This design comes from an exercise in tuning for small area and a short achievable clock period on the open sky130 flow, not from production work.
RTL that was checked went through simulation tests only; none was proved equivalent to the original.
Not every run is shown, and edits may drop behaviour that the tests do not exercise.
The RTL of runs 2 to 7 was laid out without a check of its function.
Power and IR drop assume default switching activity.

### flow/config.mk
export PLATFORM = sky130hd
export DESIGN_NAME = ALU_TOP
export DESIGN_NICKNAME = ALU_TOP
export VERILOG_FILES = /design/flow/design.v
export SDC_FILE = /design/flow/constraint.sdc
export NUM_CORES = 4
export LEC_CHECK = 0
export CAP_MARGIN = 20
export CORE_MARGIN = 2
export CORE_UTILIZATION = 40
export SLEW_MARGIN = 20
### flow/constraint.sdc
create_clock -name core_clock -period 38.0 [get_ports {CLK}]
set_input_delay 7.6000 -clock core_clock [delete_from_list [all_inputs] [get_ports {CLK}]]
set_output_delay 7.6000 -clock core_clock [all_outputs]
set_load 0.01 [all_outputs]
### flow/design.v
module DIV_STAGES #(
  parameter FIRST = 0,
  parameter LAST = 15
  ) (
  input  wire [15:0] a,
  input  wire [15:0] b,
  input  wire [15:0] r_in,
  output wire [15:0] q,
  output wire [15:0] r_out
  );
  wire [16:0] bhi;
  assign bhi[16] = 1'b0;
  genvar w;
  generate
    for (w = 15; w >= 0; w = w - 1) begin : g_bhi
      assign bhi[w] = bhi[w + 1] | b[w];
    end
  endgenerate
  wire [15:0] r [FIRST:LAST + 1];
  assign r[FIRST] = r_in;
  genvar s;
  generate
    for (s = FIRST; s <= LAST; s = s + 1) begin : g_stage
      wire [s:0] t;
      if (s == 0) begin : g_t0
        assign t = a[15];
      end else begin : g_tn
        assign t = {r[s][s-1:0], a[15-s]};
      end
      wire [s:0] gg = ~t & b[s:0];
      wire [s:0] pp = ~t | b[s:0];
      wire [s:0] G [0:5];
      wire [s:0] P [0:5];
      assign G[0] = gg;
      assign P[0] = pp;
      genvar l, j;
      for (l = 0; l < 5; l = l + 1) begin : g_lvl
        for (j = 0; j <= s; j = j + 1) begin : g_bit
          if (j >= (1 << l)) begin : g_c
            assign G[l+1][j] = G[l][j] | (P[l][j] & G[l][j - (1 << l)]);
            assign P[l+1][j] = P[l][j] & P[l][j - (1 << l)];
          end else begin : g_p
            assign G[l+1][j] = G[l][j];
            assign P[l+1][j] = P[l][j];
          end
        end
      end
      wire [s+1:0] c = {G[5], 1'b0};
      wire ge = ~c[s+1] & ~bhi[s+1];
      wire [s:0] bc = b[s:0] ^ c[s:0];
      wire [s:0] d = t ^ bc;
      assign q[15-s] = ge;
      if (s == 15) begin : g_last
        assign r[s+1] = ge ? d : t;
      end else begin : g_mid
        assign r[s+1] = {{(15-s){1'b0}}, (ge ? d : t)};
      end
    end
  endgenerate
  assign r_out = r[LAST + 1];
  genvar u;
  generate
    for (u = 0; u < 16; u = u + 1) begin : g_q
      if (u > 15 - FIRST || u < 15 - LAST) begin : g_z
        assign q[u] = 1'b0;
      end
    end
  endgenerate
endmodule
module ALU_TOP #(
  parameter DATA_WIDTH = 16
  ) (
  input wire [DATA_WIDTH - 1 : 0] A,
  input wire [DATA_WIDTH - 1 : 0] B,
  input wire [3:0] ALU_FUN,
  input wire CLK,
  output wire [DATA_WIDTH - 1 : 0] Arith_OUT,
  output wire Carry_OUT,
  output wire Arith_Flag,
  output wire [DATA_WIDTH - 1 : 0] Logic_OUT,
  output wire Logic_Flag,
  output wire [DATA_WIDTH - 1 : 0] Shift_OUT,
  output wire Shift_Flag,
  output wire [DATA_WIDTH - 1 : 0] CMP_OUT,
  output wire CMP_Flag
  );
  localparam K = 9;    
  wire [15:0] q_pre;
  wire [15:0] r_pre;
  DIV_STAGES #(.FIRST(0), .LAST(K - 1)) U_div_pre (
    .a(A), .b(B), .r_in(16'd0), .q(q_pre), .r_out(r_pre)
  );
  reg [15:0] a_q, b_q;
  reg [3:0]  fun_q;
  reg [K-1:0] qh_q;
  reg [K-1:0] r_q;
  always @(posedge CLK) begin
    a_q   <= A;
    b_q   <= B;
    fun_q <= ALU_FUN;
    qh_q  <= q_pre[15:16-K];
    r_q   <= r_pre[K-1:0];
  end
  wire [15:0] q_post;
  wire [15:0] r_post;
  DIV_STAGES #(.FIRST(K), .LAST(15)) U_div_post (
    .a(a_q), .b(b_q), .r_in({{(16-K){1'b0}}, r_q}), .q(q_post), .r_out(r_post)
  );
  wire [15:0] quot = {qh_q, q_post[15-K:0]};
  wire [16:0] sum  = {1'b0, a_q} + {1'b0, b_q};
  wire [16:0] dif  = {1'b0, a_q} - {1'b0, b_q};
  wire [16:0] prod = a_q * b_q;
  wire sel_arith = (fun_q[3:2] == 2'b00);
  wire sel_logic = (fun_q[3:2] == 2'b01);
  wire sel_cmp   = (fun_q[3:2] == 2'b10);
  wire sel_shift = (fun_q[3:2] == 2'b11);
  reg [16:0] arith;
  always @(*) begin
    case (fun_q[1:0])
      2'b00: arith = sum;
      2'b01: arith = dif;
      2'b10: arith = prod;
      default: arith = {1'b0, quot};
    endcase
  end
  assign {Carry_OUT, Arith_OUT} = sel_arith ? arith : 17'd0;
  assign Arith_Flag = sel_arith;
  reg [15:0] logic_r;
  always @(*) begin
    case (fun_q[1:0])
      2'b00: logic_r = a_q & b_q;
      2'b01: logic_r = a_q | b_q;
      2'b10: logic_r = ~(a_q & b_q);
      default: logic_r = ~(a_q | b_q);
    endcase
  end
  assign Logic_OUT  = sel_logic ? logic_r : 16'd0;
  assign Logic_Flag = sel_logic;
  reg [1:0] cmp_r;
  always @(*) begin
    case (fun_q[1:0])
      2'b00: cmp_r = 2'd0;
      2'b01: cmp_r = (a_q == b_q) ? 2'd1 : 2'd0;
      2'b10: cmp_r = (a_q > b_q) ? 2'd2 : 2'd0;
      default: cmp_r = (a_q < b_q) ? 2'd3 : 2'd0;
    endcase
  end
  assign CMP_OUT  = sel_cmp ? {14'd0, cmp_r} : 16'd0;
  assign CMP_Flag = sel_cmp;
  reg [15:0] shift_r;
  always @(*) begin
    case (fun_q[1:0])
      2'b00: shift_r = a_q >> 1;
      2'b01: shift_r = a_q << 1;
      2'b10: shift_r = b_q >> 1;
      default: shift_r = b_q << 1;
    endcase
  end
  assign Shift_OUT  = sel_shift ? shift_r : 16'd0;
  assign Shift_Flag = sel_shift;
endmodule
### flow/run.sh
#!/bin/bash
# synth_recipe.tcl (not shown) runs the flow's synth.tcl, then flattens the netlist and writes it again
# the make line also repeats each setting of config.mk as NAME=value (left out here)
make -C /OpenROAD-flow-scripts/flow DESIGN_CONFIG=/design/flow/config.mk WORK_HOME=/design/flow/orfs CLKGATE_MAP_FILE= SYNTH_SCRIPT=/design/flow/synth_recipe.tcl finish
==> qor.yml, run 1 <==
finalSetupTns_ns: 0
ctsHoldBuffers: 0
relSlewSlack: 0.2414
p_total_mw: 0.7351
seq_area_frac_synth: 0.06104
drv_slew: 0
start_util: 0.4031
die_x_um: 214.4
cts_buffer_depth: 2
ir_worst_vdd_mv: 0.03995
netlist_top_cells_count: "nor2_1 (265), inv_1 (221), nand2_1 (211), xnor2_1 (156), a21oi_1 (135)"
final_area_mm2: 0.01920
crit_arrival_ns: 16.69
critPathCaptureType: "output pin"
finalSetupViolCount: 0
hold_violations: 0
cts_root_buffer: "clkbuf_16"
post_cts_buffers: 0
fin_crit_sh: 0.6391
powerDensity_mw_per_mm2: 38.29
worst-slew-pin-transition_ns: 1.129
grt-ovfl-total: 0
p_leak_nw: 7.867
io_pins: 106
fin_crit_ns: 24.29
postRouteAntennaNets: 0
gp_congestion: 0.9228
rows: 77
core_mm2: 0.04393
cp_slowest_stage_delay_ns: 0.71
die_h_um: 214.4
outcome: "finished clean"
required_ns: 30.40
clkTransAtPathRegs_ns: 0.11
cts-buffers-inserted: 5
grt_pass1_wl_um: 100600
worstPathMaxFanout: 22
htreeDepth: 2
ys_types: 120
grt_max_degree: 70
-- run 1: routing by layer --
metal / share of wire / GRT usage / wire (um) / vias up
met4: 0.028 / 0.07407 / 1812 / 0
met3: 0.079 / 0.04255 / 5105 / 98
li1: - / - / - / 8426
met2: 0.44 / 0.4374 / 28280 / 745
met1: 0.45 / 0.3898 / 29370 / 8737
met5: 0 / 0 / 0 / -
-- run 1: power by group --
group | switching [mW] | leakage, nW | internal [mW] | total [mW]
logic | 0.354 | 7.33 | 0.252 | 0.606
registers | 0.00675 | 0.452 | 0.0592 | 0.0660
clock network | 0.0296 | 0.0875 | 0.0334 | 0.0630
-- run 1: logic make-up after synthesis --
group,after synthesis,share of synthesized area
AO/OA/AOI/OAI,618,0.2519
AND/OR/NAND/NOR,823,0.2268
other,1,0.0002118
buffers and inverters,378,0.08669
flip-flops,54,0.06104
adder cells (fa/ha/maj),271,0.2306
XOR/XNOR,198,0.09997
multiplexers,55,0.04281
-- run 1: registers in the layout, summed over array words and instances, names as in the netlist --
signal / count
a_q: 16
b_q: 16
fun_q: 4
qh_q: 9
r_q: 9
-- run 1: final timing paths --
kind	startpoint	end	slack [ns]	cells past startpoint
setup / recovery	a_q[6]	Arith_OUT[0]	13.71	56
hold / removal	A[0]	a_q[0]	7.69	1
-- run 1: cells in the final DEF (no fill, tap or decap), types with 17 or more instances in the layout --
cell type	n
nor2b_1	29
nor4_1	19
a21oi_1	135
clkdlybuf4s50_1	91
nor3_1	58
nand4_1	19
or2_2	21
inv_1	221
mux2i_1	26
xnor2_1	156
maj3_1	37
buf_4	35
nand3_1	42
o21ai_0	91
fa_1	106
nand2b_1	25
a21o_1	41
a31oi_1	37
or3_1	17
o31ai_1	26
xor2_1	38
o211ai_1	27
nor2_1	265
nand2_1	211
and2_1	34
dfxtp_1	50
a211oi_1	25
ha_1	120
-- run 1: stage by stage --
step	instances	hold WS [ns]	utilization	setup slack, ns
global route	2992	7.692	0.4370	12.46
CTS	2992	7.683	0.4369	13.95
detailed placement	2984	8.056	0.4329	14.38
global placement	2984	8.053	0.4329	14.85
floorplan	2411	7.628	-	17.00
finish	2992	7.687	0.4370	13.71
-- run 1: area by class of cell --
type                    count  area [um^2]
clock inverters             2        38.79
well taps                 592        740.7
clock buffers               6        138.9
repair buffers            126         1174
multi-input cells        1979        15140
inverters                 233        874.6
flip-flops and latches     54         1086
fillers                  4617        24740
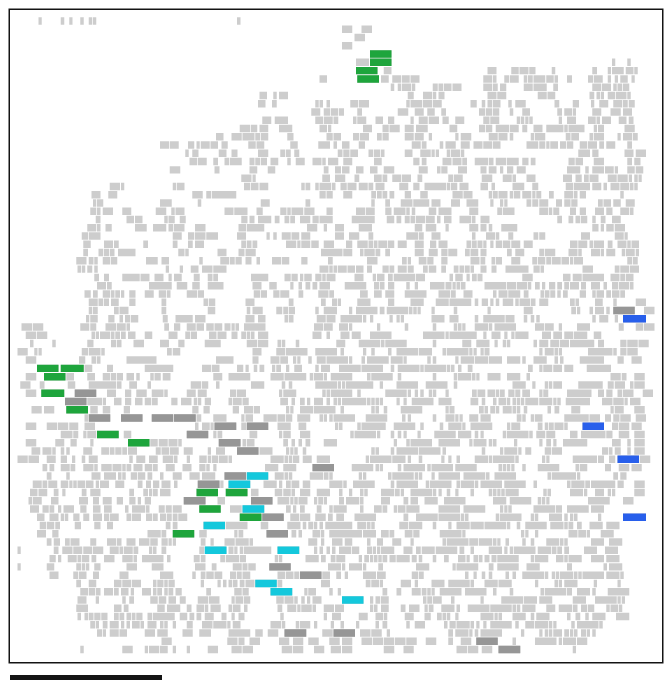
Figure 1: run 1, register map, names as in the netlist.
The bar under the picture is 50 um long. Other sequential cells in the stronger grey, the rest of the logic in the fainter grey.
- green: `b_q` (placed flops 16)
- cyan: `qh_q` (placed flops 9)
- blue: `fun_q` (placed flops 4)
- not coloured: 25

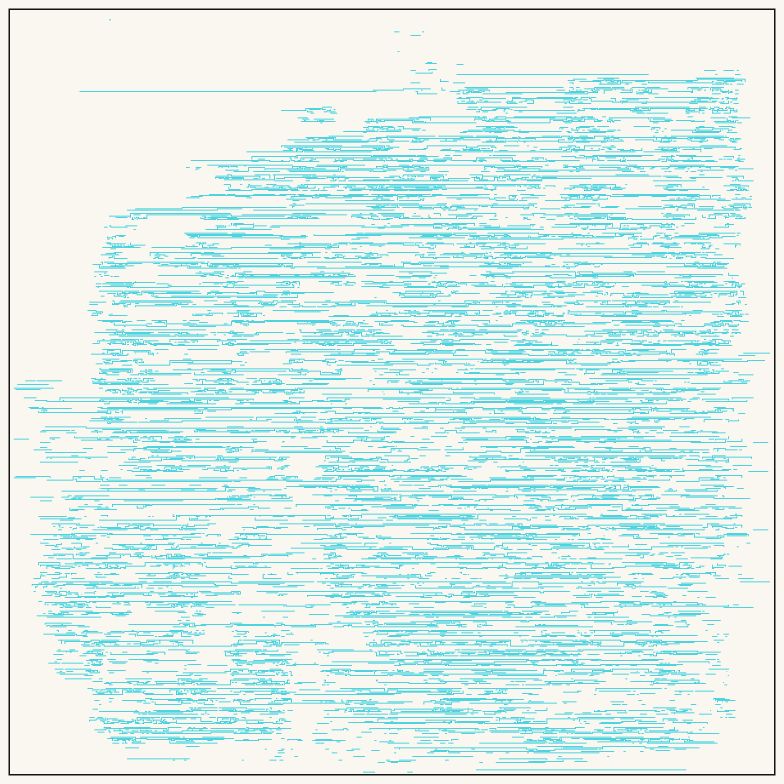
Figure 2: run 1, the metal 1 layer.
- main direction: horizontal
- longest straight run: 83.3 um
- wire length on this layer: 29.4 mm
routed wire length: 64570 um
Via Count: 18010
M1 GR Usage: 0.3898

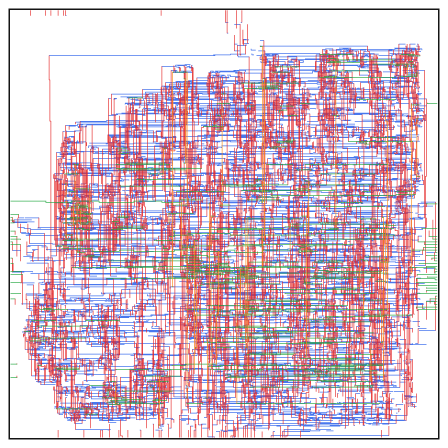
Figure 3: run 1, routed metal, one colour a layer.
- green: met3 (wire length 5110 um)
- orange: met4 (wire length 1810 um)
- blue: met1 (wire length 29.4 mm)
- red: met2 (wire length 28.3 mm)
All-Layer GR Usage: 0.2761
wire length per cell: 21.58 um

Figure 4. The metal 2 layer (run 1).
The bar under the picture is 50 um long.
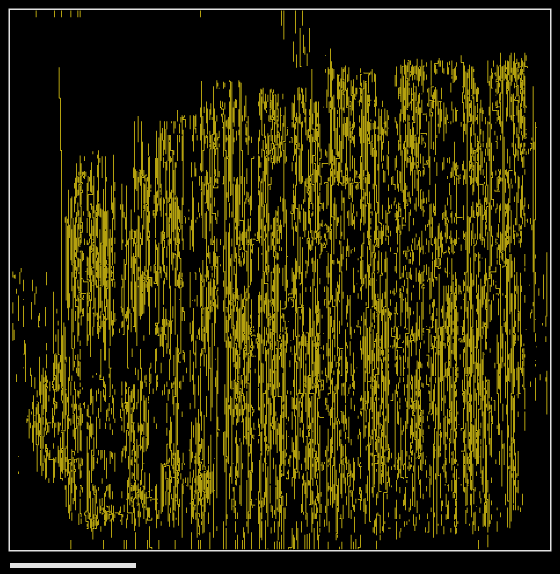

## Run 2: files that changed since run 1, shown whole
removed: flow/run.sh
==> flow/design.v <==
module SUBW #(
  parameter W = 8
  ) (
  input  wire [W-1:0] x,
  input  wire [W-1:0] y,
  output wire [W-1:0] d,
  output wire         bo
  );
  wire [W-1:0] G [0:5];
  wire [W-1:0] P [0:5];
  assign G[0] = ~x & y;
  assign P[0] = ~x | y;
  genvar l, j;
  generate
    for (l = 0; l < 5; l = l + 1) begin : g_lvl
      for (j = 0; j < W; j = j + 1) begin : g_bit
        if (j >= (1 << l)) begin : g_c
          assign G[l+1][j] = G[l][j] | (P[l][j] & G[l][j - (1 << l)]);
          assign P[l+1][j] = P[l][j] & P[l][j - (1 << l)];
        end else begin : g_p
          assign G[l+1][j] = G[l][j];
          assign P[l+1][j] = P[l][j];
        end
      end
    end
  endgenerate
  wire [W:0] c = {G[5], 1'b0};
  wire [W-1:0] yc = y ^ c[W-1:0];
  assign d  = x ^ yc;
  assign bo = c[W];
endmodule
module DIV_R4 #(
  parameter FIRST = 0,
  parameter LAST = 15
  ) (
  input  wire [15:0] a,
  input  wire [15:0] b,
  input  wire [17:0] b3,      
  input  wire [15:0] r_in,
  output wire [15:0] q,
  output wire [15:0] r_out
  );
  wire [16:0] b2 = {b, 1'b0};
  wire [18:0] hi1, hi2, hi3;
  assign hi1[18] = 1'b0;
  assign hi2[18] = 1'b0;
  assign hi3[18] = 1'b0;
  genvar w;
  generate
    for (w = 17; w >= 0; w = w - 1) begin : g_hi
      assign hi1[w] = hi1[w + 1] | ((w < 16) ? b[w < 16 ? w : 0] : 1'b0);
      assign hi2[w] = hi2[w + 1] | ((w < 17) ? b2[w < 17 ? w : 0] : 1'b0);
      assign hi3[w] = hi3[w + 1] | b3[w];
    end
  endgenerate
  wire [15:0] r [FIRST:LAST + 2];
  assign r[FIRST] = r_in;
  genvar s;
  generate
    for (s = FIRST; s <= LAST; s = s + 2) begin : g_step
      localparam W = s + 2;
      wire [W-1:0] x;
      if (s == 0) begin : g_x0
        assign x = a[15:14];
      end else begin : g_xn
        assign x = {r[s][s-1:0], a[15-s], a[14-s]};
      end
      wire [W-1:0] d1, d2, d3;
      wire bo1, bo2, bo3;
      SUBW #(.W(W)) U_s1 (.x(x), .y(b [W-1:0]), .d(d1), .bo(bo1));
      SUBW #(.W(W)) U_s2 (.x(x), .y(b2[W-1:0]), .d(d2), .bo(bo2));
      SUBW #(.W(W)) U_s3 (.x(x), .y(b3[W-1:0]), .d(d3), .bo(bo3));
      wire ge1 = ~bo1 & ~hi1[W];
      wire ge2 = ~bo2 & ~hi2[W];
      wire ge3 = ~bo3 & ~hi3[W];
      assign q[15-s] = ge2;
      assign q[14-s] = ge3 | (ge1 & ~ge2);
      wire [W-1:0] rn = ge3 ? d3 : ge2 ? d2 : ge1 ? d1 : x;
      if (W >= 16) begin : g_last
        assign r[s+2] = rn[15:0];
      end else begin : g_mid
        assign r[s+2] = {{(16-W){1'b0}}, rn};
      end
    end
  endgenerate
  assign r_out = r[LAST + 1];
  genvar u;
  generate
    for (u = 0; u < 16; u = u + 1) begin : g_q
      if (u > 15 - FIRST || u < 15 - LAST) begin : g_z
        assign q[u] = 1'b0;
      end
    end
  endgenerate
endmodule
module ALU_TOP #(
  parameter DATA_WIDTH = 16
  ) (
  input wire [DATA_WIDTH - 1 : 0] A,
  input wire [DATA_WIDTH - 1 : 0] B,
  input wire [3:0] ALU_FUN,
  input wire CLK,
  output wire [DATA_WIDTH - 1 : 0] Arith_OUT,
  output wire Carry_OUT,
  output wire Arith_Flag,
  output wire [DATA_WIDTH - 1 : 0] Logic_OUT,
  output wire Logic_Flag,
  output wire [DATA_WIDTH - 1 : 0] Shift_OUT,
  output wire Shift_Flag,
  output wire [DATA_WIDTH - 1 : 0] CMP_OUT,
  output wire CMP_Flag
  );
  localparam K = 8;    
  wire [15:0] q_pre;
  wire [15:0] r_pre;
  wire [17:0] b3_pre = {2'b00, B} + {1'b0, B, 1'b0};
  DIV_R4 #(.FIRST(0), .LAST(K - 1)) U_div_pre (
    .a(A), .b(B), .b3(b3_pre), .r_in(16'd0), .q(q_pre), .r_out(r_pre)
  );
  reg [15:0] a_q, b_q;
  reg [3:0]  fun_q;
  reg [K-1:0] qh_q;
  reg [K-1:0] r_q;
  reg [17:0] b3_q;
  always @(posedge CLK) begin
    a_q   <= A;
    b_q   <= B;
    fun_q <= ALU_FUN;
    qh_q  <= q_pre[15:16-K];
    r_q   <= r_pre[K-1:0];
    b3_q  <= b3_pre;
  end
  wire [15:0] q_post;
  wire [15:0] r_post;
  DIV_R4 #(.FIRST(K), .LAST(15)) U_div_post (
    .a(a_q), .b(b_q), .b3(b3_q), .r_in({{(16-K){1'b0}}, r_q}), .q(q_post), .r_out(r_post)
  );
  wire [15:0] quot = {qh_q, q_post[15-K:0]};
  wire [16:0] sum  = {1'b0, a_q} + {1'b0, b_q};
  wire [16:0] dif  = {1'b0, a_q} - {1'b0, b_q};
  wire [16:0] prod = a_q * b_q;
  wire sel_arith = (fun_q[3:2] == 2'b00);
  wire sel_logic = (fun_q[3:2] == 2'b01);
  wire sel_cmp   = (fun_q[3:2] == 2'b10);
  wire sel_shift = (fun_q[3:2] == 2'b11);
  reg [16:0] arith;
  always @(*) begin
    case (fun_q[1:0])
      2'b00: arith = sum;
      2'b01: arith = dif;
      2'b10: arith = prod;
      default: arith = {1'b0, quot};
    endcase
  end
  assign {Carry_OUT, Arith_OUT} = sel_arith ? arith : 17'd0;
  assign Arith_Flag = sel_arith;
  reg [15:0] logic_r;
  always @(*) begin
    case (fun_q[1:0])
      2'b00: logic_r = a_q & b_q;
      2'b01: logic_r = a_q | b_q;
      2'b10: logic_r = ~(a_q & b_q);
      default: logic_r = ~(a_q | b_q);
    endcase
  end
  assign Logic_OUT  = sel_logic ? logic_r : 16'd0;
  assign Logic_Flag = sel_logic;
  reg [1:0] cmp_r;
  always @(*) begin
    case (fun_q[1:0])
      2'b00: cmp_r = 2'd0;
      2'b01: cmp_r = (a_q == b_q) ? 2'd1 : 2'd0;
      2'b10: cmp_r = (a_q > b_q) ? 2'd2 : 2'd0;
      default: cmp_r = (a_q < b_q) ? 2'd3 : 2'd0;
    endcase
  end
  assign CMP_OUT  = sel_cmp ? {14'd0, cmp_r} : 16'd0;
  assign CMP_Flag = sel_cmp;
  reg [15:0] shift_r;
  always @(*) begin
    case (fun_q[1:0])
      2'b00: shift_r = a_q >> 1;
      2'b01: shift_r = a_q << 1;
      2'b10: shift_r = b_q >> 1;
      default: shift_r = b_q << 1;
    endcase
  end
  assign Shift_OUT  = sel_shift ? shift_r : 16'd0;
  assign Shift_Flag = sel_shift;
endmodule
==> flow/flow/run.sh <==
#!/bin/bash
# The standard layout, with the resizer's setup repair aimed well below the
# clock period (the SDC is unchanged; only how hard repair_timing works).
set -euo pipefail
MARGIN=${MARGIN:-22}
bash standard.sh SETUP_SLACK_MARGIN=$MARGIN finish > standard_make.log 2>&1
==> flow/standard.sh <==
#!/bin/bash
# synth_recipe.tcl (not shown) runs the flow's synth.tcl, then flattens the netlist and writes it again
# the make line also repeats each setting of config.mk as NAME=value (left out here)
make -C /OpenROAD-flow-scripts/flow DESIGN_CONFIG=/design/flow/config.mk WORK_HOME=/design/flow/orfs CLKGATE_MAP_FILE= SYNTH_SCRIPT=/design/flow/synth_recipe.tcl "${@:-finish}"
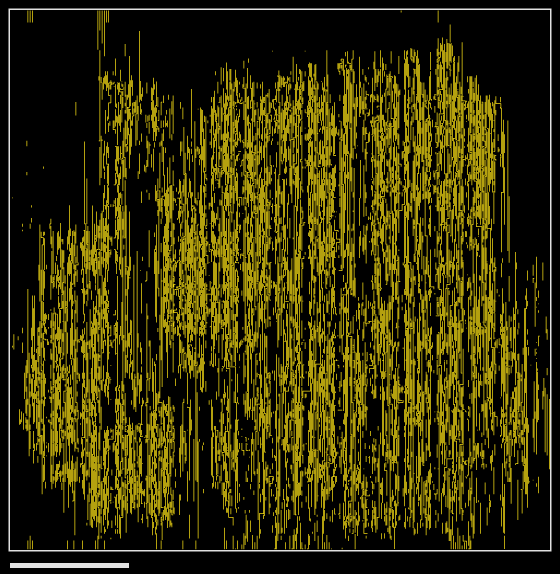
Figure 5: run 2, the metal 2 layer.
The bar under the picture is 50 um long.
- share of all routed wire: 45%
- main direction: vertical
- nets with wire on the layer: 2725
- wire length on this layer: 37.8 mm
- longest straight run: 86.7 um
Via Count: 22200
routed wire length: 83700 um
met2 usage: 0.4868

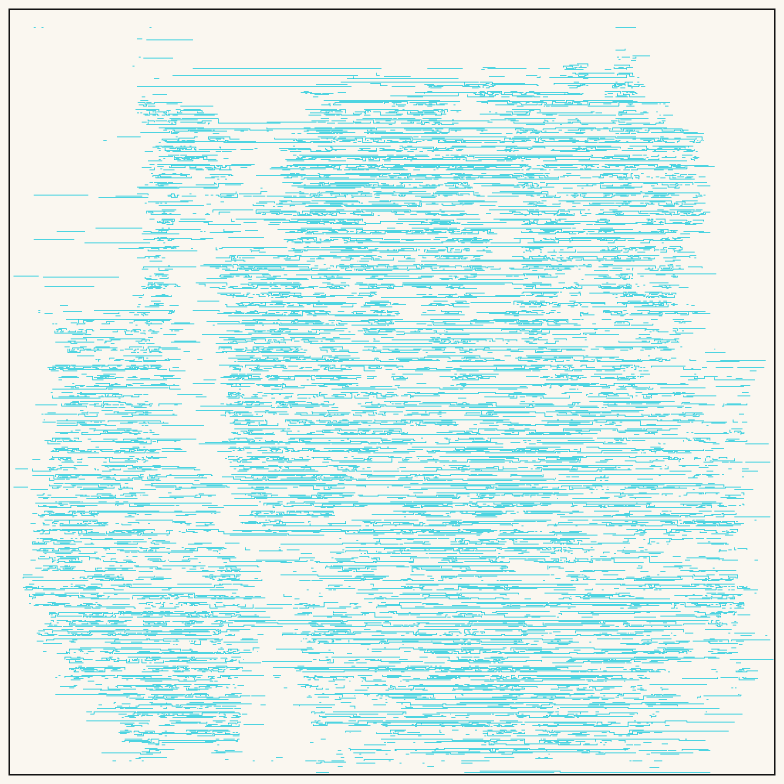
Figure 6: run 2, the metal 1 layer.
- share of all routed wire: 40%
- main direction: horizontal
- longest straight run: 108 um
- nets with wire on the layer: 2965
- wire length on this layer: 33.4 mm
M1 GR Usage: 0.3883

==> qor.yml, run 2 <==
outcome: "finished clean"
io_pins: 106  # unchanged
swShare: 0.5192  # -0.01249
synthAdderAreaFrac: 0.2475  # +0.01689
final_cell_mix: "nor2_1 (283), inv_1 (236), nand2_1 (218)"
pwr-share-clk: 0.095  # +0.009
p_sw_mw: 0.5100  # +30%
start_util: 0.4073  # +0.004170
p_leak_nw: 10.31  # +31%
final_common_cell: "nor2_1"
track_usage: 0.3038  # +0.02771
seq_area_frac_synth: 0.06900  # +0.007957
worst-slew-pin-transition_ns: 1.034  # -0.09501 ns
finalSetupTns_ns: 0  # unchanged
synth_compound_area_frac: 0.2589  # +0.007065
synthSimpleGateAreaFrac: 0.2091  # -0.01773
synth_top_family_by_area: "compound AO/OA/AOI/OAI gates"
finalSetupViolCount: 0  # unchanged
cp_slowest_stage_delay_ns: 0.43  # -0.28 ns
cts_root_buffer: "clkbuf_16"
fin_crit_sh: 0.4328  # -0.2063
synthMuxAreaShare: 0.03731  # -0.005502
largest_registers: "b3_q (18), a_q (16), b_q (15)"
fillers: 4679  # +1.3%
hold_depth: 1  # unchanged
netlist_top_cells_count: "nor2_1 (295), inv_1 (242), nand2_1 (226), xnor2_1 (172), a21oi_1 (161)"
critPathCaptureType: "output pin"
gp_congestion: 1.002  # +8.6%
hold_violations: 0  # unchanged
required_ns: 30.40  # about the same
cts-buffers-inserted: 9  # +4
stdcell_count: 3554  # +19%
crit_arrival_ns: 8.85  # -7.84 ns
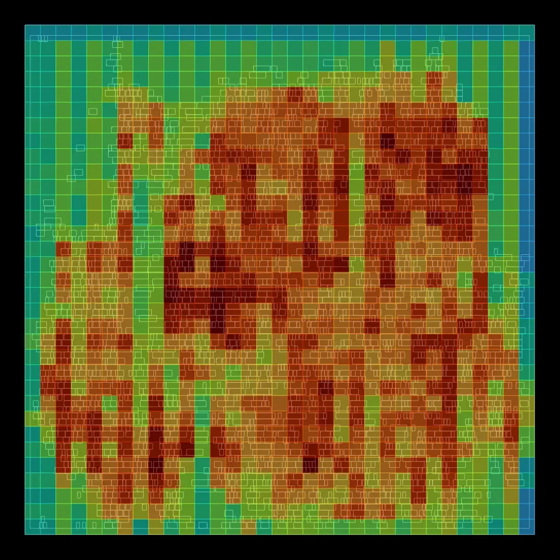
Figure 7: run 2, routing congestion map.
wire length per cell: 23.55 um
grt met3 use: 0.05557
GRT busiest layer: met2
final core occ: 0.5111

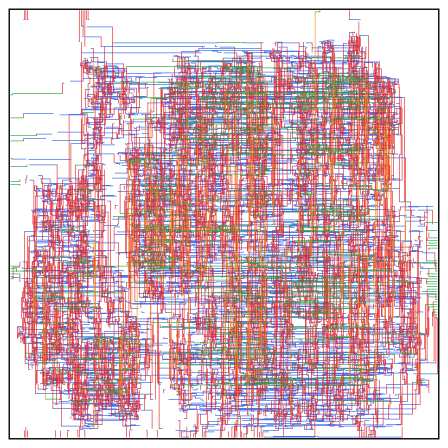
Figure 8: run 2, routed metal, one colour a layer.
- orange: met4 (wire length 4630 um)
- red: met2 (wire length 37.8 mm)
- green: met3 (wire length 7800 um)
- blue: met1 (wire length 33.4 mm)

==> run 2: changes by cell type after synthesis, sizes merged, moves of 13 or more <==
cell / before / now
maj3: 45 / 89
clkbuf: 89 / 119
nor2: 266 / 295
a21oi: 138 / 165
o21ai: 104 / 128
nor2b: 29 / 51
inv: 225 / 245
ha: 120 / 138
dfxtp: 54 / 69
xnor2: 157 / 172
nand3: 43 / 56
nor3: 67 / 54
==> run 2: power groups by stage <==
stage | clock network [mW] | logic [mW] | registers, mW
finish | 0.0930 | 0.791 | 0.0980
global route | 0.0973 | 0.859 | 0.0985
CTS | 0.0957 | 0.751 | 0.0962
detailed placement | 0 | 0.686 | 0.0975
global placement | 0 | 0.673 | 0.0972
floorplan | 0 | 0.510 | 0.0849
==> run 2: cell families after synthesis <==
logic type / count (synthesis)
multiplexers: 55
XOR/XNOR: 206
flip-flops: 69
adder cells (fa/ha/maj): 343
buffers and inverters: 436
other: 1
AO/OA/AOI/OAI: 731
AND/OR/NAND/NOR: 881
==> run 2: through the flow <==
step           cell area [um^2]    util  hold slack (ns)  worst slack, ns
6_report                  25120  0.5111            7.501            21.55
4_1_cts                   23870  0.4857            7.616            21.69
2_1_floorplan             20110       -            7.628            22.00
3_3_place_gp              21440  0.4363            8.047            19.75
3_5_place_dp              21440  0.4363            8.048            19.38
5_1_grt                   25120  0.5111            7.519            21.29
==> run 2: layer usage <==
layer	vias up	routed length [um]
met4	0	4628
met3	262	7800
met1	10740	33450
met2	1245	37820
li1	9953	-
met5	-	0
==> run 2: how the worst max path moves through the flow <==
stage / from / end / slack [ns] / cells past startpoint
after floorplan: a_q[6] / Arith_OUT[0] / 22.00 / 33
after global placement: a_q[7] / Arith_OUT[0] / 19.75 / 31
after detailed placement: a_q[7] / Arith_OUT[0] / 19.38 / 31
after CTS: b3_q[0] / Arith_OUT[0] / 21.69 / 37
after global routing: b3_q[0] / Arith_OUT[0] / 21.29 / 37
final: b3_q[0] / Arith_OUT[0] / 21.55 / 37
==> run 2: layout make-up <==
class	count	area (um^2)	area share
clock buffer	11	242.7	0.009663
sequential	69	1414	0.05628
clock inverter	5	60.06	0.002391
tap	664	830.8	0.03307
inverter	253	983.4	0.03915
multi-input combinational	2231	18620	0.7412
timing repair buffer	321	2970	0.1182
==> run 2: what timing repair did <==
item,CTS,global route
setup buffers,110,60
endpoints found under the setup margin,14,11
gates cloned,4,5
pin swaps,93,87
resized for setup,259,157
Figure 9. Register map, names as in the netlist (run 2).
The bar under the picture is 50 um long. Other sequential cells in the stronger grey, the rest of the logic in the fainter grey.
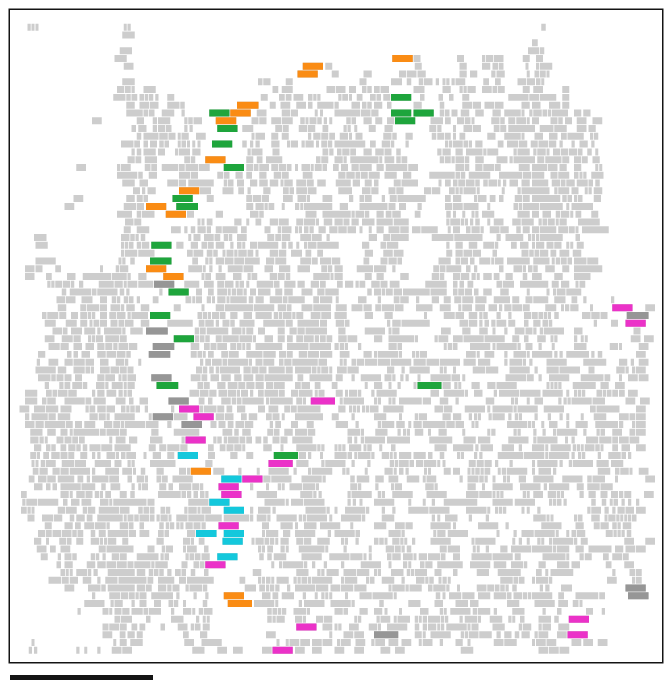

## Run 3: what changed since run 2
==> flow/run.sh (new file) <==
#!/bin/bash
# synth_recipe.tcl (not shown) runs the flow's synth.tcl, then flattens the netlist and writes it again
# the make line also repeats each setting of config.mk as NAME=value (left out here)
make -C /OpenROAD-flow-scripts/flow DESIGN_CONFIG=/design/flow/config.mk WORK_HOME=/design/flow/orfs CLKGATE_MAP_FILE= SYNTH_SCRIPT=/design/flow/synth_recipe.tcl finish
removed: flow/flow/run.sh
removed: flow/standard.sh
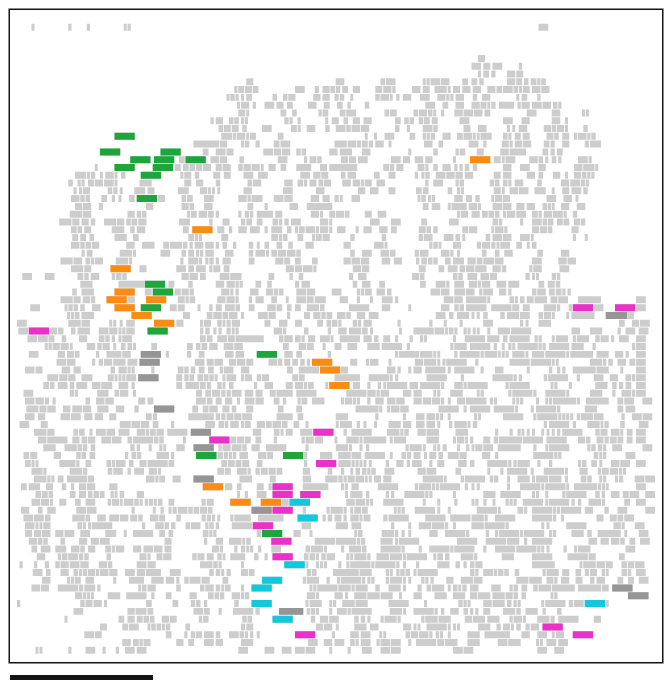
Figure 10: run 3, register map, names as in the netlist.
The bar under the picture is 50 um long. Other sequential cells in the stronger grey, the rest of the logic in the fainter grey.
- green: `b3_q` (placed flops 18)
- cyan: `qh_q` (placed flops 8; where south)
- orange: `b_q` (placed flops 15)
- magenta: `a_q` (placed flops 16)

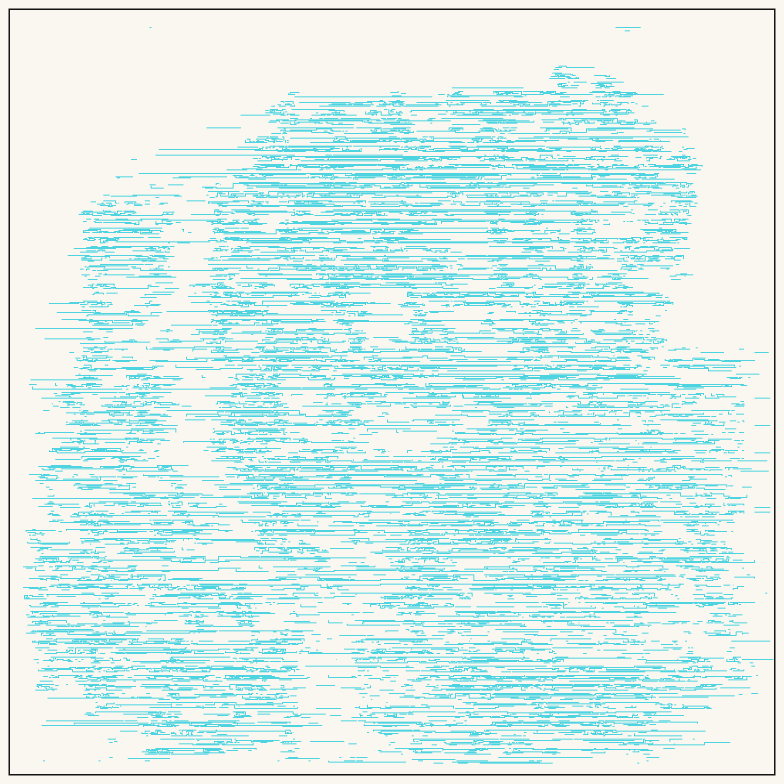
Figure 11: run 3, the metal 1 layer.
- wire length on this layer: 33.1 mm
- share of all routed wire: 43%
- longest straight run: 75.4 um
- nets with wire on the layer: 2753
- main direction: horizontal
M1 GR Usage: 0.3892
routed wire length: 77770 um

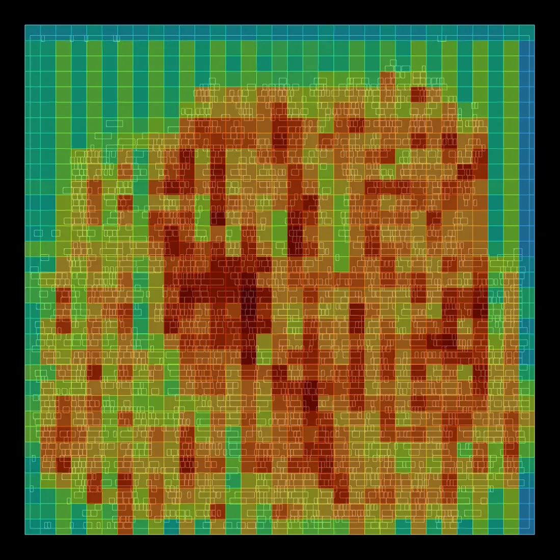
Figure 12: run 3, routing congestion map.
wire length per cell: 23.06 um
grt met3 use: 0.05057
final core occ: 0.4408

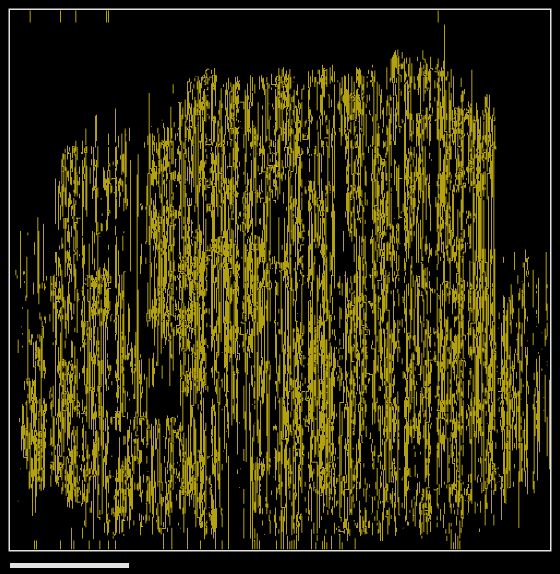
Figure 13: run 3, the metal 2 layer.
The bar under the picture is 50 um long.
- share of all routed wire: 44%
- longest straight run: 101 um
- nets with wire on the layer: 2456

==> qor.yml, run 3 <==
largest_registers: "b3_q (18), a_q (16), b_q (15)"
busiest_layer: "met2"
cts_buffer_depth: 2
yosysMostFrequentCell: "nor2_1"
pwr-share-clk: 0.101  # +0.006
outcome: "finished clean"
ctsHoldBuffers: 0
syn-cell-area_mm2: 0.02002
worst-slew-pin-transition_ns: 1.115  # +0.08052 ns
hold_violations: 0  # unchanged
cts_root_buffer: "clkbuf_16"
swShare: 0.5240  # +0.004847
grt_setup_unrepaired: "false"
io_pins: 106  # unchanged
max_flop_register: "b3_q"
fin_crit_sh: 0.5105  # +0.07763
finalSetupTns_ns: 0  # unchanged
synthFlopType: "dfxtp_1"
cp_slowest_stage_delay_ns: 0.58  # +0.15 ns
cp.depth: 32  # -14%
stdcell_count: 3372  # -5.1%
synth_top_area_frac: 0.1160
synth_top_cell_by_area: "fa_1"
p_leak_nw: 8.881  # -14%
final_common_cell: "nor2_1"
finalSetupViolCount: 0  # unchanged
post_cts_resized: 0  # -100%
die_area_mm2: 0.05185
ys_seq_elements: 69
dp_hpwl_um: 59320
hold_depth: 1  # unchanged
gp_congestion: 0.9965  # -0.58%
die_h_um: 227.7
required_ns: 30.40  # about the same
final_cell_mix: "nor2_1 (295), inv_1 (242), nand2_1 (226)"
critPathSlowestCell: "xor2_1"
largest_register_ffs: 18
synth.avg_cell_area_um2: 7.355
grt_use_met2: 0.4647  # -0.02201
track_usage: 0.2900  # -0.01376
crit_buf_inv: 2
fmax_mhz: 51.55
post_cts_buffers: 0  # -100%
netlist_top_cells_count: "nor2_1 (295), inv_1 (242), nand2_1 (226), xnor2_1 (172), a21oi_1 (161)"
p_sw_mw: 0.4519  # -11%
route.vias.total: 20880  # -6.0%
crit_arrival_ns: 11.80  # +2.95 ns
start_util: 0.4073  # unchanged
seq_area_frac_synth: 0.06900  # unchanged
critPathCaptureType: "output pin"
cts-buffers-inserted: 9  # unchanged
run 3: cell counts after synthesis:
No cell type changed its count.
run 3: metrics by stage:
step                total power [mW]  worst slack (ns)  area, um^2  hold slack, ns
finish                        0.8624             18.60       21670           7.646
global route                  0.9352             18.02       21670           7.659
CTS                           0.8557             18.78       21660           7.640
detailed placement            0.7632             19.24       21380           8.052
global placement              0.7559             19.51       21380           8.045
floorplan                     0.5934             21.70       20070           7.628
run 3: cell type report:
class	count	area (um^2)
repair buffers	140	1279
multi-input cells	2230	16940
clock inverters	6	43.79
flip-flops and latches	69	1386
inverters	253	949.7
well taps	664	830.8
clock buffers	10	239.0
fillers	4997	27490
run 3: metal layers:
metal | share of wire | vias up
met3 | 0.089 | 194
li1 | - | 9573
met5 | 0 | -
met4 | 0.041 | 0
met1 | 0.43 | 10080
met2 | 0.44 | 1034
run 3: power by group through the flow:
stage	combinational [mW]	sequential [mW]	clock (mW)
final	0.674	0.101	0.0875
after global routing	0.743	0.102	0.0908
after CTS	0.667	0.0999	0.0885
after detailed placement	0.662	0.102	0
after global placement	0.655	0.101	0
after floorplan	0.508	0.0849	0
run 3: logic make-up (layout without fill, tap and decap cells):
| group | Yosys count | after routing | share of synthesized area |
|---|---|---|---|
| AOI/OAI and AO/OA | 731 | 731 | 0.2589 |
| xor gates and xnor gates | 206 | 206 | 0.09012 |
| adders and majority gates | 343 | 343 | 0.2475 |
| buffers and inverters | 436 | 409 | 0.08788 |
| DFF | 69 | 69 | 0.06900 |
| muxes | 55 | 55 | 0.03731 |
| other | 1 | 14 | 0.0001873 |
| and+or+nand+nor | 881 | 881 | 0.2091 |
run 3: path summary, 6_finish.rpt:
kind,startpoint,endpoint,slack [ns]
max,a_q[6],Arith_OUT[0],18.60
min,A[3],a_q[3],7.65
Figure 14. Routed metal, one colour a layer (run 3).
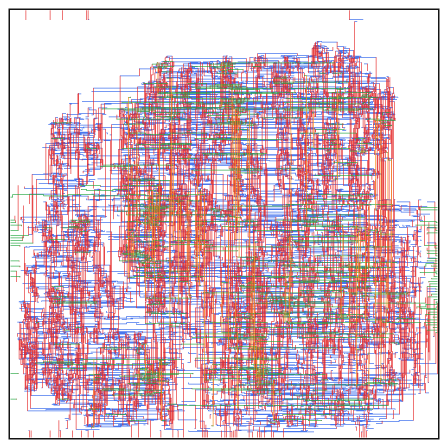

## Run 4: what changed since run 3
==> flow/flow/run.sh (new file) <==
#!/bin/bash
# The standard layout, with the resizer's setup repair aimed well below the
# clock period (the SDC is unchanged; only how hard repair_timing works).
set -euo pipefail
bash standard.sh SETUP_SLACK_MARGIN=23 finish > standard_make.log 2>&1
==> flow/standard.sh (new file) <==
#!/bin/bash
# synth_recipe.tcl (not shown) runs the flow's synth.tcl, then flattens the netlist and writes it again
# the make line also repeats each setting of config.mk as NAME=value (left out here)
make -C /OpenROAD-flow-scripts/flow DESIGN_CONFIG=/design/flow/config.mk WORK_HOME=/design/flow/orfs CLKGATE_MAP_FILE= SYNTH_SCRIPT=/design/flow/synth_recipe.tcl "${@:-finish}"
--- a/flow/config.mk
+++ b/flow/config.mk
@@ -8,4 +8,4 @@
 export CAP_MARGIN = 20
 export CORE_MARGIN = 2
-export CORE_UTILIZATION = 40
+export CORE_UTILIZATION = 60
 export SLEW_MARGIN = 20
removed: flow/run.sh
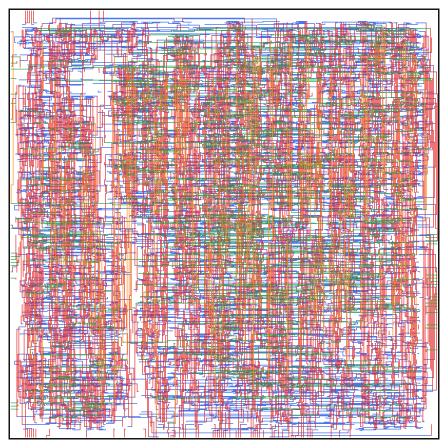
Figure 15: run 4, routed metal, one colour a layer.
- orange: met4 (wire length 6440 um)
- red: met2 (wire length 36.6 mm)
- blue: met1 (wire length 30.5 mm)
- green: met3 (wire length 10100 um)
wire length per cell: 24.70 um
All-Layer GR Usage: 0.4458
routed wire length: 83660 um
Via Count: 23510

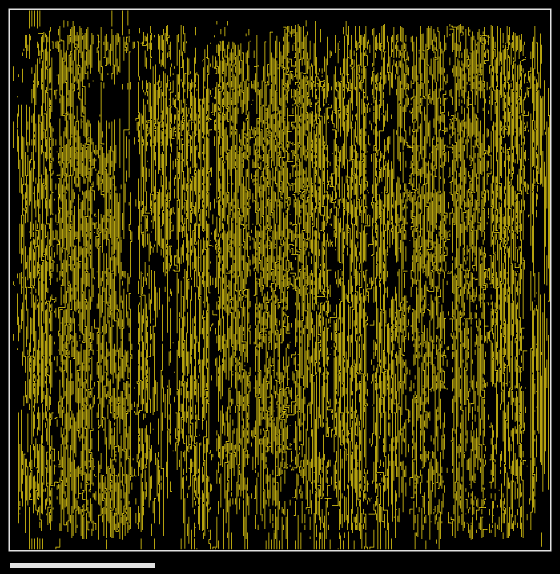
Figure 16: run 4, the metal 2 layer.
The bar under the picture is 50 um long.
- nets with wire on the layer: 2851
- longest straight run: 64.1 um
- main direction: vertical
- wire length on this layer: 36.6 mm
- share of all routed wire: 44%

==> qor.yml, run 4 <==
syn-cell-area_mm2: 0.02002  # unchanged
synth-xor-area-share: 0.09013  # unchanged
ys_seq_elements: 69  # unchanged
synth_compound_area_frac: 0.2589  # unchanged
max_flop_register: "b3_q"
p_sw_mw: 0.5274  # +17%
required_ns: 30.40  # about the same
io_pins: 106  # unchanged
synthMuxAreaShare: 0.03731  # unchanged
synthAdderAreaFrac: 0.2475  # unchanged
outcome: "finished clean"
die_area_mm2: 0.03484  # -33%
cts_buffer_depth: 2  # unchanged
critPathCaptureType: "output pin"
dp_hpwl_um: 54890  # -7.5%
regArea_mm2: 0.001434  # +3.4%
gp_congestion: 0.9866  # -0.99%
die_x_um: 186.7
postSynthCellCount: 2722
synthSimpleGateAreaFrac: 0.2091  # unchanged
cp_slowest_stage_delay_ns: 0.61  # +0.03 ns
synth_top_cell_by_area: "fa_1"
start_util: 0.6122  # +0.2049
crit_arrival_ns: 8.78  # -3.02 ns
netlist_top_cells_count: "nor2_1 (295), inv_1 (242), nand2_1 (226), xnor2_1 (172), a21oi_1 (161)"
final_cell_mix: "nor2_1 (276), buf_4 (234), inv_1 (229)"
cts-buffers-inserted: 9  # unchanged
synth_top_family_by_area: "compound AO/OA/AOI/OAI gates"
synth.avg_cell_area_um2: 7.355  # unchanged
finalSetupViolCount: 0  # unchanged
grt_setup_unrepaired: "true"
synth_top_area_frac: 0.1160  # unchanged
yosysMostFrequentCell: "nor2_1"
seq_area_frac_synth: 0.06900  # unchanged
fillers: 2267  # -55%
multi_input_area_mm2: 0.01898  # +12%
fin_crit_sh: 0.4311  # -0.07935
worst-slew-pin-transition_ns: 1.019  # -0.09551 ns
finalSetupTns_ns: 0  # unchanged
p_leak_nw: 10.70  # +20%
synthFlopType: "dfxtp_1"
firstDrtPassIters: 7
crit_buf_inv: 5  # +3
largest_registers: "b3_q (18), a_q (16), b_q (15)"
hold_violations: 0  # unchanged
pwr-share-clk: 0.097  # -0.004
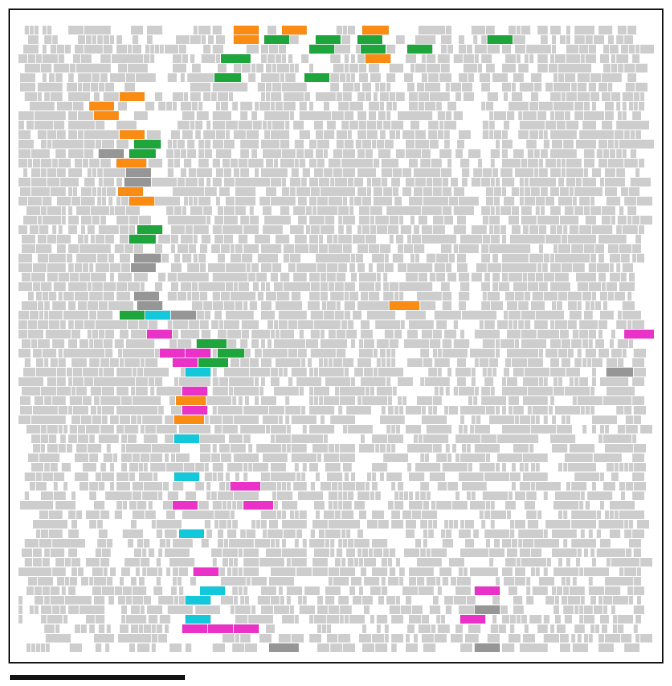
Figure 17: run 4, register map, names as in the netlist.
The bar under the picture is 50 um long. Other sequential cells in the stronger grey, the rest of the logic in the fainter grey.
- green: `b3_q` (placed flops 18)
- magenta: `a_q` (placed flops 16)
- cyan: `qh_q` (placed flops 8)
- orange: `b_q` (placed flops 15)

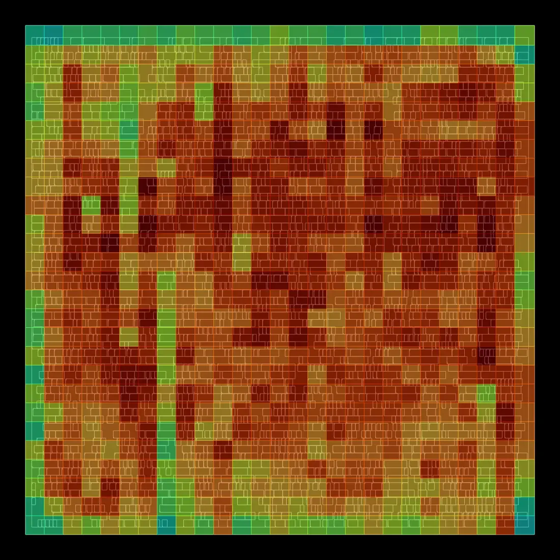
Figure 18: run 4, routing congestion map.
M1 GR Usage: 0.5765
met2 usage: 0.6997
final core occ: 0.7888
grt met3 use: 0.08012

-- run 4: cell count changes in the layout (fill, tap and decap cells not counted), moves of 14 or more --
cell / previous run / this run
buf_4: 49 / 234
buf_6: 0 / 25
maj3_1: 77 / 53
maj3_2: 12 / 36
a21oi_1: 161 / 139
nor2_1: 295 / 276
o21ai_0: 114 / 95
clkdlybuf4s50_1: 91 / 73
dfxtp_1: 67 / 49
buf_12: 0 / 14
-- run 4: cell families (layout without fill, tap and decap cells) --
kind of cell | Yosys count | after routing
and+or+nand+nor | 881 | 881
AOI/OAI and AO/OA | 731 | 732
buffers and inverters | 436 | 645
adders and majority gates | 343 | 343
xor gates and xnor gates | 206 | 206
DFF | 69 | 69
muxes | 55 | 55
other | 1 | 14
-- run 4: power groups by stage --
stage	registers [mW]	clock network [mW]	logic, mW
final	0.105	0.0990	0.812
after floorplan	0.0849	0	0.517
after CTS	0.102	0.0990	0.745
after global placement	0.103	0	0.659
after global routing	0.105	0.101	0.869
after detailed placement	0.103	0	0.674
-- run 4: final timing paths --
kind                            to  startpoint  depth (start not counted)  slack [ns]
worst max-delay path  Arith_OUT[0]      a_q[6]                         35       21.62
worst min-delay path       b_q[11]       B[11]                          1        7.48
-- run 4: what timing repair did --
| action | in CTS | in global routing |
|---|---|---|
| gates resized for setup | 351 | 147 |
| hold buffers | 0 | 0 |
| endpoints found under the hold margin | 0 | 0 |
| pin swaps | 157 | 94 |
| endpoints found under the setup margin | 17 | 16 |
| gates cloned | 8 | 2 |
| setup buffers | 178 | 54 |
-- run 4: per-stage QoR --
step	power [mW]	setup WS, ns	area, um^2	std cells
2_1_floorplan	0.6019	22.52	20410	2735
3_3_place_gp	0.7613	20.27	21370	3129
3_5_place_dp	0.7775	19.99	21370	3129
4_1_cts	0.9452	21.88	24710	3331
5_1_grt	1.076	21.43	25790	3387
6_report	1.015	21.62	25790	3387
-- run 4: metal layers --
layer	wire (um)	global-route usage	vias up
met5	0	0.004121	-
met4	6439	0.2567	0
met3	10090	0.08012	481
met2	36610	0.6997	1902
met1	30510	0.5765	11060
li1	-	-	10070
-- run 4: layout make-up --
type                            instances  area share
Clock buffer                           10    0.009702
Clock inverter                          6    0.002959
Inverter                              253     0.03944
Multi-Input combinational cell       2231      0.7359
Sequential cell                        69     0.05559
Tap cell                              442     0.02144
Timing Repair Buffer                  376      0.1350
Figure 19. The metal 1 layer (run 4).
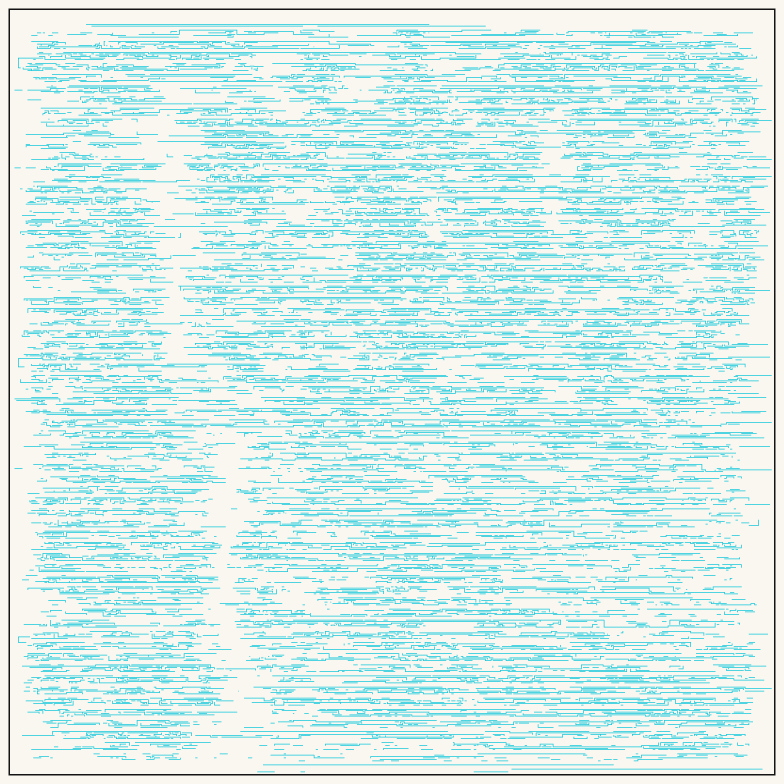

## Run 5: what changed since run 4
==> flow/flow/run.sh (replaced) <==
#!/bin/bash
# The standard layout, with the resizer's setup repair aimed well below the
# clock period (the SDC is unchanged; only how hard repair_timing works).
set -euo pipefail
bash standard.sh SETUP_SLACK_MARGIN=22 finish > standard_make.log 2>&1
--- a/flow/config.mk
+++ b/flow/config.mk
@@ -10,2 +10,3 @@
 export CORE_UTILIZATION = 60
 export SLEW_MARGIN = 20
+export TNS_END_PERCENT = 0
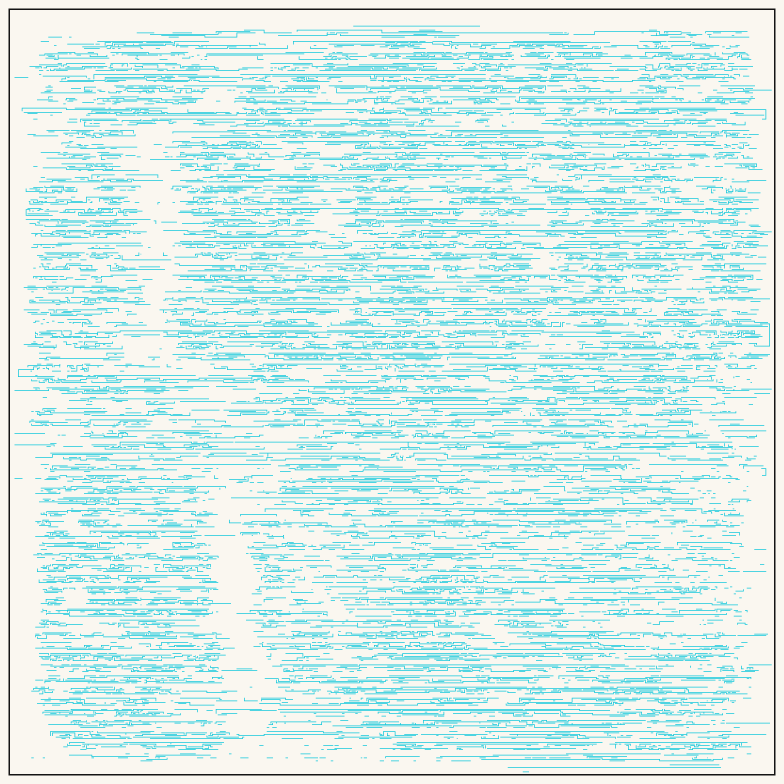
Figure 20: run 5, the metal 1 layer.
- share of all routed wire: 38%
- nets with wire on the layer: 2920
- main direction: horizontal
Via Count: 22310
routed wire length: 77710 um
M1 GR Usage: 0.5402

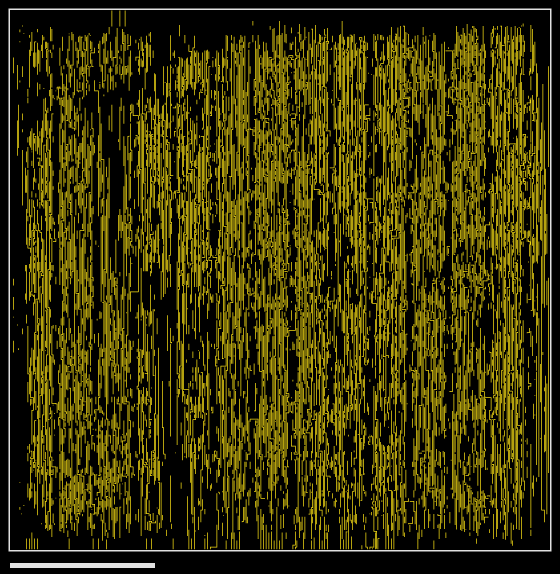
Figure 21: run 5, the metal 2 layer.
The bar under the picture is 50 um long.
- main direction: vertical
- nets with wire on the layer: 2659

==> qor.yml, run 5 <==
netlist_top_cells_count: "nor2_1 (295), inv_1 (242), nand2_1 (226), xnor2_1 (172), a21oi_1 (161)"
critPathCaptureType: "output pin"
synth.avg_cell_area_um2: 7.355  # unchanged
p_leak_nw: 9.825  # -8.2%
required_ns: 30.40  # about the same
cts-buffers-inserted: 9  # unchanged
postRouteAntennaNets: 0
die_area_mm2: 0.03484  # unchanged
synthFlopType: "dfxtp_1"
wl_per_cell_um: 23.68  # -4.1%
start_util: 0.6122  # unchanged
hold_depth: 1  # unchanged
track_usage: 0.4333  # -0.01247
cts_buffer_depth: 2  # unchanged
synth_top_area_frac: 0.1160  # unchanged
fin_ws_ns: 21.45  # -0.1666 ns
path_class: "reg2out"
ys_seq_elements: 69  # unchanged
die_x_um: 186.7  # unchanged
yosysMostFrequentCell: "nor2_1"
crit_buf_inv: 6  # +1
dp_hpwl_um: 55210  # +0.59%
syn-cell-area_mm2: 0.02002  # unchanged
grt_setup_unrepaired: "true"
synth-edff-count: 0
firstDrtPassIters: 6  # -1
fin_crit_sh: 0.4355  # +0.004384
crit_arrival_ns: 8.95  # +0.17 ns
holdPathEnd: "fun_q[1]"
whs_ns: 7.668
io_pins: 106  # unchanged
final_cell_mix: "nor2_1 (282), inv_1 (237), nand2_1 (221)"
synth_top_cell_by_area: "fa_1"
finalSetupViolCount: 0  # unchanged
seq_area_frac_synth: 0.06900  # unchanged
grt_pass1_wl_um: 119800
hold_violations: 0  # unchanged
hp-start: "ALU_FUN[1]"
clkTransAtPathRegs_ns: 0.06
cp_slowest_stage_delay_ns: 0.47  # -0.14 ns
finalSetupTns_ns: 0  # unchanged
worst-slew-pin-transition_ns: 0.9716  # -0.04752 ns
postSynthCellCount: 2722  # unchanged
outcome: "finished clean"
pre_cts_slack_ns: 19.53  # -0.4584 ns
yosysWarningCount: 11
relSlewSlack: 0.3473
max_flop_register: "b3_q"
p_total_mw: 0.9531  # -6.1%
gp_congestion: 1.028  # +4.1%
largest_registers: "b3_q (18), a_q (16), b_q (15)"
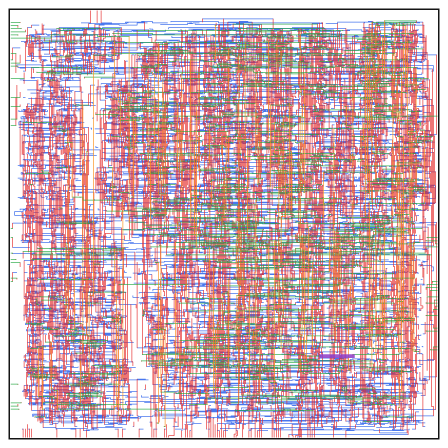
Figure 22: run 5, routed metal, one colour a layer.
- green: met3 (wire length 9430 um)
- blue: met1 (wire length 29.1 mm)
- purple: met5 (wire length 13.8 um)
- red: met2 (wire length 33.7 mm)
- orange: met4 (wire length 5430 um)

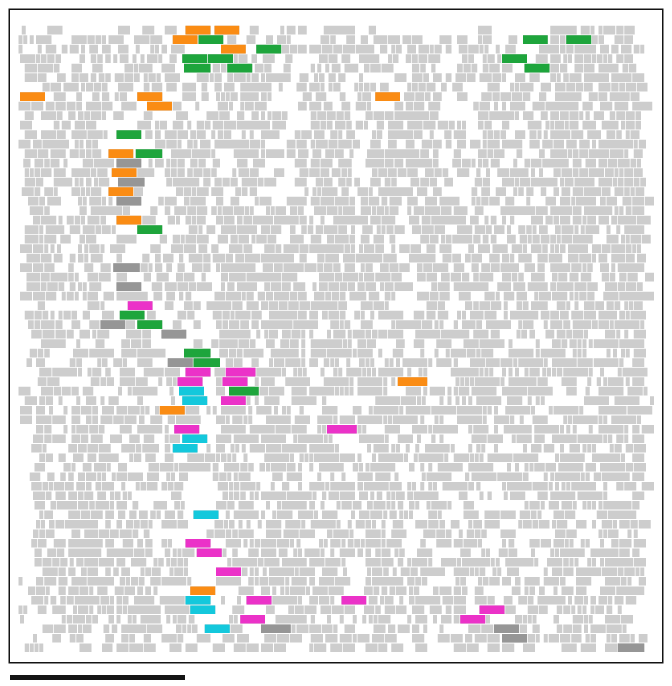
Figure 23: run 5, register map, names as in the netlist.
The bar under the picture is 50 um long. Other sequential cells in the stronger grey, the rest of the logic in the fainter grey.
- cyan: `qh_q` (placed flops 8)
- green: `b3_q` (placed flops 18)
- orange: `b_q` (placed flops 15)
- magenta: `a_q` (placed flops 16)
final core occ: 0.7275
Register Area: 0.001409 mm^2
sequential power: 0.0969 mW

run 5: cell type report:
class	instances	area, um^2
Sequential cell	69	1409
Multi-Input combinational cell	2231	18190
Fill cell	2651	8912
Tap cell	442	553.0
Clock inverter	4	25.02
Inverter	253	983.4
Timing Repair Buffer	271	2382
Clock buffer	11	242.7
Antenna cell	1	2.502
run 5: cell families (layout without fill, tap and decap cells):
kind of cell	Yosys count	count (layout)	synth area share
AOI/OAI and AO/OA	731	732	0.2589
xor gates and xnor gates	206	206	0.09012
adders and majority gates	343	343	0.2475
buffers and inverters	436	539	0.08788
DFF	69	69	0.06900
muxes	55	55	0.03731
other	1	15	0.0001873
and+or+nand+nor	881	881	0.2091
run 5: where the power goes:
group / internal, mW / leakage, nW / switching, mW
Sequential: 0.0788 / 0.581 / 0.0181
Combinational: 0.333 / 9.12 / 0.441
Clock: 0.0453 / 0.127 / 0.0367
run 5: worst max-delay path by stage:
stage                     startpoint            to  slack (ns)  cells past startpoint
after floorplan               a_q[6]  Arith_OUT[0]       22.00                     33
after global placement        a_q[7]  Arith_OUT[0]       19.84                     31
after global routing          a_q[6]  Arith_OUT[0]       21.24                     36
after detailed placement     b3_q[0]  Arith_OUT[0]       19.53                     31
final                         a_q[6]  Arith_OUT[0]       21.45                     35
after CTS                     a_q[6]  Arith_OUT[0]       21.90                     35
run 5: per-stage QoR:
step,std cells,cell area [um^2],utilization
final,3282,23790,0.7275
after global routing,3281,23790,0.7274
after CTS,3271,23490,0.7183
after detailed placement,3133,21140,0.6464
after global placement,3133,21140,0.6464
after floorplan,2735,20110,-
run 5: what timing repair did:
action / CTS / global route
cloned: 2 / 0
setup buffers: 121 / 10
hold buffers: 0 / 0
pin swaps: 100 / 16
gates resized for setup: 249 / 42
setup endpoints to repair: 14 / 13
run 5: routing by layer:
metal	vias to the layer above	global-route usage	wire length (um)
met2	1661	0.6753	33690
met5	-	0	13
met3	372	0.1061	9426
met4	2	0.2674	5434
met1	10440	0.5402	29140
li1	9842	-	-
Figure 24. Routing congestion map (run 5).
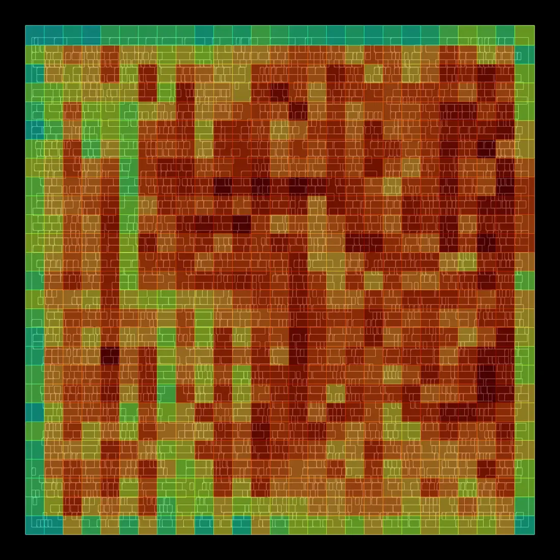

## Run 6: what changed since run 5
--- a/flow/design.v
+++ b/flow/design.v
@@ -1,4 +1,5 @@
 module SUBW #(
-  parameter W = 8
+  parameter W = 8,
+  parameter PREFIX = 0       
   ) (
   input  wire [W-1:0] x,
@@ -7,30 +8,43 @@
   output wire         bo
   );
-  wire [W-1:0] G [0:5];
-  wire [W-1:0] P [0:5];
+  localparam L = (W <= 1) ? 1 : $clog2(W);
+  wire [W-1:0] G [0:2*L];
+  wire [W-1:0] P [0:2*L];
   assign G[0] = ~x & y;
   assign P[0] = ~x | y;
   genvar l, j;
   generate
-    for (l = 0; l < 5; l = l + 1) begin : g_lvl
-      for (j = 0; j < W; j = j + 1) begin : g_bit
-        if (j >= (1 << l)) begin : g_c
-          assign G[l+1][j] = G[l][j] | (P[l][j] & G[l][j - (1 << l)]);
-          assign P[l+1][j] = P[l][j] & P[l][j - (1 << l)];
-        end else begin : g_p
-          assign G[l+1][j] = G[l][j];
-          assign P[l+1][j] = P[l][j];
+    if (PREFIX == 3) begin : g_op
+      assign {bo, d} = {1'b0, x} - {1'b0, y};
+    end else begin : g_pf
+      for (l = 0; l < 2 * L; l = l + 1) begin : g_lvl
+        for (j = 0; j < W; j = j + 1) begin : g_bit
+          localparam integer K =
+            (PREFIX == 0) ? ((l < L && j >= (1 << l)) ? j - (1 << l) : -1) :
+            (PREFIX == 1) ? ((l < L && ((j >> l) & 1)) ? ((j >> l) << l) - 1 : -1) :
+            (l < L) ? (((j + 1) % (2 << l) == 0) ? j - (1 << l) : -1) :
+            (l < 2 * L - 1) ?
+              (((j + 1) % (2 << (2 * L - 2 - l)) == (1 << (2 * L - 2 - l)) &&
+                j >= (2 << (2 * L - 2 - l))) ? j - (1 << (2 * L - 2 - l)) : -1) : -1;
+          if (K >= 0) begin : g_c
+            assign G[l+1][j] = G[l][j] | (P[l][j] & G[l][K]);
+            assign P[l+1][j] = P[l][j] & P[l][K];
+          end else begin : g_p
+            assign G[l+1][j] = G[l][j];
+            assign P[l+1][j] = P[l][j];
+          end
         end
       end
-    end
-  endgenerate
-  wire [W:0] c = {G[5], 1'b0};
-  wire [W-1:0] yc = y ^ c[W-1:0];
-  assign d  = x ^ yc;
-  assign bo = c[W];
+      wire [W:0] c = {G[2*L], 1'b0};
+      wire [W-1:0] yc = y ^ c[W-1:0];
+      assign d  = x ^ yc;
+      assign bo = c[W];
+    end
+  endgenerate
 endmodule
 module DIV_R4 #(
   parameter FIRST = 0,
-  parameter LAST = 15
+  parameter LAST = 15,
+  parameter PREFIX = 2
   ) (
   input  wire [15:0] a,
@@ -68,7 +82,7 @@
       wire [W-1:0] d1, d2, d3;
       wire bo1, bo2, bo3;
-      SUBW #(.W(W)) U_s1 (.x(x), .y(b [W-1:0]), .d(d1), .bo(bo1));
-      SUBW #(.W(W)) U_s2 (.x(x), .y(b2[W-1:0]), .d(d2), .bo(bo2));
-      SUBW #(.W(W)) U_s3 (.x(x), .y(b3[W-1:0]), .d(d3), .bo(bo3));
+      SUBW #(.W(W), .PREFIX(PREFIX)) U_s1 (.x(x), .y(b [W-1:0]), .d(d1), .bo(bo1));
+      SUBW #(.W(W), .PREFIX(PREFIX)) U_s2 (.x(x), .y(b2[W-1:0]), .d(d2), .bo(bo2));
+      SUBW #(.W(W), .PREFIX(PREFIX)) U_s3 (.x(x), .y(b3[W-1:0]), .d(d3), .bo(bo3));
       wire ge1 = ~bo1 & ~hi1[W];
       wire ge2 = ~bo2 & ~hi2[W];
==> flow/flow/run.sh (replaced) <==
#!/bin/bash
# The standard layout with two changes to how it is made (the SDC, clock
# period and constraints are unchanged):
#  - synthesis leaves adders to ABC instead of mapping them to full/half-adder
#    cells first (ADDER_MAP_FILE empty skips extract_fa); registers are the
#    same as in the standard synthesis;
#  - the resizer's setup repair aims at a slack well above zero, so it keeps
#    sizing the critical path after the 38 ns clock is met.
set -euo pipefail
MARGIN=22
bash standard.sh ADDER_MAP_FILE= SETUP_SLACK_MARGIN=$MARGIN finish > standard_make.log 2>&1
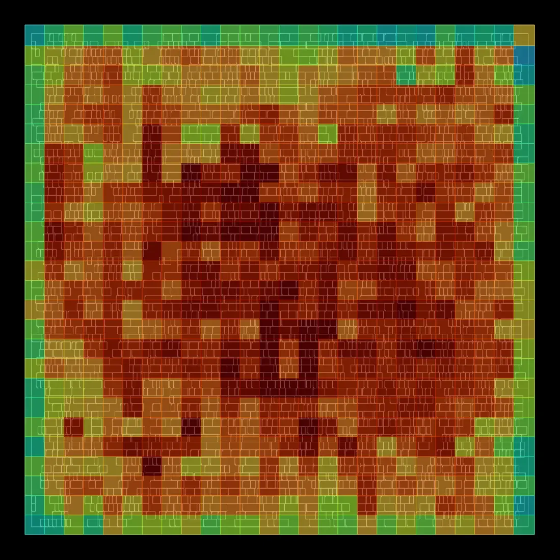
Figure 25: run 6, routing congestion map.
grt met3 use: 0.1270
wire length per cell: 24.22 um
All-Layer GR Usage: 0.4481
met2 usage: 0.7113

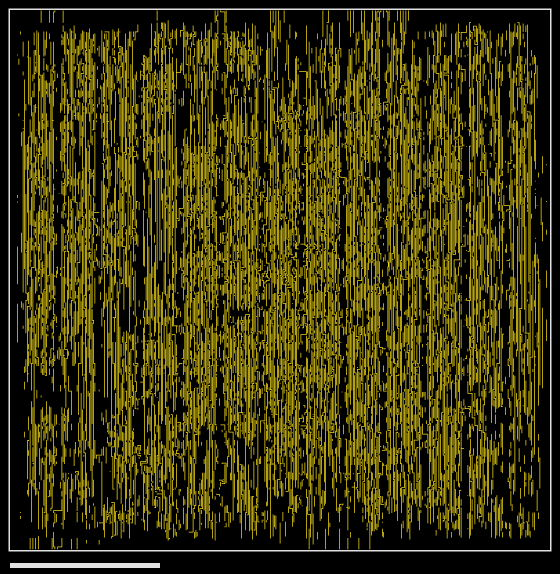
Figure 26: run 6, the metal 2 layer.
The bar under the picture is 50 um long.
- longest straight run: 62.9 um
- nets with wire on the layer: 2568
- wire length on this layer: 34.0 mm
- main direction: vertical

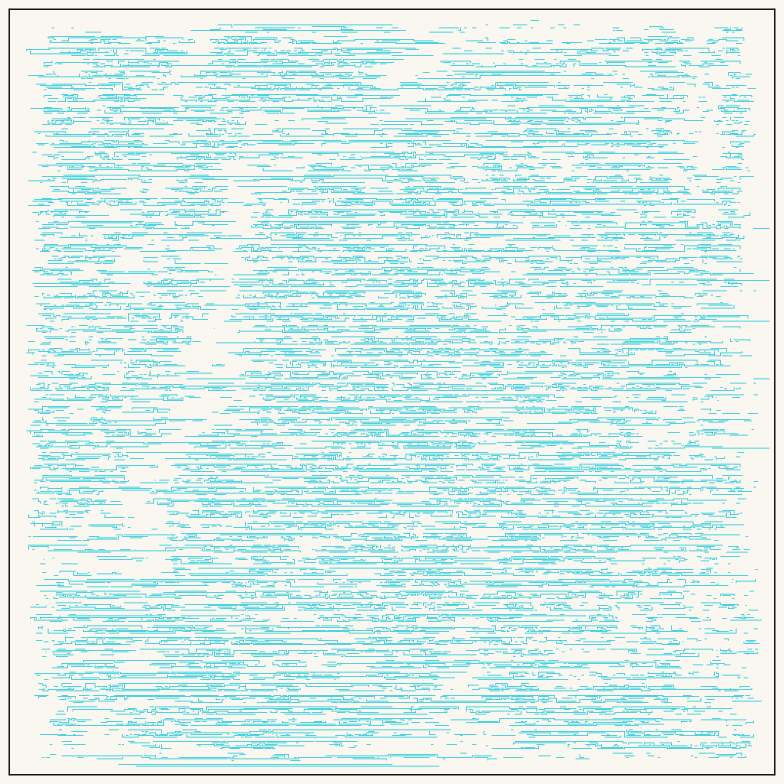
Figure 27: run 6, the metal 1 layer.
- longest straight run: 71.3 um
- share of all routed wire: 35%
- wire length on this layer: 27.5 mm
- main direction: horizontal
- nets with wire on the layer: 2708
Via Count: 23090
M1 GR Usage: 0.5229
routed wire length: 78770 um

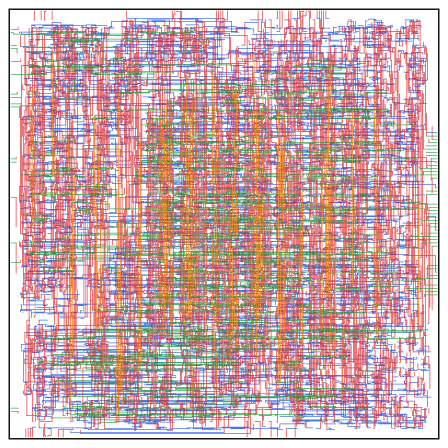
Figure 28: run 6, routed metal, one colour a layer.
- blue: met1 (wire length 27.5 mm)
- green: met3 (wire length 10700 um)
- orange: met4 (wire length 6520 um)
- red: met2 (wire length 34.0 mm)

==> qor.yml, run 6 <==
swShare: 0.5061  # -0.01412
grt_setup_unrepaired: "true"
clkTransAtPathRegs_ns: 0.07  # about the same
critPathCaptureType: "output pin"
grt_pass1_wl_um: 116700  # -2.6%
pwr-share-clk: 0.109  # +0.023
die_x_um: 179.8  # -3.7%
final_cell_mix: "nand2_1 (349), xnor2_1 (343), nor2_1 (244)"
setup.worst_path.start: "b3_q[4]"
relSlewSlack: 0.3328  # -0.01444
finalSetupViolCount: 0  # unchanged
whs_ns: 7.661  # -0.007330 ns
p_total_mw: 0.9040  # -5.2%
fillers: 2389  # -9.9%
io_pins: 106  # unchanged
synthFlopType: "dfxtp_1"
largest_registers: "b3_q (18), a_q (16), b_q (15)"
start_util: 0.6078  # -0.004366
seq_area_frac_synth: 0.07449  # +0.005489
outcome: "finished clean"
cp_slowest_stage_delay_ns: 0.72  # +0.25 ns
regArea_mm2: 0.001434  # +1.8%
synth-edff-count: 0  # unchanged
sequentialPowerShare: 0.105  # +0.003
synth_top_cell_by_area: "xnor2_1"
cp.depth: 35  # unchanged
yosysMostFrequentCell: "xnor2_1"
synth_top_area_frac: 0.1667  # +0.05072
path_class: "reg2out"
netlist_top_cells_count: "xnor2_1 (353), nand2_1 (352), nor2_1 (250), o21ai_0 (179), a21oi_1 (150)"
hold_violations: 0  # unchanged
required_ns: 30.40  # about the same
p_leak_nw: 8.122  # -17%
hold_depth: 1  # unchanged
synth.avg_cell_area_um2: 6.741  # -8.3%
## run 6: changes by cell type in the layout (fill, tap and decap cells not counted), sizes merged, moves of 13 or more
cell     delta
xnor2     +185
ha        -138
inv       -134
nand2     +126
fa        -116
o21ai      +62
xor2       +60
maj3       +57
nor2       -42
mux2i      -16
a2111oi    -13
a21o       -13
nor4       -13
## run 6: logic make-up after synthesis
| family | after synthesis | share of synthesized area |
|---|---|---|
| AND/OR/NAND/NOR | 958 | 0.2402 |
| AO/OA/AOI/OAI | 752 | 0.2843 |
| XOR/XNOR | 451 | 0.2160 |
| buffers and inverters | 338 | 0.07530 |
| adder cells (fa/ha/maj) | 146 | 0.07955 |
| flip-flops | 69 | 0.07449 |
| multiplexers | 36 | 0.02989 |
| other | 1 | 0.0002022 |
## run 6: metrics by stage
step / worst slack (ns) / std cells / util
6_report: 21.15 / 3252 / 0.7438
5_1_grt: 21.06 / 3249 / 0.7436
4_1_cts: 21.62 / 3204 / 0.7182
3_5_place_dp: 18.78 / 3072 / 0.6349
3_3_place_gp: 19.21 / 3072 / 0.6349
2_1_floorplan: 22.29 / 2764 / -
## run 6: final timing paths
check,end
worst max-delay path,Arith_OUT[0]
worst min-delay path,fun_q[3]
## run 6: repair_timing
action / in CTS / in global routing
buffers inserted: 103 / 44
cloned: 13 / 1
pin swaps: 78 / 52
setup endpoints to repair: 14 / 14
gates resized for setup: 241 / 90
hold buffers: 0 / 0
## run 6: area by class of cell
class,instances,area share
Inverter,119,0.02112
Clock inverter,6,0.004135
Multi-Input combinational cell,2362,0.7550
Tap cell,396,0.02183
Antenna cell,3,0.0003308
Sequential cell,69,0.06318
Clock buffer,10,0.01053
Timing Repair Buffer,287,0.1239
## run 6: power by group through the flow
stage	combinational [mW]	sequential [mW]	clock, mW
3_5_place_dp	0.618	0.0945	0
3_3_place_gp	0.603	0.0944	0
5_1_grt	0.763	0.0953	0.101
2_1_floorplan	0.499	0.0823	0
4_1_cts	0.671	0.0935	0.0985
6_report	0.711	0.0951	0.0984
## run 6: layer usage
metal / wire length [um] / GRT usage / vias up
met5: 0 / 0 / -
met4: 6523 / 0.3076 / 0
met3: 10720 / 0.1270 / 623
met2: 34020 / 0.7113 / 1863
met1: 27500 / 0.5229 / 10630
li1: - / - / 9974
Figure 29. Register map, names as in the netlist (run 6).
The bar under the picture is 50 um long. Other sequential cells in the stronger grey, the rest of the logic in the fainter grey.
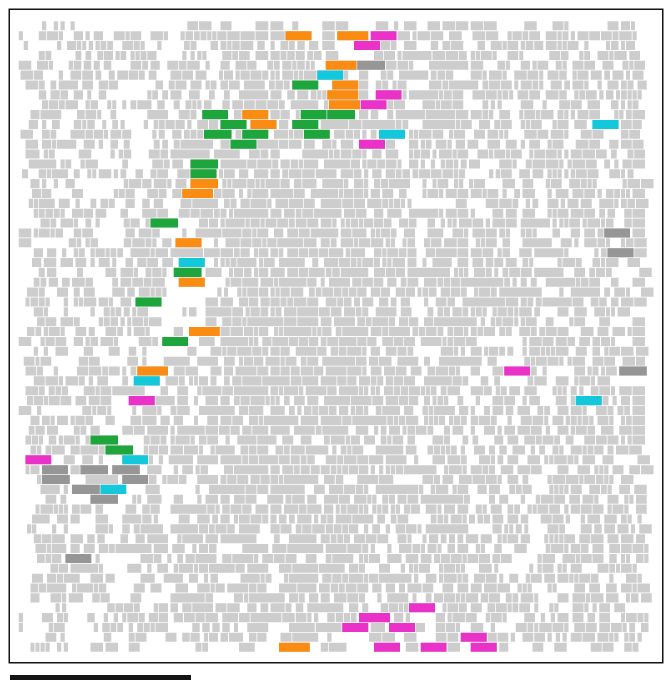

## Run 7: what changed since run 6
--- a/flow/flow/run.sh
+++ b/flow/flow/run.sh
@@ -8,4 +8,4 @@
 #    sizing the critical path after the 38 ns clock is met.
 set -euo pipefail
-MARGIN=22
+MARGIN=23.5
 bash standard.sh ADDER_MAP_FILE= SETUP_SLACK_MARGIN=$MARGIN finish > standard_make.log 2>&1
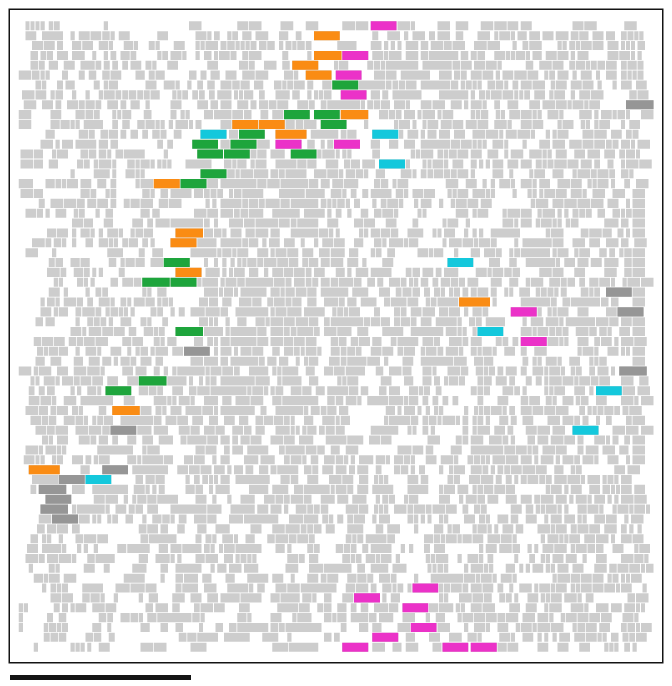
Figure 30: run 7, register map, names as in the netlist.
The bar under the picture is 50 um long. Other sequential cells in the stronger grey, the rest of the logic in the fainter grey.
- cyan: `qh_q` (placed flops 8)
- orange: `b_q` (placed flops 15)
- green: `b3_q` (placed flops 18)
- magenta: `a_q` (placed flops 16)

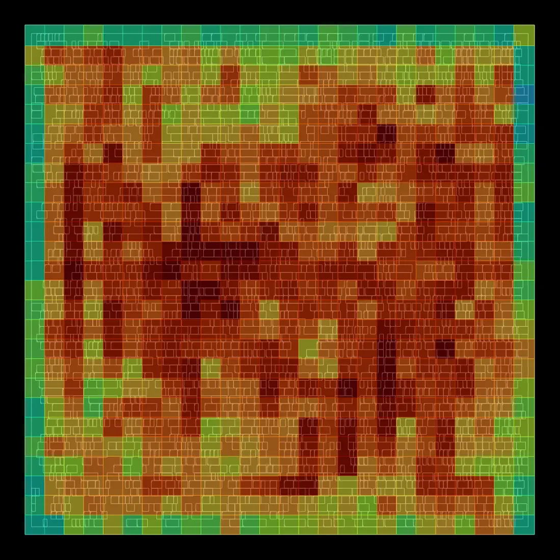
Figure 31: run 7, routing congestion map.
grt met3 use: 0.08955
All-Layer GR Usage: 0.4325
final core occ: 0.7036
wire length per cell: 23.16 um
met2 usage: 0.6870

==> qor.yml, run 7 <==
outcome: "finished clean"
fin_ws_ns: 21.11  # -0.03300 ns
pre_cts_slack_ns: 19.04  # +0.2620 ns
synth.avg_cell_area_um2: 6.741  # unchanged
netlist_top_cells_count: "xnor2_1 (353), nand2_1 (352), nor2_1 (250), o21ai_0 (179), a21oi_1 (150)"
dominant_cells: "multi-input combinational cells"
synth_top_area_frac: 0.1667  # unchanged
synthFlopType: "dfxtp_1"
regArea_mm2: 0.001406  # -1.9%
grt_pass1_wl_um: 113200  # -3.0%
seq_area_frac_synth: 0.07449  # unchanged
required_ns: 30.40  # about the same
relSlewSlack: 0.3595  # +0.02671
inv_count: 119  # unchanged
hold_violations: 0  # unchanged
buffers: 221  # -23%
clockBufferCount: 9  # -1
grt_setup_unrepaired: "true"
nMultiInputCombCells: 2359  # -0.13%
n_tap_cell: 396  # unchanged
synth_top_cell_by_area: "xnor2_1"
final_cell_mix: "nand2_1 (349), xnor2_1 (345), nor2_1 (245)"
io_pins: 106  # unchanged
antenna_cells: 1  # -2
fillers: 2644  # +11%
finalSetupViolCount: 0  # unchanged
clkTransAtPathRegs_ns: 0.07  # about the same
multi_input_area_share: 0.7818  # +0.02679
die_x_um: 179.8  # unchanged
yosysMostFrequentCell: "xnor2_1"
critPathCaptureType: "output pin"
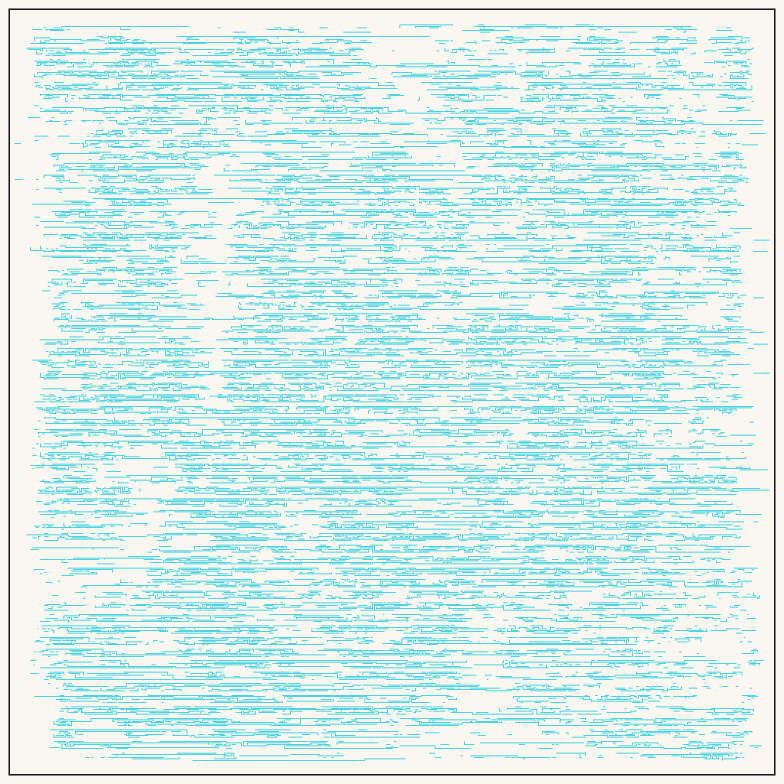
Figure 32: run 7, the metal 1 layer.
- wire length on this layer: 27.3 mm
- nets with wire on the layer: 2648
- longest straight run: 62.1 um
- share of all routed wire: 37%
- main direction: horizontal
routed wire length: 73660 um
Via Count: 22050

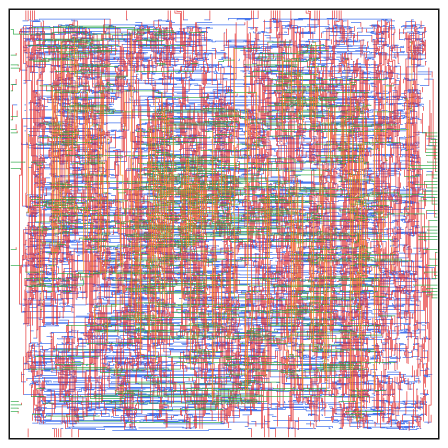
Figure 33: run 7, routed metal, one colour a layer.
- orange: met4 (wire length 5240 um)
- green: met3 (wire length 8780 um)
- red: met2 (wire length 32.3 mm)
- blue: met1 (wire length 27.3 mm)

## run 7: what timing repair did
item                                   in CTS  in global routing
endpoints found under the hold margin       0                  0
gates resized for setup                   154                 33
buffers inserted                           72                 11
gates cloned                                2                  2
setup endpoints to repair                  22                 21
pin swaps                                  56                 13
hold buffers                                0                  0
## run 7: worst paths after layout
| path | start | to | slack [ns] | cells past startpoint |
|---|---|---|---|---|
| max | b_q[12] | Arith_OUT[0] | 21.11 | 30 |
| min | ALU_FUN[0] | fun_q[0] | 7.66 | 1 |
## run 7: worst max-delay path, delay by kind of cell, from the launching register on
family	cells	cell delay [ns]
AO/OA/AOI/OAI	14	3.82
adder cells (fa/ha/maj)	1	0.26
multiplexers	2	0.58
AND/OR/NAND/NOR	9	3.19
flip-flops	1	0.32
buffers and inverters	2	0.35
XOR/XNOR	2	0.38
## run 7: kinds of logic (layout without fill, tap and decap cells)
| kind of cell | count (synthesis) | in the layout | synth area share |
|---|---|---|---|
| buffers and inverters | 338 | 355 | 0.07530 |
| flip-flops | 69 | 69 | 0.07449 |
| adder cells (fa/ha/maj) | 146 | 146 | 0.07955 |
| multiplexers | 36 | 36 | 0.02989 |
| AND/OR/NAND/NOR | 958 | 960 | 0.2402 |
| AO/OA/AOI/OAI | 752 | 752 | 0.2843 |
| XOR/XNOR | 451 | 451 | 0.2160 |
| other | 1 | 15 | 0.0002022 |
## run 7: metal layers
layer	global-route usage	share of wire	vias to the layer above	routed length (um)
met5	0	0	-	0
met4	0.2745	0.071	0	5239
met3	0.08955	0.12	450	8776
met2	0.6870	0.44	1521	32310
met1	0.5332	0.37	10290	27330
li1	-	-	9792	-
## run 7: metrics by stage
stage               cell area [um^2]  hold WS, ns  power, mW  cells
global placement               19660        8.049     0.7070   3077
detailed placement             19660        8.051     0.7207   3077
floorplan                      18870        7.628     0.5894   2764
global route                   21460        7.668     0.9153   3179
CTS                            21170        7.657     0.8354   3166
finish                         21470        7.662     0.8590   3180
## run 7: report_power, final
| part | switching, mW | internal, mW | leakage (nW) | total [mW] |
|---|---|---|---|---|
| Clock | 0.0407 | 0.0443 | 0.121 | 0.0850 |
| Combinational | 0.387 | 0.292 | 6.85 | 0.679 |
| Sequential | 0.0168 | 0.0779 | 0.580 | 0.0947 |
## Run 8: what changed since run 7
--- a/flow/design.v
+++ b/flow/design.v
@@ -8,5 +8,5 @@
   output wire         bo
   );
-  localparam L = (W <= 1) ? 1 : $clog2(W);
+  localparam L = (W <= 2) ? 1 : (W <= 4) ? 2 : (W <= 8) ? 3 : (W <= 16) ? 4 : 5;
   wire [W-1:0] G [0:2*L];
   wire [W-1:0] P [0:2*L];
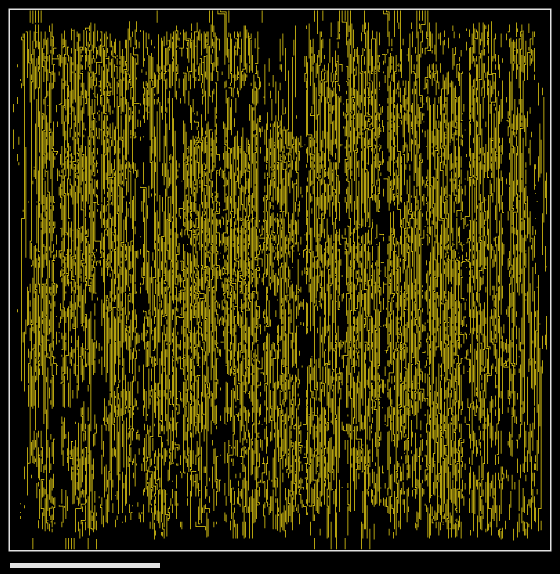
Figure 34: run 8, the metal 2 layer.
The bar under the picture is 50 um long.
- nets with wire on the layer: 2454
- share of all routed wire: 44%
- wire length on this layer: 32.3 mm

==> qor.yml, run 8 <==
outcome: "finished clean"
relSlewSlack: 0.3595  # unchanged
start_util: 0.6078
synth_top_cell_by_area: "xnor2_1"
layout-drive-gt1-share: 0.1437
critPathSlowestCell: "or4_4"
route.vias.total: 22050  # unchanged
totalWireLength_um: 73660  # unchanged
finalSetupViolCount: 0  # unchanged
firstDrtPassIters: 8
drtIter0Drc: 2876
grt_setup_unrepaired: "true"
synth_top_area_frac: 0.1667  # unchanged
io_pins: 106  # unchanged
required_ns: 30.40  # about the same
netlist_top_cells_count: "xnor2_1 (353), nand2_1 (352), nor2_1 (250), o21ai_0 (179), a21oi_1 (150)"
critPathCaptureType: "output pin"
largest_register_ffs: 18
rows: 64
seq_area_frac_synth: 0.07449  # unchanged
yosysWarningCount: 11
largest_registers: "b3_q (18), a_q (16), b_q (15)"
synth.avg_cell_area_um2: 6.741  # unchanged
die_x_um: 179.8  # unchanged
grt_max_degree: 67
clkTransAtPathRegs_ns: 0.07  # about the same
fin_crit_ns: 16.89
wl_per_cell_um: 23.16  # unchanged
track_usage: 0.4325  # unchanged
grt-ovfl-total: 0
grt_pass1_wl_um: 113200  # unchanged
fin_util: 0.7036  # unchanged
whs_ns: 7.662  # unchanged
hold_violations: 0  # unchanged
final_cell_mix: "nand2_1 (349), xnor2_1 (345), nor2_1 (245)"
synthFlopType: "dfxtp_1"
drv_slew: 0
yosysMostFrequentCell: "xnor2_1"
run 8: cells by family after synthesis:
group / synth area share
simple gates: 0.2402
flops: 0.07449
buf+inv: 0.07530
fa+ha+maj: 0.07955
mux: 0.02989
compound gates: 0.2843
xor+xnor: 0.2160
other cells: 0.0002022
run 8: stage by stage:
stage | power [mW] | instances | setup WS [ns] | area, um^2
global placement | 0.7070 | 3077 | 19.36 | 19660
detailed placement | 0.7207 | 3077 | 19.04 | 19660
finish | 0.8590 | 3180 | 21.11 | 21470
floorplan | 0.5894 | 2764 | 22.56 | 18870
CTS | 0.8354 | 3166 | 21.49 | 21170
global route | 0.9153 | 3179 | 20.95 | 21460
run 8: routing by layer:
layer / wire length [um] / up-vias / share of wire / GRT usage
met3: 8776 / 450 / 0.12 / 0.08955
met2: 32310 / 1521 / 0.44 / 0.6870
met4: 5239 / 0 / 0.071 / 0.2745
met5: 0 / - / 0 / 0
li1: - / 9792 / - / -
met1: 27330 / 10290 / 0.37 / 0.5332
run 8: what timing repair did:
item / in CTS / in global routing
hold buffers: 0 / 0
resized for setup: 154 / 33
pin swaps: 56 / 13
setup buffers: 72 / 11
setup endpoints to repair: 22 / 21
gates cloned: 2 / 2
run 8: cell type report:
class                      count  area (um^2)
tap                          396        495.5
antenna                        1        2.502
clock inverter                 6        47.55
sequential                    69         1406
fill                        2644         9042
inverter                     119        464.2
multi-input combinational   2359        16780
clock buffer                   9        225.2
timing repair buffer         221         2043
run 8: where the power goes:
| part | total, mW | leakage (nW) | switching (mW) | internal (mW) |
|---|---|---|---|---|
| clock network | 0.0850 | 0.121 | 0.0407 | 0.0443 |
| logic | 0.679 | 6.85 | 0.387 | 0.292 |
| registers | 0.0947 | 0.580 | 0.0168 | 0.0779 |
run 8: worst paths after layout:
check | from | to | slack, ns | cells past startpoint
setup / recovery | b_q[12] | Arith_OUT[0] | 21.11 | 30
hold / removal | ALU_FUN[0] | fun_q[0] | 7.66 | 1
run 8: critical path: cells and delay by family, from the launching register on:
kind | cells | cell delay, ns
adders and majority gates | 1 | 0.26
and+or+nand+nor | 9 | 3.19
buffers and inverters | 2 | 0.35
AOI/OAI and AO/OA | 14 | 3.82
DFF | 1 | 0.32
muxes | 2 | 0.58
xor gates and xnor gates | 2 | 0.38
## Run 9: what changed since run 8
--- a/flow/design.v
+++ b/flow/design.v
@@ -46,5 +46,6 @@
   parameter FIRST = 0,
   parameter LAST = 15,
-  parameter PREFIX = 2
+  parameter PREFIX = 2,
+  parameter HI3_FROM_B = 0    
   ) (
   input  wire [15:0] a,
@@ -65,5 +66,9 @@
       assign hi1[w] = hi1[w + 1] | ((w < 16) ? b[w < 16 ? w : 0] : 1'b0);
       assign hi2[w] = hi2[w + 1] | ((w < 17) ? b2[w < 17 ? w : 0] : 1'b0);
-      assign hi3[w] = hi3[w + 1] | b3[w];
+      if (HI3_FROM_B) begin : g_cmp
+        assign hi3[w] = ({16'd0, b} >= (((32'd1 << w) + 32'd2) / 32'd3));
+      end else begin : g_or
+        assign hi3[w] = hi3[w + 1] | b3[w];
+      end
     end
   endgenerate
@@ -129,5 +134,5 @@
   wire [15:0] r_pre;
   wire [17:0] b3_pre = {2'b00, B} + {1'b0, B, 1'b0};
-  DIV_R4 #(.FIRST(0), .LAST(K - 1)) U_div_pre (
+  DIV_R4 #(.FIRST(0), .LAST(K - 1), .HI3_FROM_B(1)) U_div_pre (
     .a(A), .b(B), .b3(b3_pre), .r_in(16'd0), .q(q_pre), .r_out(r_pre)
   );
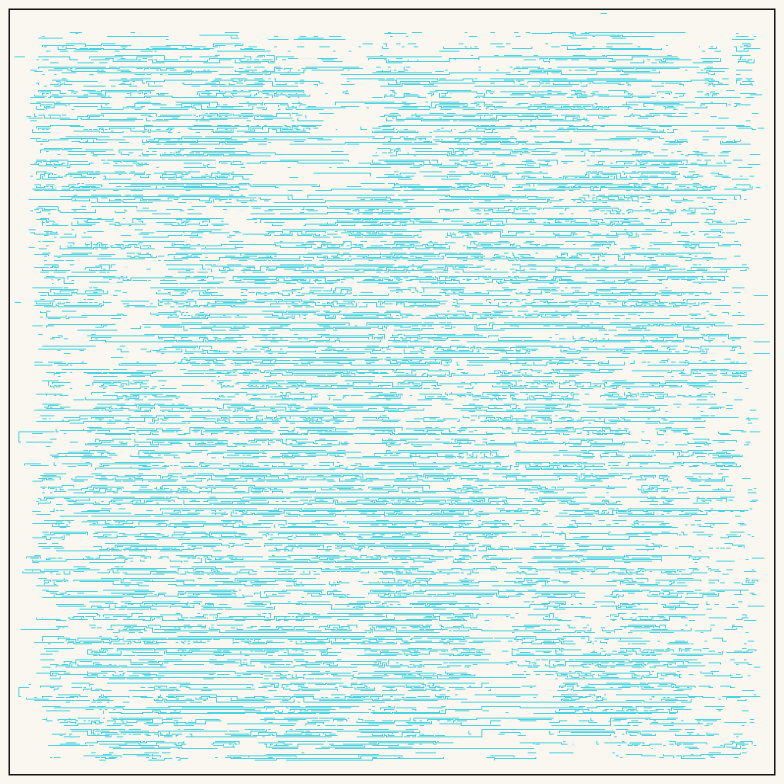
Figure 35: run 9, the metal 1 layer.
- nets with wire on the layer: 2593
- longest straight run: 50.6 um
- share of all routed wire: 36%

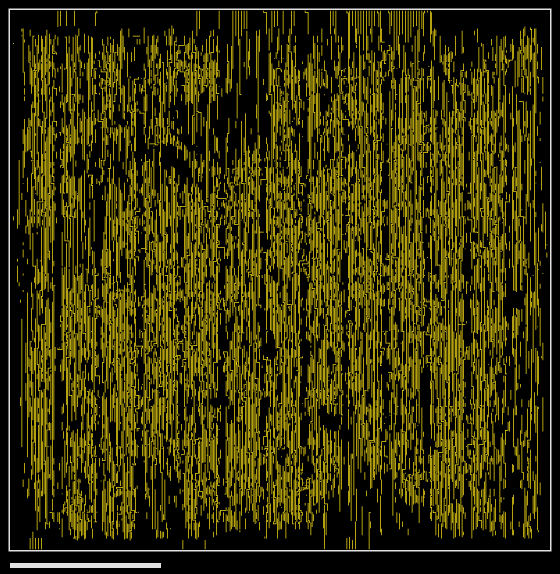
Figure 36: run 9, the metal 2 layer.
The bar under the picture is 50 um long.
- longest straight run: 70.4 um
- nets with wire on the layer: 2434

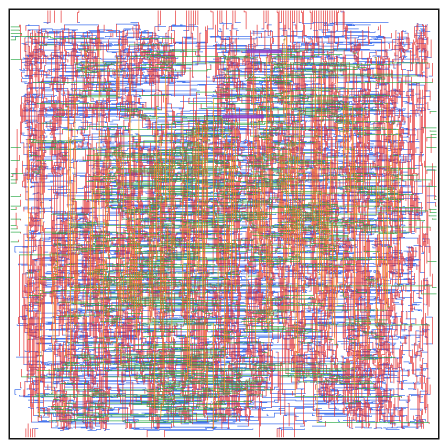
Figure 37: run 9, routed metal, one colour a layer.
- orange: met4 (wire length 5820 um)
- blue: met1 (wire length 27.2 mm)
- purple: met5 (wire length 28.5 um)
- red: met2 (wire length 31.5 mm)
- green: met3 (wire length 10400 um)
routed wire length: 74930 um
Via Count: 21660
wire length per cell: 23.96 um
All-Layer GR Usage: 0.4522

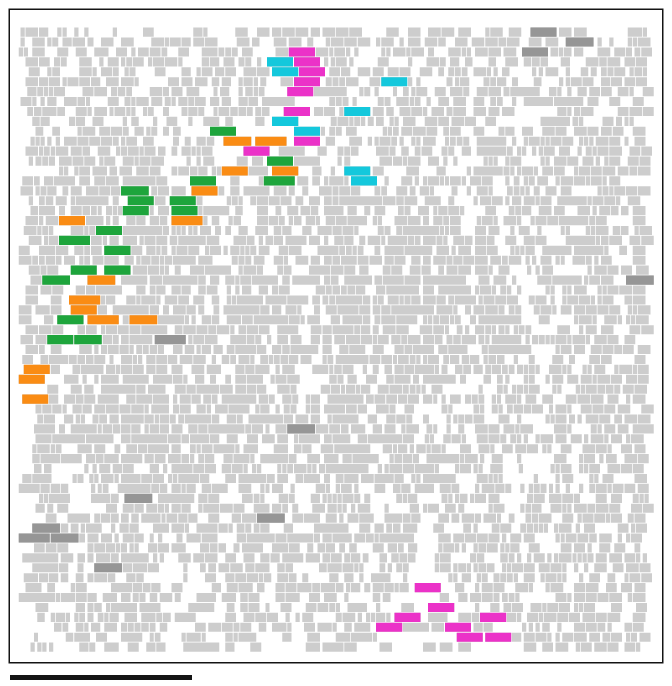
Figure 38: run 9, register map, names as in the netlist.
The bar under the picture is 50 um long. Other sequential cells in the stronger grey, the rest of the logic in the fainter grey.
- orange: `b_q` (placed flops 15)
- green: `b3_q` (placed flops 18)
- magenta: `a_q` (placed flops 16)
- cyan: `qh_q` (placed flops 8; where north)
- not coloured: 12

==> qor.yml, run 9 <==
firstDrtPassIters: 8  # unchanged
crit_arrival_ns: 8.60
yosysWarningCount: 11  # unchanged
synth_compound_area_frac: 0.2792  # -0.005077
tritoncts: "built"
required_ns: 30.40  # about the same
placedInstanceArea_mm2: 0.01917  # -2.5%
finalSetupViolCount: 0  # unchanged
synth_top_area_frac: 0.1558  # -0.01095
synth_top_family_by_area: "compound AO/OA/AOI/OAI gates"
outcome: "finished clean"
clkTransAtPathRegs_ns: 0.08  # about the same
ys_types: 132
fin_util: 0.7405  # +0.03693
pre_cts_slack_ns: 20.42  # +1.378 ns
max_flop_register: "b3_q"
worstPathMaxFanout: 12
antenna_cells: 0  # -1
dp_hpwl_um: 49250
largest_register_ffs: 18  # unchanged
fin_crit_ns: 16.20  # -0.6856 ns
synth.area.top_cells: "xnor2_1 (16%), maj3_1 (8.6%), dfxtp_1 (7.5%)"
die_area_mm2: 0.03196
final_cell_mix: "nand2_1 (343), xnor2_1 (319), nor2_1 (208)"
synth_top_cell_by_area: "xnor2_1"
drtIter0Drc: 2761  # -4.0%
ys_seq_elements: 69
fillers: 2326  # -12%
synth.avg_cell_area_um2: 6.978  # +3.5%
powerDensity_mw_per_mm2: 43.19
grt_pass1_wl_um: 112100  # -1.0%
relSlewSlack: 0.3485  # -0.01101
critPathSlowestCell: "or4bb_4"
layout-drive-gt1-share: 0.1867  # +0.04297
start_util: 0.6136  # +0.005745
io_pins: 106  # unchanged
multi_input_area_mm2: 0.01673  # -0.34%
synth-xor-area-share: 0.2220  # +0.006003
critPathCaptureType: "output pin"
rows: 63  # -1.6%
regArea_mm2: 0.001429  # +1.6%
die_x_um: 178.8  # -0.57%
final_area_mm2: 0.02212  # +3.1%
fin_ws_ns: 21.80  # +0.6856 ns
synthAdderAreaFrac: 0.09181  # +0.01226
yosysMostFrequentCell: "nand2_1"
netlist_top_cells_count: "nand2_1 (346), xnor2_1 (326), nor2_1 (217), maj3_1 (158), o21ai_0 (150)"
synthMuxAreaShare: 0.03058  # +0.0006902
synthSimpleGateAreaFrac: 0.2268  # -0.01344
cts_root_buffer: "clkbuf_16"
hold_violations: 0  # unchanged
grt_max_degree: 71  # +6.0%
largest_registers: "b3_q (18), a_q (16), b_q (15)"
drv_slew: 0  # unchanged
ir_worst_vdd_mv: 0.09740
seq_area_frac_synth: 0.07536  # +0.0008695
synthFlopType: "dfxtp_1"
grt_setup_unrepaired: "true"
grt-ovfl-total: 0  # unchanged
[run 9: final cells by class]
type                       instances  area share
inverter                          94     0.01731
clock inverter                     6    0.003167
clock buffer                      10     0.01080
tap                              390     0.02206
multi-input combinational       2272      0.7560
timing repair buffer             286      0.1261
sequential                        69     0.06459
[run 9: cells by family (layout without fill, tap and decap cells)]
| kind of cell | after synthesis | count (layout) |
|---|---|---|
| adders and majority gates | 167 | 167 |
| and+or+nand+nor | 884 | 885 |
| AOI/OAI and AO/OA | 702 | 708 |
| buffers and inverters | 306 | 396 |
| other | 1 | 14 |
| xor gates and xnor gates | 460 | 460 |
| DFF | 69 | 69 |
| muxes | 38 | 38 |
[run 9: what timing repair did]
item                       in CTS  in global routing
pin swaps                      97                 25
hold buffers                    0                  0
resized for setup             231                 42
setup endpoints to repair      22                 23
setup buffers                 126                 16
cloned                         15                  3
hold endpoints to repair        0                  0
[run 9: report_power, final]
part	switching [mW]	total, mW	internal, mW
Combinational	0.470	0.768	0.298
Sequential	0.0144	0.0922	0.0778
Clock	0.0420	0.0952	0.0531
Total	0.527	0.956	0.429
[run 9: worst max-delay path, delay by kind of cell (launching register included)]
kind,cells,cell delay (ns)
XOR/XNOR,1,0.33
buffers and inverters,7,1.18
adder cells (fa/ha/maj),2,0.66
AO/OA/AOI/OAI,17,4.14
flip-flops,1,0.43
AND/OR/NAND/NOR,5,1.11
multiplexers,1,0.36
[run 9: routing by layer]
layer / track usage / vias to the layer above / wire length [um]
li1: - / 9511 / -
met1: 0.5444 / 10080 / 27170
met2: 0.6750 / 1636 / 31540
met3: 0.1446 / 423 / 10370
met4: 0.3262 / 4 / 5822
met5: 0 / - / 28
[run 9: path summary, 6_finish.rpt]
| check | start | to | slack [ns] | cells past startpoint |
|---|---|---|---|---|
| min | ALU_FUN[0] | fun_q[0] | 7.65 | 1 |
| max | b3_q[0] | Arith_OUT[0] | 21.80 | 33 |
[run 9: metrics by stage]
step	hold WS (ns)	total power [mW]	instances
final	7.654	0.9556	3127
after global routing	7.657	1.003	3127
after CTS	7.651	0.8849	3108
after detailed placement	8.046	0.7357	2951
after global placement	8.041	0.7263	2951
after floorplan	7.628	0.5607	2640
Figure 39. Routing congestion map (run 9).
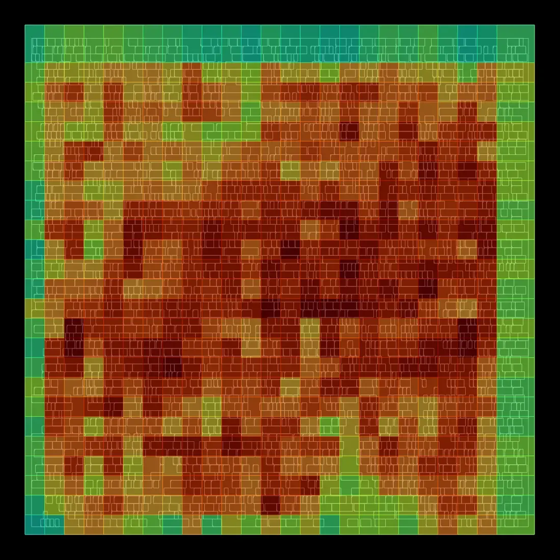

## Run 10: what changed since run 9
==> flow/flow/run.sh (replaced) <==
#!/bin/bash
# The standard layout with three changes to how it is made (the SDC, clock
# period and constraints are unchanged):
#  - synthesis leaves adders to ABC instead of mapping them to full/half-adder
#    cells first (ADDER_MAP_FILE empty skips extract_fa); registers are the
#    same as in the standard synthesis;
#  - every input and output port still gets a buffer, but a plain buf_2
#    rather than the delay buffer buffer_ports picks by default;
#  - the resizer's setup repair aims at a slack well above zero, so it keeps
#    sizing the critical path after the 38 ns clock is met.
# standard.sh's make output goes to standard_make.log; each ORFS step writes
# its own log under orfs/logs.
set -euo pipefail
MARGIN=23.5
bash standard.sh ADDER_MAP_FILE= SETUP_SLACK_MARGIN=$MARGIN \
  "BUFFER_PORTS_ARGS=-buffer_cell sky130_fd_sc_hd__buf_2" finish > standard_make.log 2>&1
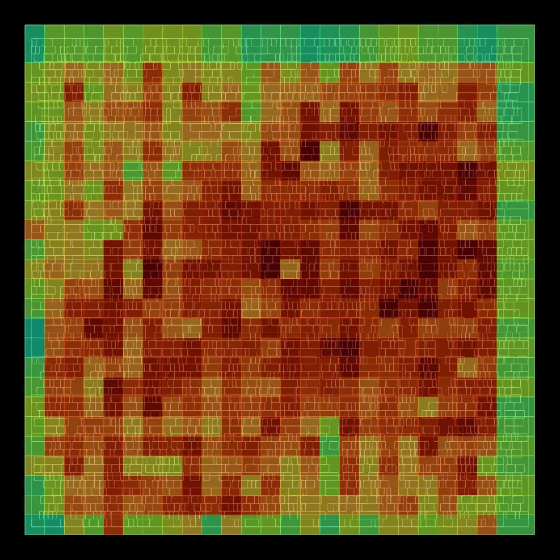
Figure 40: run 10, routing congestion map.
grt met3 use: 0.1200
final core occ: 0.7380

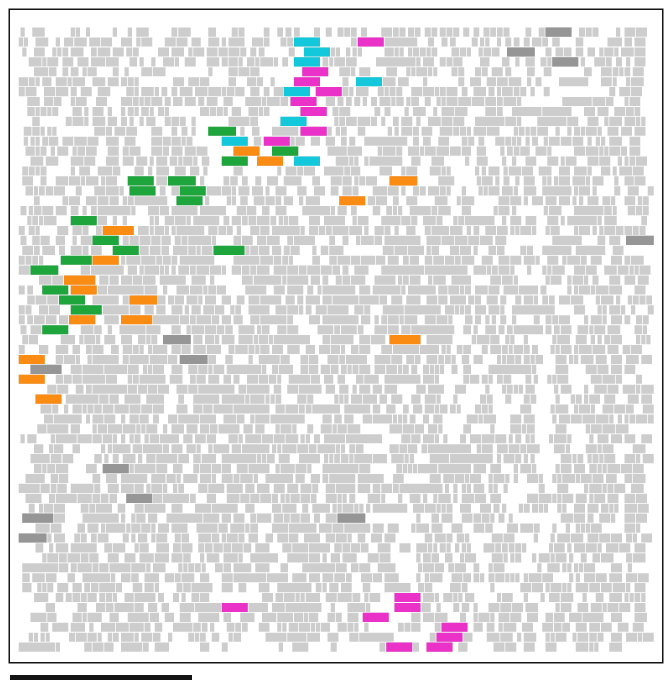
Figure 41: run 10, register map, names as in the netlist.
The bar under the picture is 50 um long. Other sequential cells in the stronger grey, the rest of the logic in the fainter grey.
- green: `b3_q` (placed flops 18)
- magenta: `a_q` (placed flops 16)
- cyan: `qh_q` (placed flops 8; where north)
- orange: `b_q` (placed flops 15)
- not coloured: 12
Register Area: 0.001429 mm^2
sequential power: 0.0928 mW
sequential portion of the cell area: 0.06481

==> qor.yml, run 10 <==
rows: 63  # unchanged
netlist_top_cells_count: "nand2_1 (346), xnor2_1 (326), nor2_1 (217), maj3_1 (158), o21ai_0 (150)"
die_area_mm2: 0.03196  # unchanged
tritoncts: "built"
ctsHoldBuffers: 0  # unchanged
powerDensity_mw_per_mm2: 42.59  # -1.4%
synth_top_area_frac: 0.1558  # unchanged
dp_hpwl_um: 48640  # -1.2%
final_common_cell: "nand2_1"
start_util: 0.6136  # unchanged
required_ns: 30.40  # about the same
firstDrtPassIters: 9  # +1
wl_per_cell_um: 23.58  # -1.6%
final_area_mm2: 0.02205  # -0.34%
hold_violations: 0  # unchanged
grt_setup_unrepaired: "true"
core_mm2: 0.02987
fin_crit_ns: 16.04  # -0.1597 ns
ys_types: 132  # unchanged
p_total_mw: 0.9390  # -1.7%
seq_area_frac_synth: 0.07536  # unchanged
max_flop_register: "b3_q"
synth-edff-count: 0
busiest_layer: "met2"
final_cell_mix: "nand2_1 (344), xnor2_1 (319), nor2_1 (208)"
relSlewSlack: 0.3493  # +0.0008420
track_usage: 0.4456  # -0.006618
yosysMostFrequentCell: "nand2_1"
critPathSlowestCell: "or4_4"
crit_arrival_ns: 8.44  # -0.16 ns
hold_depth: 1  # unchanged
synth.avg_cell_area_um2: 6.978  # unchanged
stdcell_count: 3133  # +0.19%
ir_worst_vdd_mv: 0.06759  # -31%
fmax_mhz: 62.34
layout-drive-gt1-share: 0.2280  # +0.04132
die_x_um: 178.8  # unchanged
worstPathMaxFanout: 12  # unchanged
grt_pass1_wl_um: 110600  # -1.3%
placedInstanceArea_mm2: 0.01867  # -2.6%
grt-ovfl-total: 0  # unchanged
finalSetupViolCount: 0  # unchanged
ys_seq_elements: 69  # unchanged
clkTransAtPathRegs_ns: 0.09  # about the same
cts_root_buffer: "clkbuf_16"
synthFlopType: "dfxtp_1"
io_pins: 106  # unchanged
yosysWarningCount: 11  # unchanged
outcome: "finished clean"
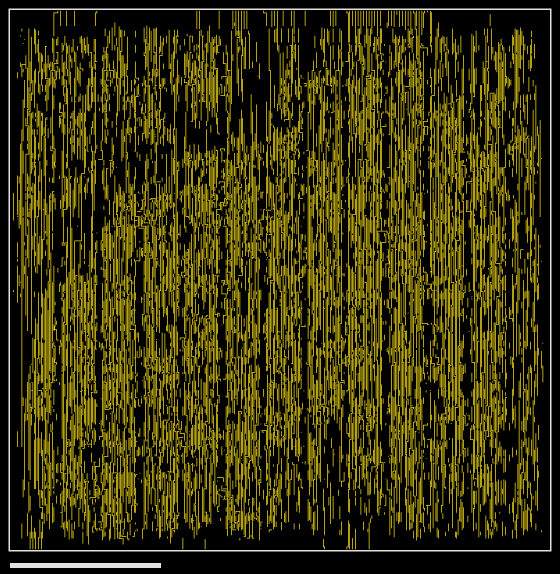
Figure 42: run 10, the metal 2 layer.
The bar under the picture is 50 um long.
- main direction: vertical
- wire length on this layer: 31.7 mm
met2 usage: 0.6817
Via Count: 21510
routed wire length: 73870 um

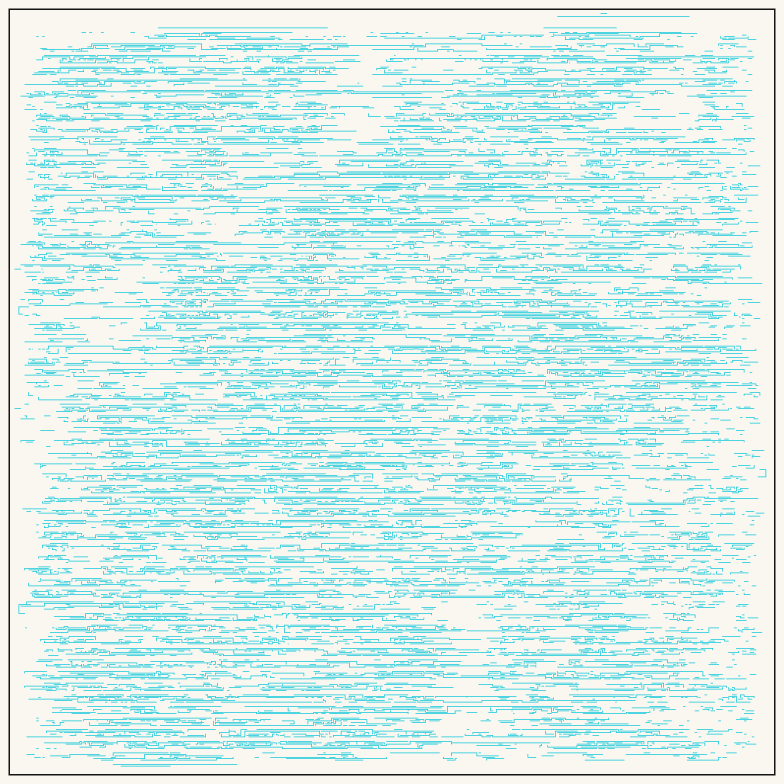
Figure 43: run 10, the metal 1 layer.
- longest straight run: 54.3 um
- wire length on this layer: 27.6 mm
M1 GR Usage: 0.5496

==> run 10: cell counts after synthesis <==
Identical to the previous run, type by type.
==> run 10: worst paths after layout <==
path / start / endpoint
max: b3_q[0] / Arith_OUT[0]
min: ALU_FUN[1] / fun_q[1]
==> run 10: cells by family (layout without fill, tap and decap cells) <==
| group | Yosys count | after routing | synth area share |
|---|---|---|---|
| fa+ha+maj | 167 | 167 | 0.09181 |
| mux | 38 | 38 | 0.03058 |
| compound gates | 702 | 707 | 0.2793 |
| other cells | 1 | 16 | 0.0002046 |
| buf+inv | 306 | 402 | 0.07399 |
| flops | 69 | 69 | 0.07536 |
| xor+xnor | 460 | 460 | 0.2220 |
| simple gates | 884 | 884 | 0.2268 |
==> run 10: layout make-up <==
type                            count  area, um^2
Multi-Input combinational cell   2270       16940
Tap cell                          390       488.0
Timing Repair Buffer              292        2497
Clock inverter                      7       82.58
Sequential cell                    69        1429
Fill cell                        2385        7828
Inverter                           94       379.1
Clock buffer                        9       225.2
Antenna cell                        2       5.005
==> run 10: critical path: cells and delay by family, from the launching register on <==
family          cells  cell delay, ns
fa+ha+maj           1            0.38
buf+inv             4            0.68
flops               1            0.38
compound gates     18            4.22
simple gates        8            2.15
xor+xnor            1            0.24
==> run 10: routing by layer <==
layer  routed length (um)  up-vias
li1                     -     9512
met1                27610    10110
met2                31710     1492
met3                 9400      395
met4                 5150        0
met5                    0        -
==> run 10: repair_timing <==
item                       in CTS  in global routing
setup buffers                 117                 36
setup endpoints to repair      19                 22
cloned                         15                  1
resized for setup             228                 81
pin swaps                     102                 64
==> run 10: metrics by stage <==
step                hold slack (ns)  setup slack (ns)
global placement              7.703             20.96
floorplan                     7.628             23.30
CTS                           7.307             22.24
detailed placement            7.704             20.80
global route                  7.321             21.75
finish                        7.309             21.96
==> run 10: report_power, final <==
part / internal [mW] / leakage, nW / switching [mW]
Combinational: 0.297 / 7.35 / 0.455
Sequential: 0.0778 / 0.582 / 0.0150
Clock: 0.0519 / 0.145 / 0.0420
Total: 0.427 / 8.08 / 0.512
Figure 44. Routed metal, one colour a layer (run 10).
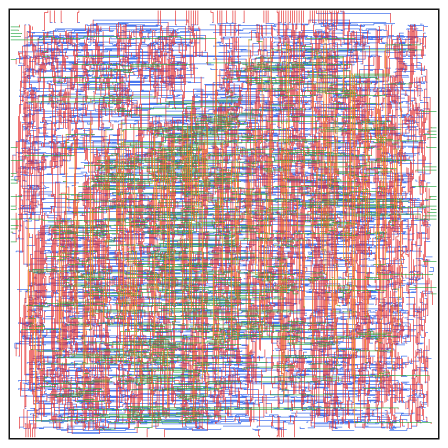

## Run 11: what changed since run 10
--- a/flow/design.v
+++ b/flow/design.v
@@ -113,4 +113,15 @@
   endgenerate
 endmodule
+module MUL_LO17 (input wire [15:0] a, input wire [15:0] b, output wire [16:0] p);
+  wire [16:0] acc [0:16];
+  assign acc[0] = 17'd0;
+  genvar i;
+  generate
+    for (i = 0; i < 16; i = i + 1) begin : g_r
+      assign acc[i+1] = acc[i] + (b[i] ? ({1'b0, a} << i) : 17'd0);
+    end
+  endgenerate
+  assign p = acc[16];
+endmodule
 module ALU_TOP #(
   parameter DATA_WIDTH = 16
@@ -158,5 +169,6 @@
   wire [16:0] sum  = {1'b0, a_q} + {1'b0, b_q};
   wire [16:0] dif  = {1'b0, a_q} - {1'b0, b_q};
-  wire [16:0] prod = a_q * b_q;
+  wire [16:0] prod;
+  MUL_LO17 U_mul (.a(a_q), .b(b_q), .p(prod));
   wire sel_arith = (fun_q[3:2] == 2'b00);
   wire sel_logic = (fun_q[3:2] == 2'b01);
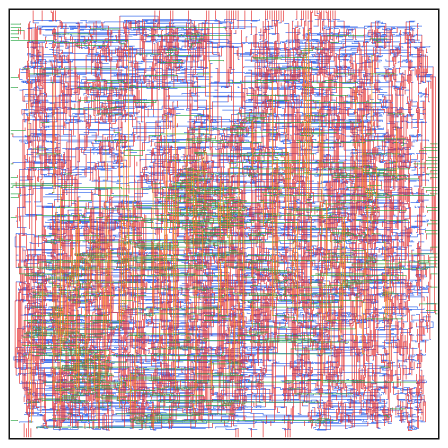
Figure 45: run 11, routed metal, one colour a layer.
- red: met2 (wire length 29.7 mm)
- orange: met4 (wire length 3700 um)
- green: met3 (wire length 6680 um)
- blue: met1 (wire length 25.1 mm)

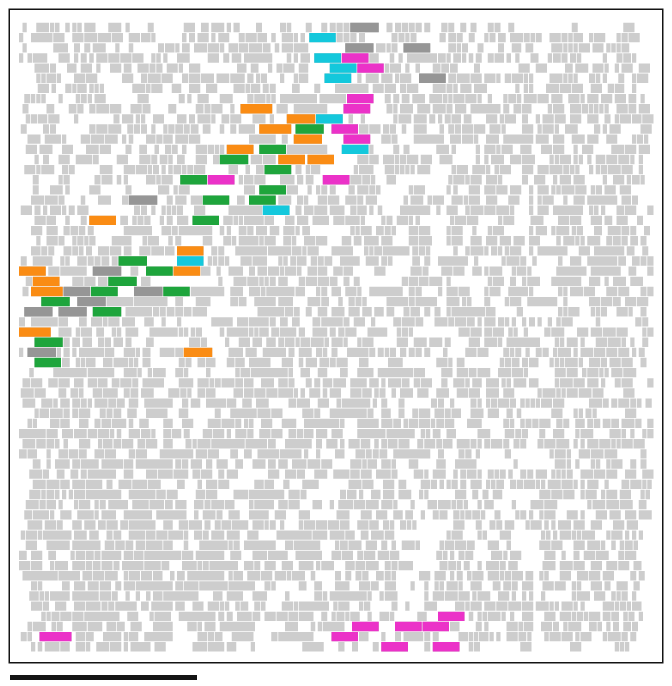
Figure 46: run 11, register map, names as in the netlist.
The bar under the picture is 50 um long. Other sequential cells in the stronger grey, the rest of the logic in the fainter grey.
- cyan: `qh_q` (placed flops 8; where north)
- orange: `b_q` (placed flops 15)
- magenta: `a_q` (placed flops 16)
- green: `b3_q` (placed flops 18)
- not coloured: 12
sequential portion of the cell area: 0.07064
Register Area: 0.001424 mm^2

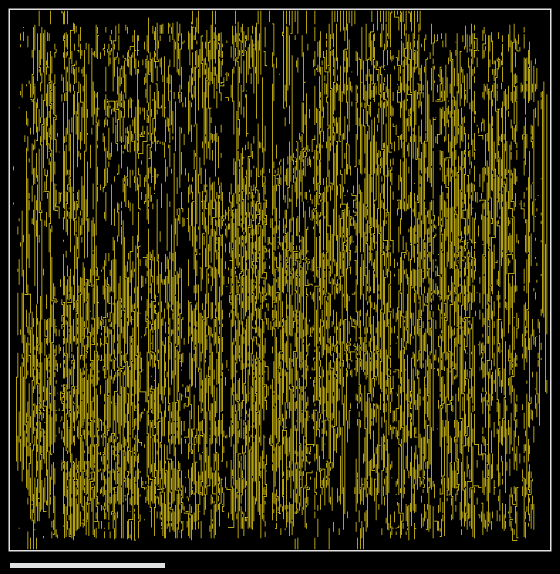
Figure 47: run 11, the metal 2 layer.
The bar under the picture is 50 um long.
- share of all routed wire: 46%
- main direction: vertical
routed wire length: 65130 um
Via Count: 19750
met2 usage: 0.6683

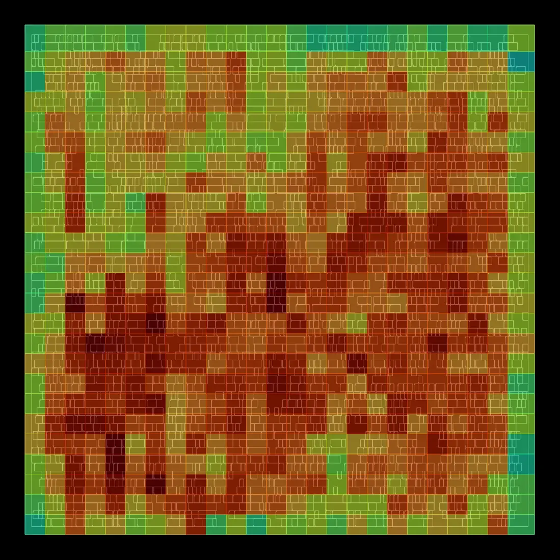
Figure 48: run 11, routing congestion map.
wire length per cell: 21.91 um
M1 GR Usage: 0.4949

==> qor.yml, run 11 <==
crit_family: "compound AO/OA/AOI/OAI gates"
crit_arrival_ns: 8.92  # +0.48 ns
layout-drive-gt1-share: 0.1924  # -0.03567
cts_root_buffer: "clkbuf_16"
worstPathMaxFanout: 20  # +8
hold_depth: 1  # unchanged
required_ns: 30.40  # about the same
fin_crit_ns: 16.52  # +0.4754 ns
antenna_cells: 0  # -2
grt-ovfl-total: 0  # unchanged
yosysMostFrequentCell: "nand2_1"
fmax_mhz: 60.54  # -2.9%
rows: 62  # -1.6%
critPathSlowestCell: "or3_4"
yosysWarningCount: 12  # +1
final_cell_mix: "nand2_1 (330), xnor2_1 (305), nor2_1 (240)"
synth.avg_cell_area_um2: 6.856  # -1.7%
sequentialPowerShare: 0.120  # +0.021
tritoncts: "built"
synthFlopType: "dfxtp_1"
ys_seq_elements: 69  # unchanged
io_pins: 106  # unchanged
multi_input_area_mm2: 0.01596  # -5.8%
hold_violations: 0  # unchanged
start_util: 0.6091  # -0.004494
top_layer_used: "met4"
clkTransAtPathRegs_ns: 0.07  # -0.02 ns
ir_worst_vdd_mv: 0.03790  # -44%
die_area_mm2: 0.03052  # -4.5%
swShare: 0.5150  # -0.03063
firstDrtPassIters: 8  # -1
max_flop_register: "b3_q"
synth-edff-count: 0  # unchanged
grt_pass1_wl_um: 99200  # -10%
met3_length_um: 6679  # -29%
internal_power_mw: 0.3814  # -11%
p_comb_frac: 0.767  # -0.034
core_mm2: 0.02870  # -3.9%
fillers: 2478  # +3.9%
ys_types: 122  # -7.6%
p_sw_mw: 0.4050  # -21%
wl_met1_um: 25050  # -9.3%
outcome: "finished clean"
hp-start: "A[7]"
-- run 11: area by class of cell --
type	count	share of cell area
Clock buffer	9	0.01117
Multi-Input combinational cell	2191	0.7920
Inverter	97	0.01887
Clock inverter	7	0.004035
Sequential cell	69	0.07064
Tap cell	384	0.02384
Timing Repair Buffer	216	0.07940
-- run 11: cells by family (layout without fill, tap and decap cells) --
kind of cell | after synthesis | in the layout | synth area share
AND/OR/NAND/NOR | 845 | 848 | 0.2239
AO/OA/AOI/OAI | 679 | 682 | 0.2698
XOR/XNOR | 437 | 437 | 0.2211
buffers and inverters | 309 | 329 | 0.07408
adder cells (fa/ha/maj) | 173 | 173 | 0.09999
flip-flops | 69 | 69 | 0.07901
multiplexers | 37 | 37 | 0.03199
other | 1 | 14 | 0.0002145
-- run 11: power groups by stage --
stage	Sequential (mW)	Clock [mW]	Combinational, mW
after floorplan	0.0823	0	0.445
after global placement	0.0940	0	0.541
after detailed placement	0.0941	0	0.552
after CTS	0.0929	0.0893	0.580
after global routing	0.0951	0.0922	0.652
final	0.0945	0.0884	0.603
-- run 11: metal layers --
metal / track usage / vias to the layer above
met2: 0.6683 / 1152
met1: 0.4949 / 9271
li1: - / 9014
met4: 0.2219 / 0
met3: 0.07115 / 315
met5: 0 / -
-- run 11: what timing repair did --
action                                  4_1_cts  5_1_grt
cloned                                        6        3
endpoints found under the setup margin       19       19
resized for setup                           163       59
hold buffers                                  0        0
pin swaps                                    43       25
setup buffers                                64       23
-- run 11: through the flow --
step | hold slack, ns | worst slack (ns)
final | 7.343 | 21.48
after global routing | 7.337 | 21.23
after CTS | 7.335 | 21.68
after detailed placement | 7.704 | 20.29
after global placement | 7.702 | 20.55
after floorplan | 7.628 | 22.90
-- run 11: worst paths after layout --
path / slack, ns / to
worst max-delay path: 21.48 / Arith_OUT[0]
worst min-delay path: 7.34 / a_q[7]

static timing again, ports no longer ideal:
No port has a modelled driver above. Below, the same layouts with a new extraction and two added sets of constraints.
Step 1 sets driving cells, clkbuf_16 on the clock port and buf_2 on the other inputs (assumed; they add their load-dependent delay and slew).
Step 2 moves the port delays by t, midway between the first and last clock arrival at a register: inputs arrive t later, outputs are due t later. That takes back most of the time a late clock gives input paths.
Three values: ideal ports, drivers, drivers and shift; two values: the first two.
run	t, ns	slack for setup (ns)	clock arrival spread, ns	worst register clock-pin slew, ns	cell pins on the clock port's net
run 1	0.383	13.713 / 13.665 / 14.048	0.032 / 0.032	0.11 / 0.11	1
run 2	0.431	21.552 / 21.502 / 21.809	0.021 / 0.021	0.07 / 0.07	1
run 3	0.436	18.602 / 18.551 / 18.987	0.027 / 0.028	0.09 / 0.09	1
run 4	0.424	21.617 / 21.561 / 21.922	0.026 / 0.026	0.09 / 0.09	1
run 5	0.424	21.450 / 21.396 / 21.393	0.012 / 0.012	0.07 / 0.07	1
run 6	0.426	21.146 / 21.088 / 21.325	0.017 / 0.017	0.07 / 0.07	1
run 7	0.431	21.113 / 21.056 / 21.021	0.027 / 0.026	0.09 / 0.09	1
run 8	0.431	21.113 / 21.056 / 21.021	0.027 / 0.026	0.09 / 0.09	1
run 9	0.432	21.798 / 21.742 / 21.729	0.019 / 0.018	0.08 / 0.08	1
run 10	0.425	21.958 / 21.906 / 21.925	0.024 / 0.024	0.09 / 0.09	1
run 11	0.387	21.483 / 21.440 / 21.392	0.016 / 0.016	0.07 / 0.07	1
After both steps setup and hold are still met in every run listed.
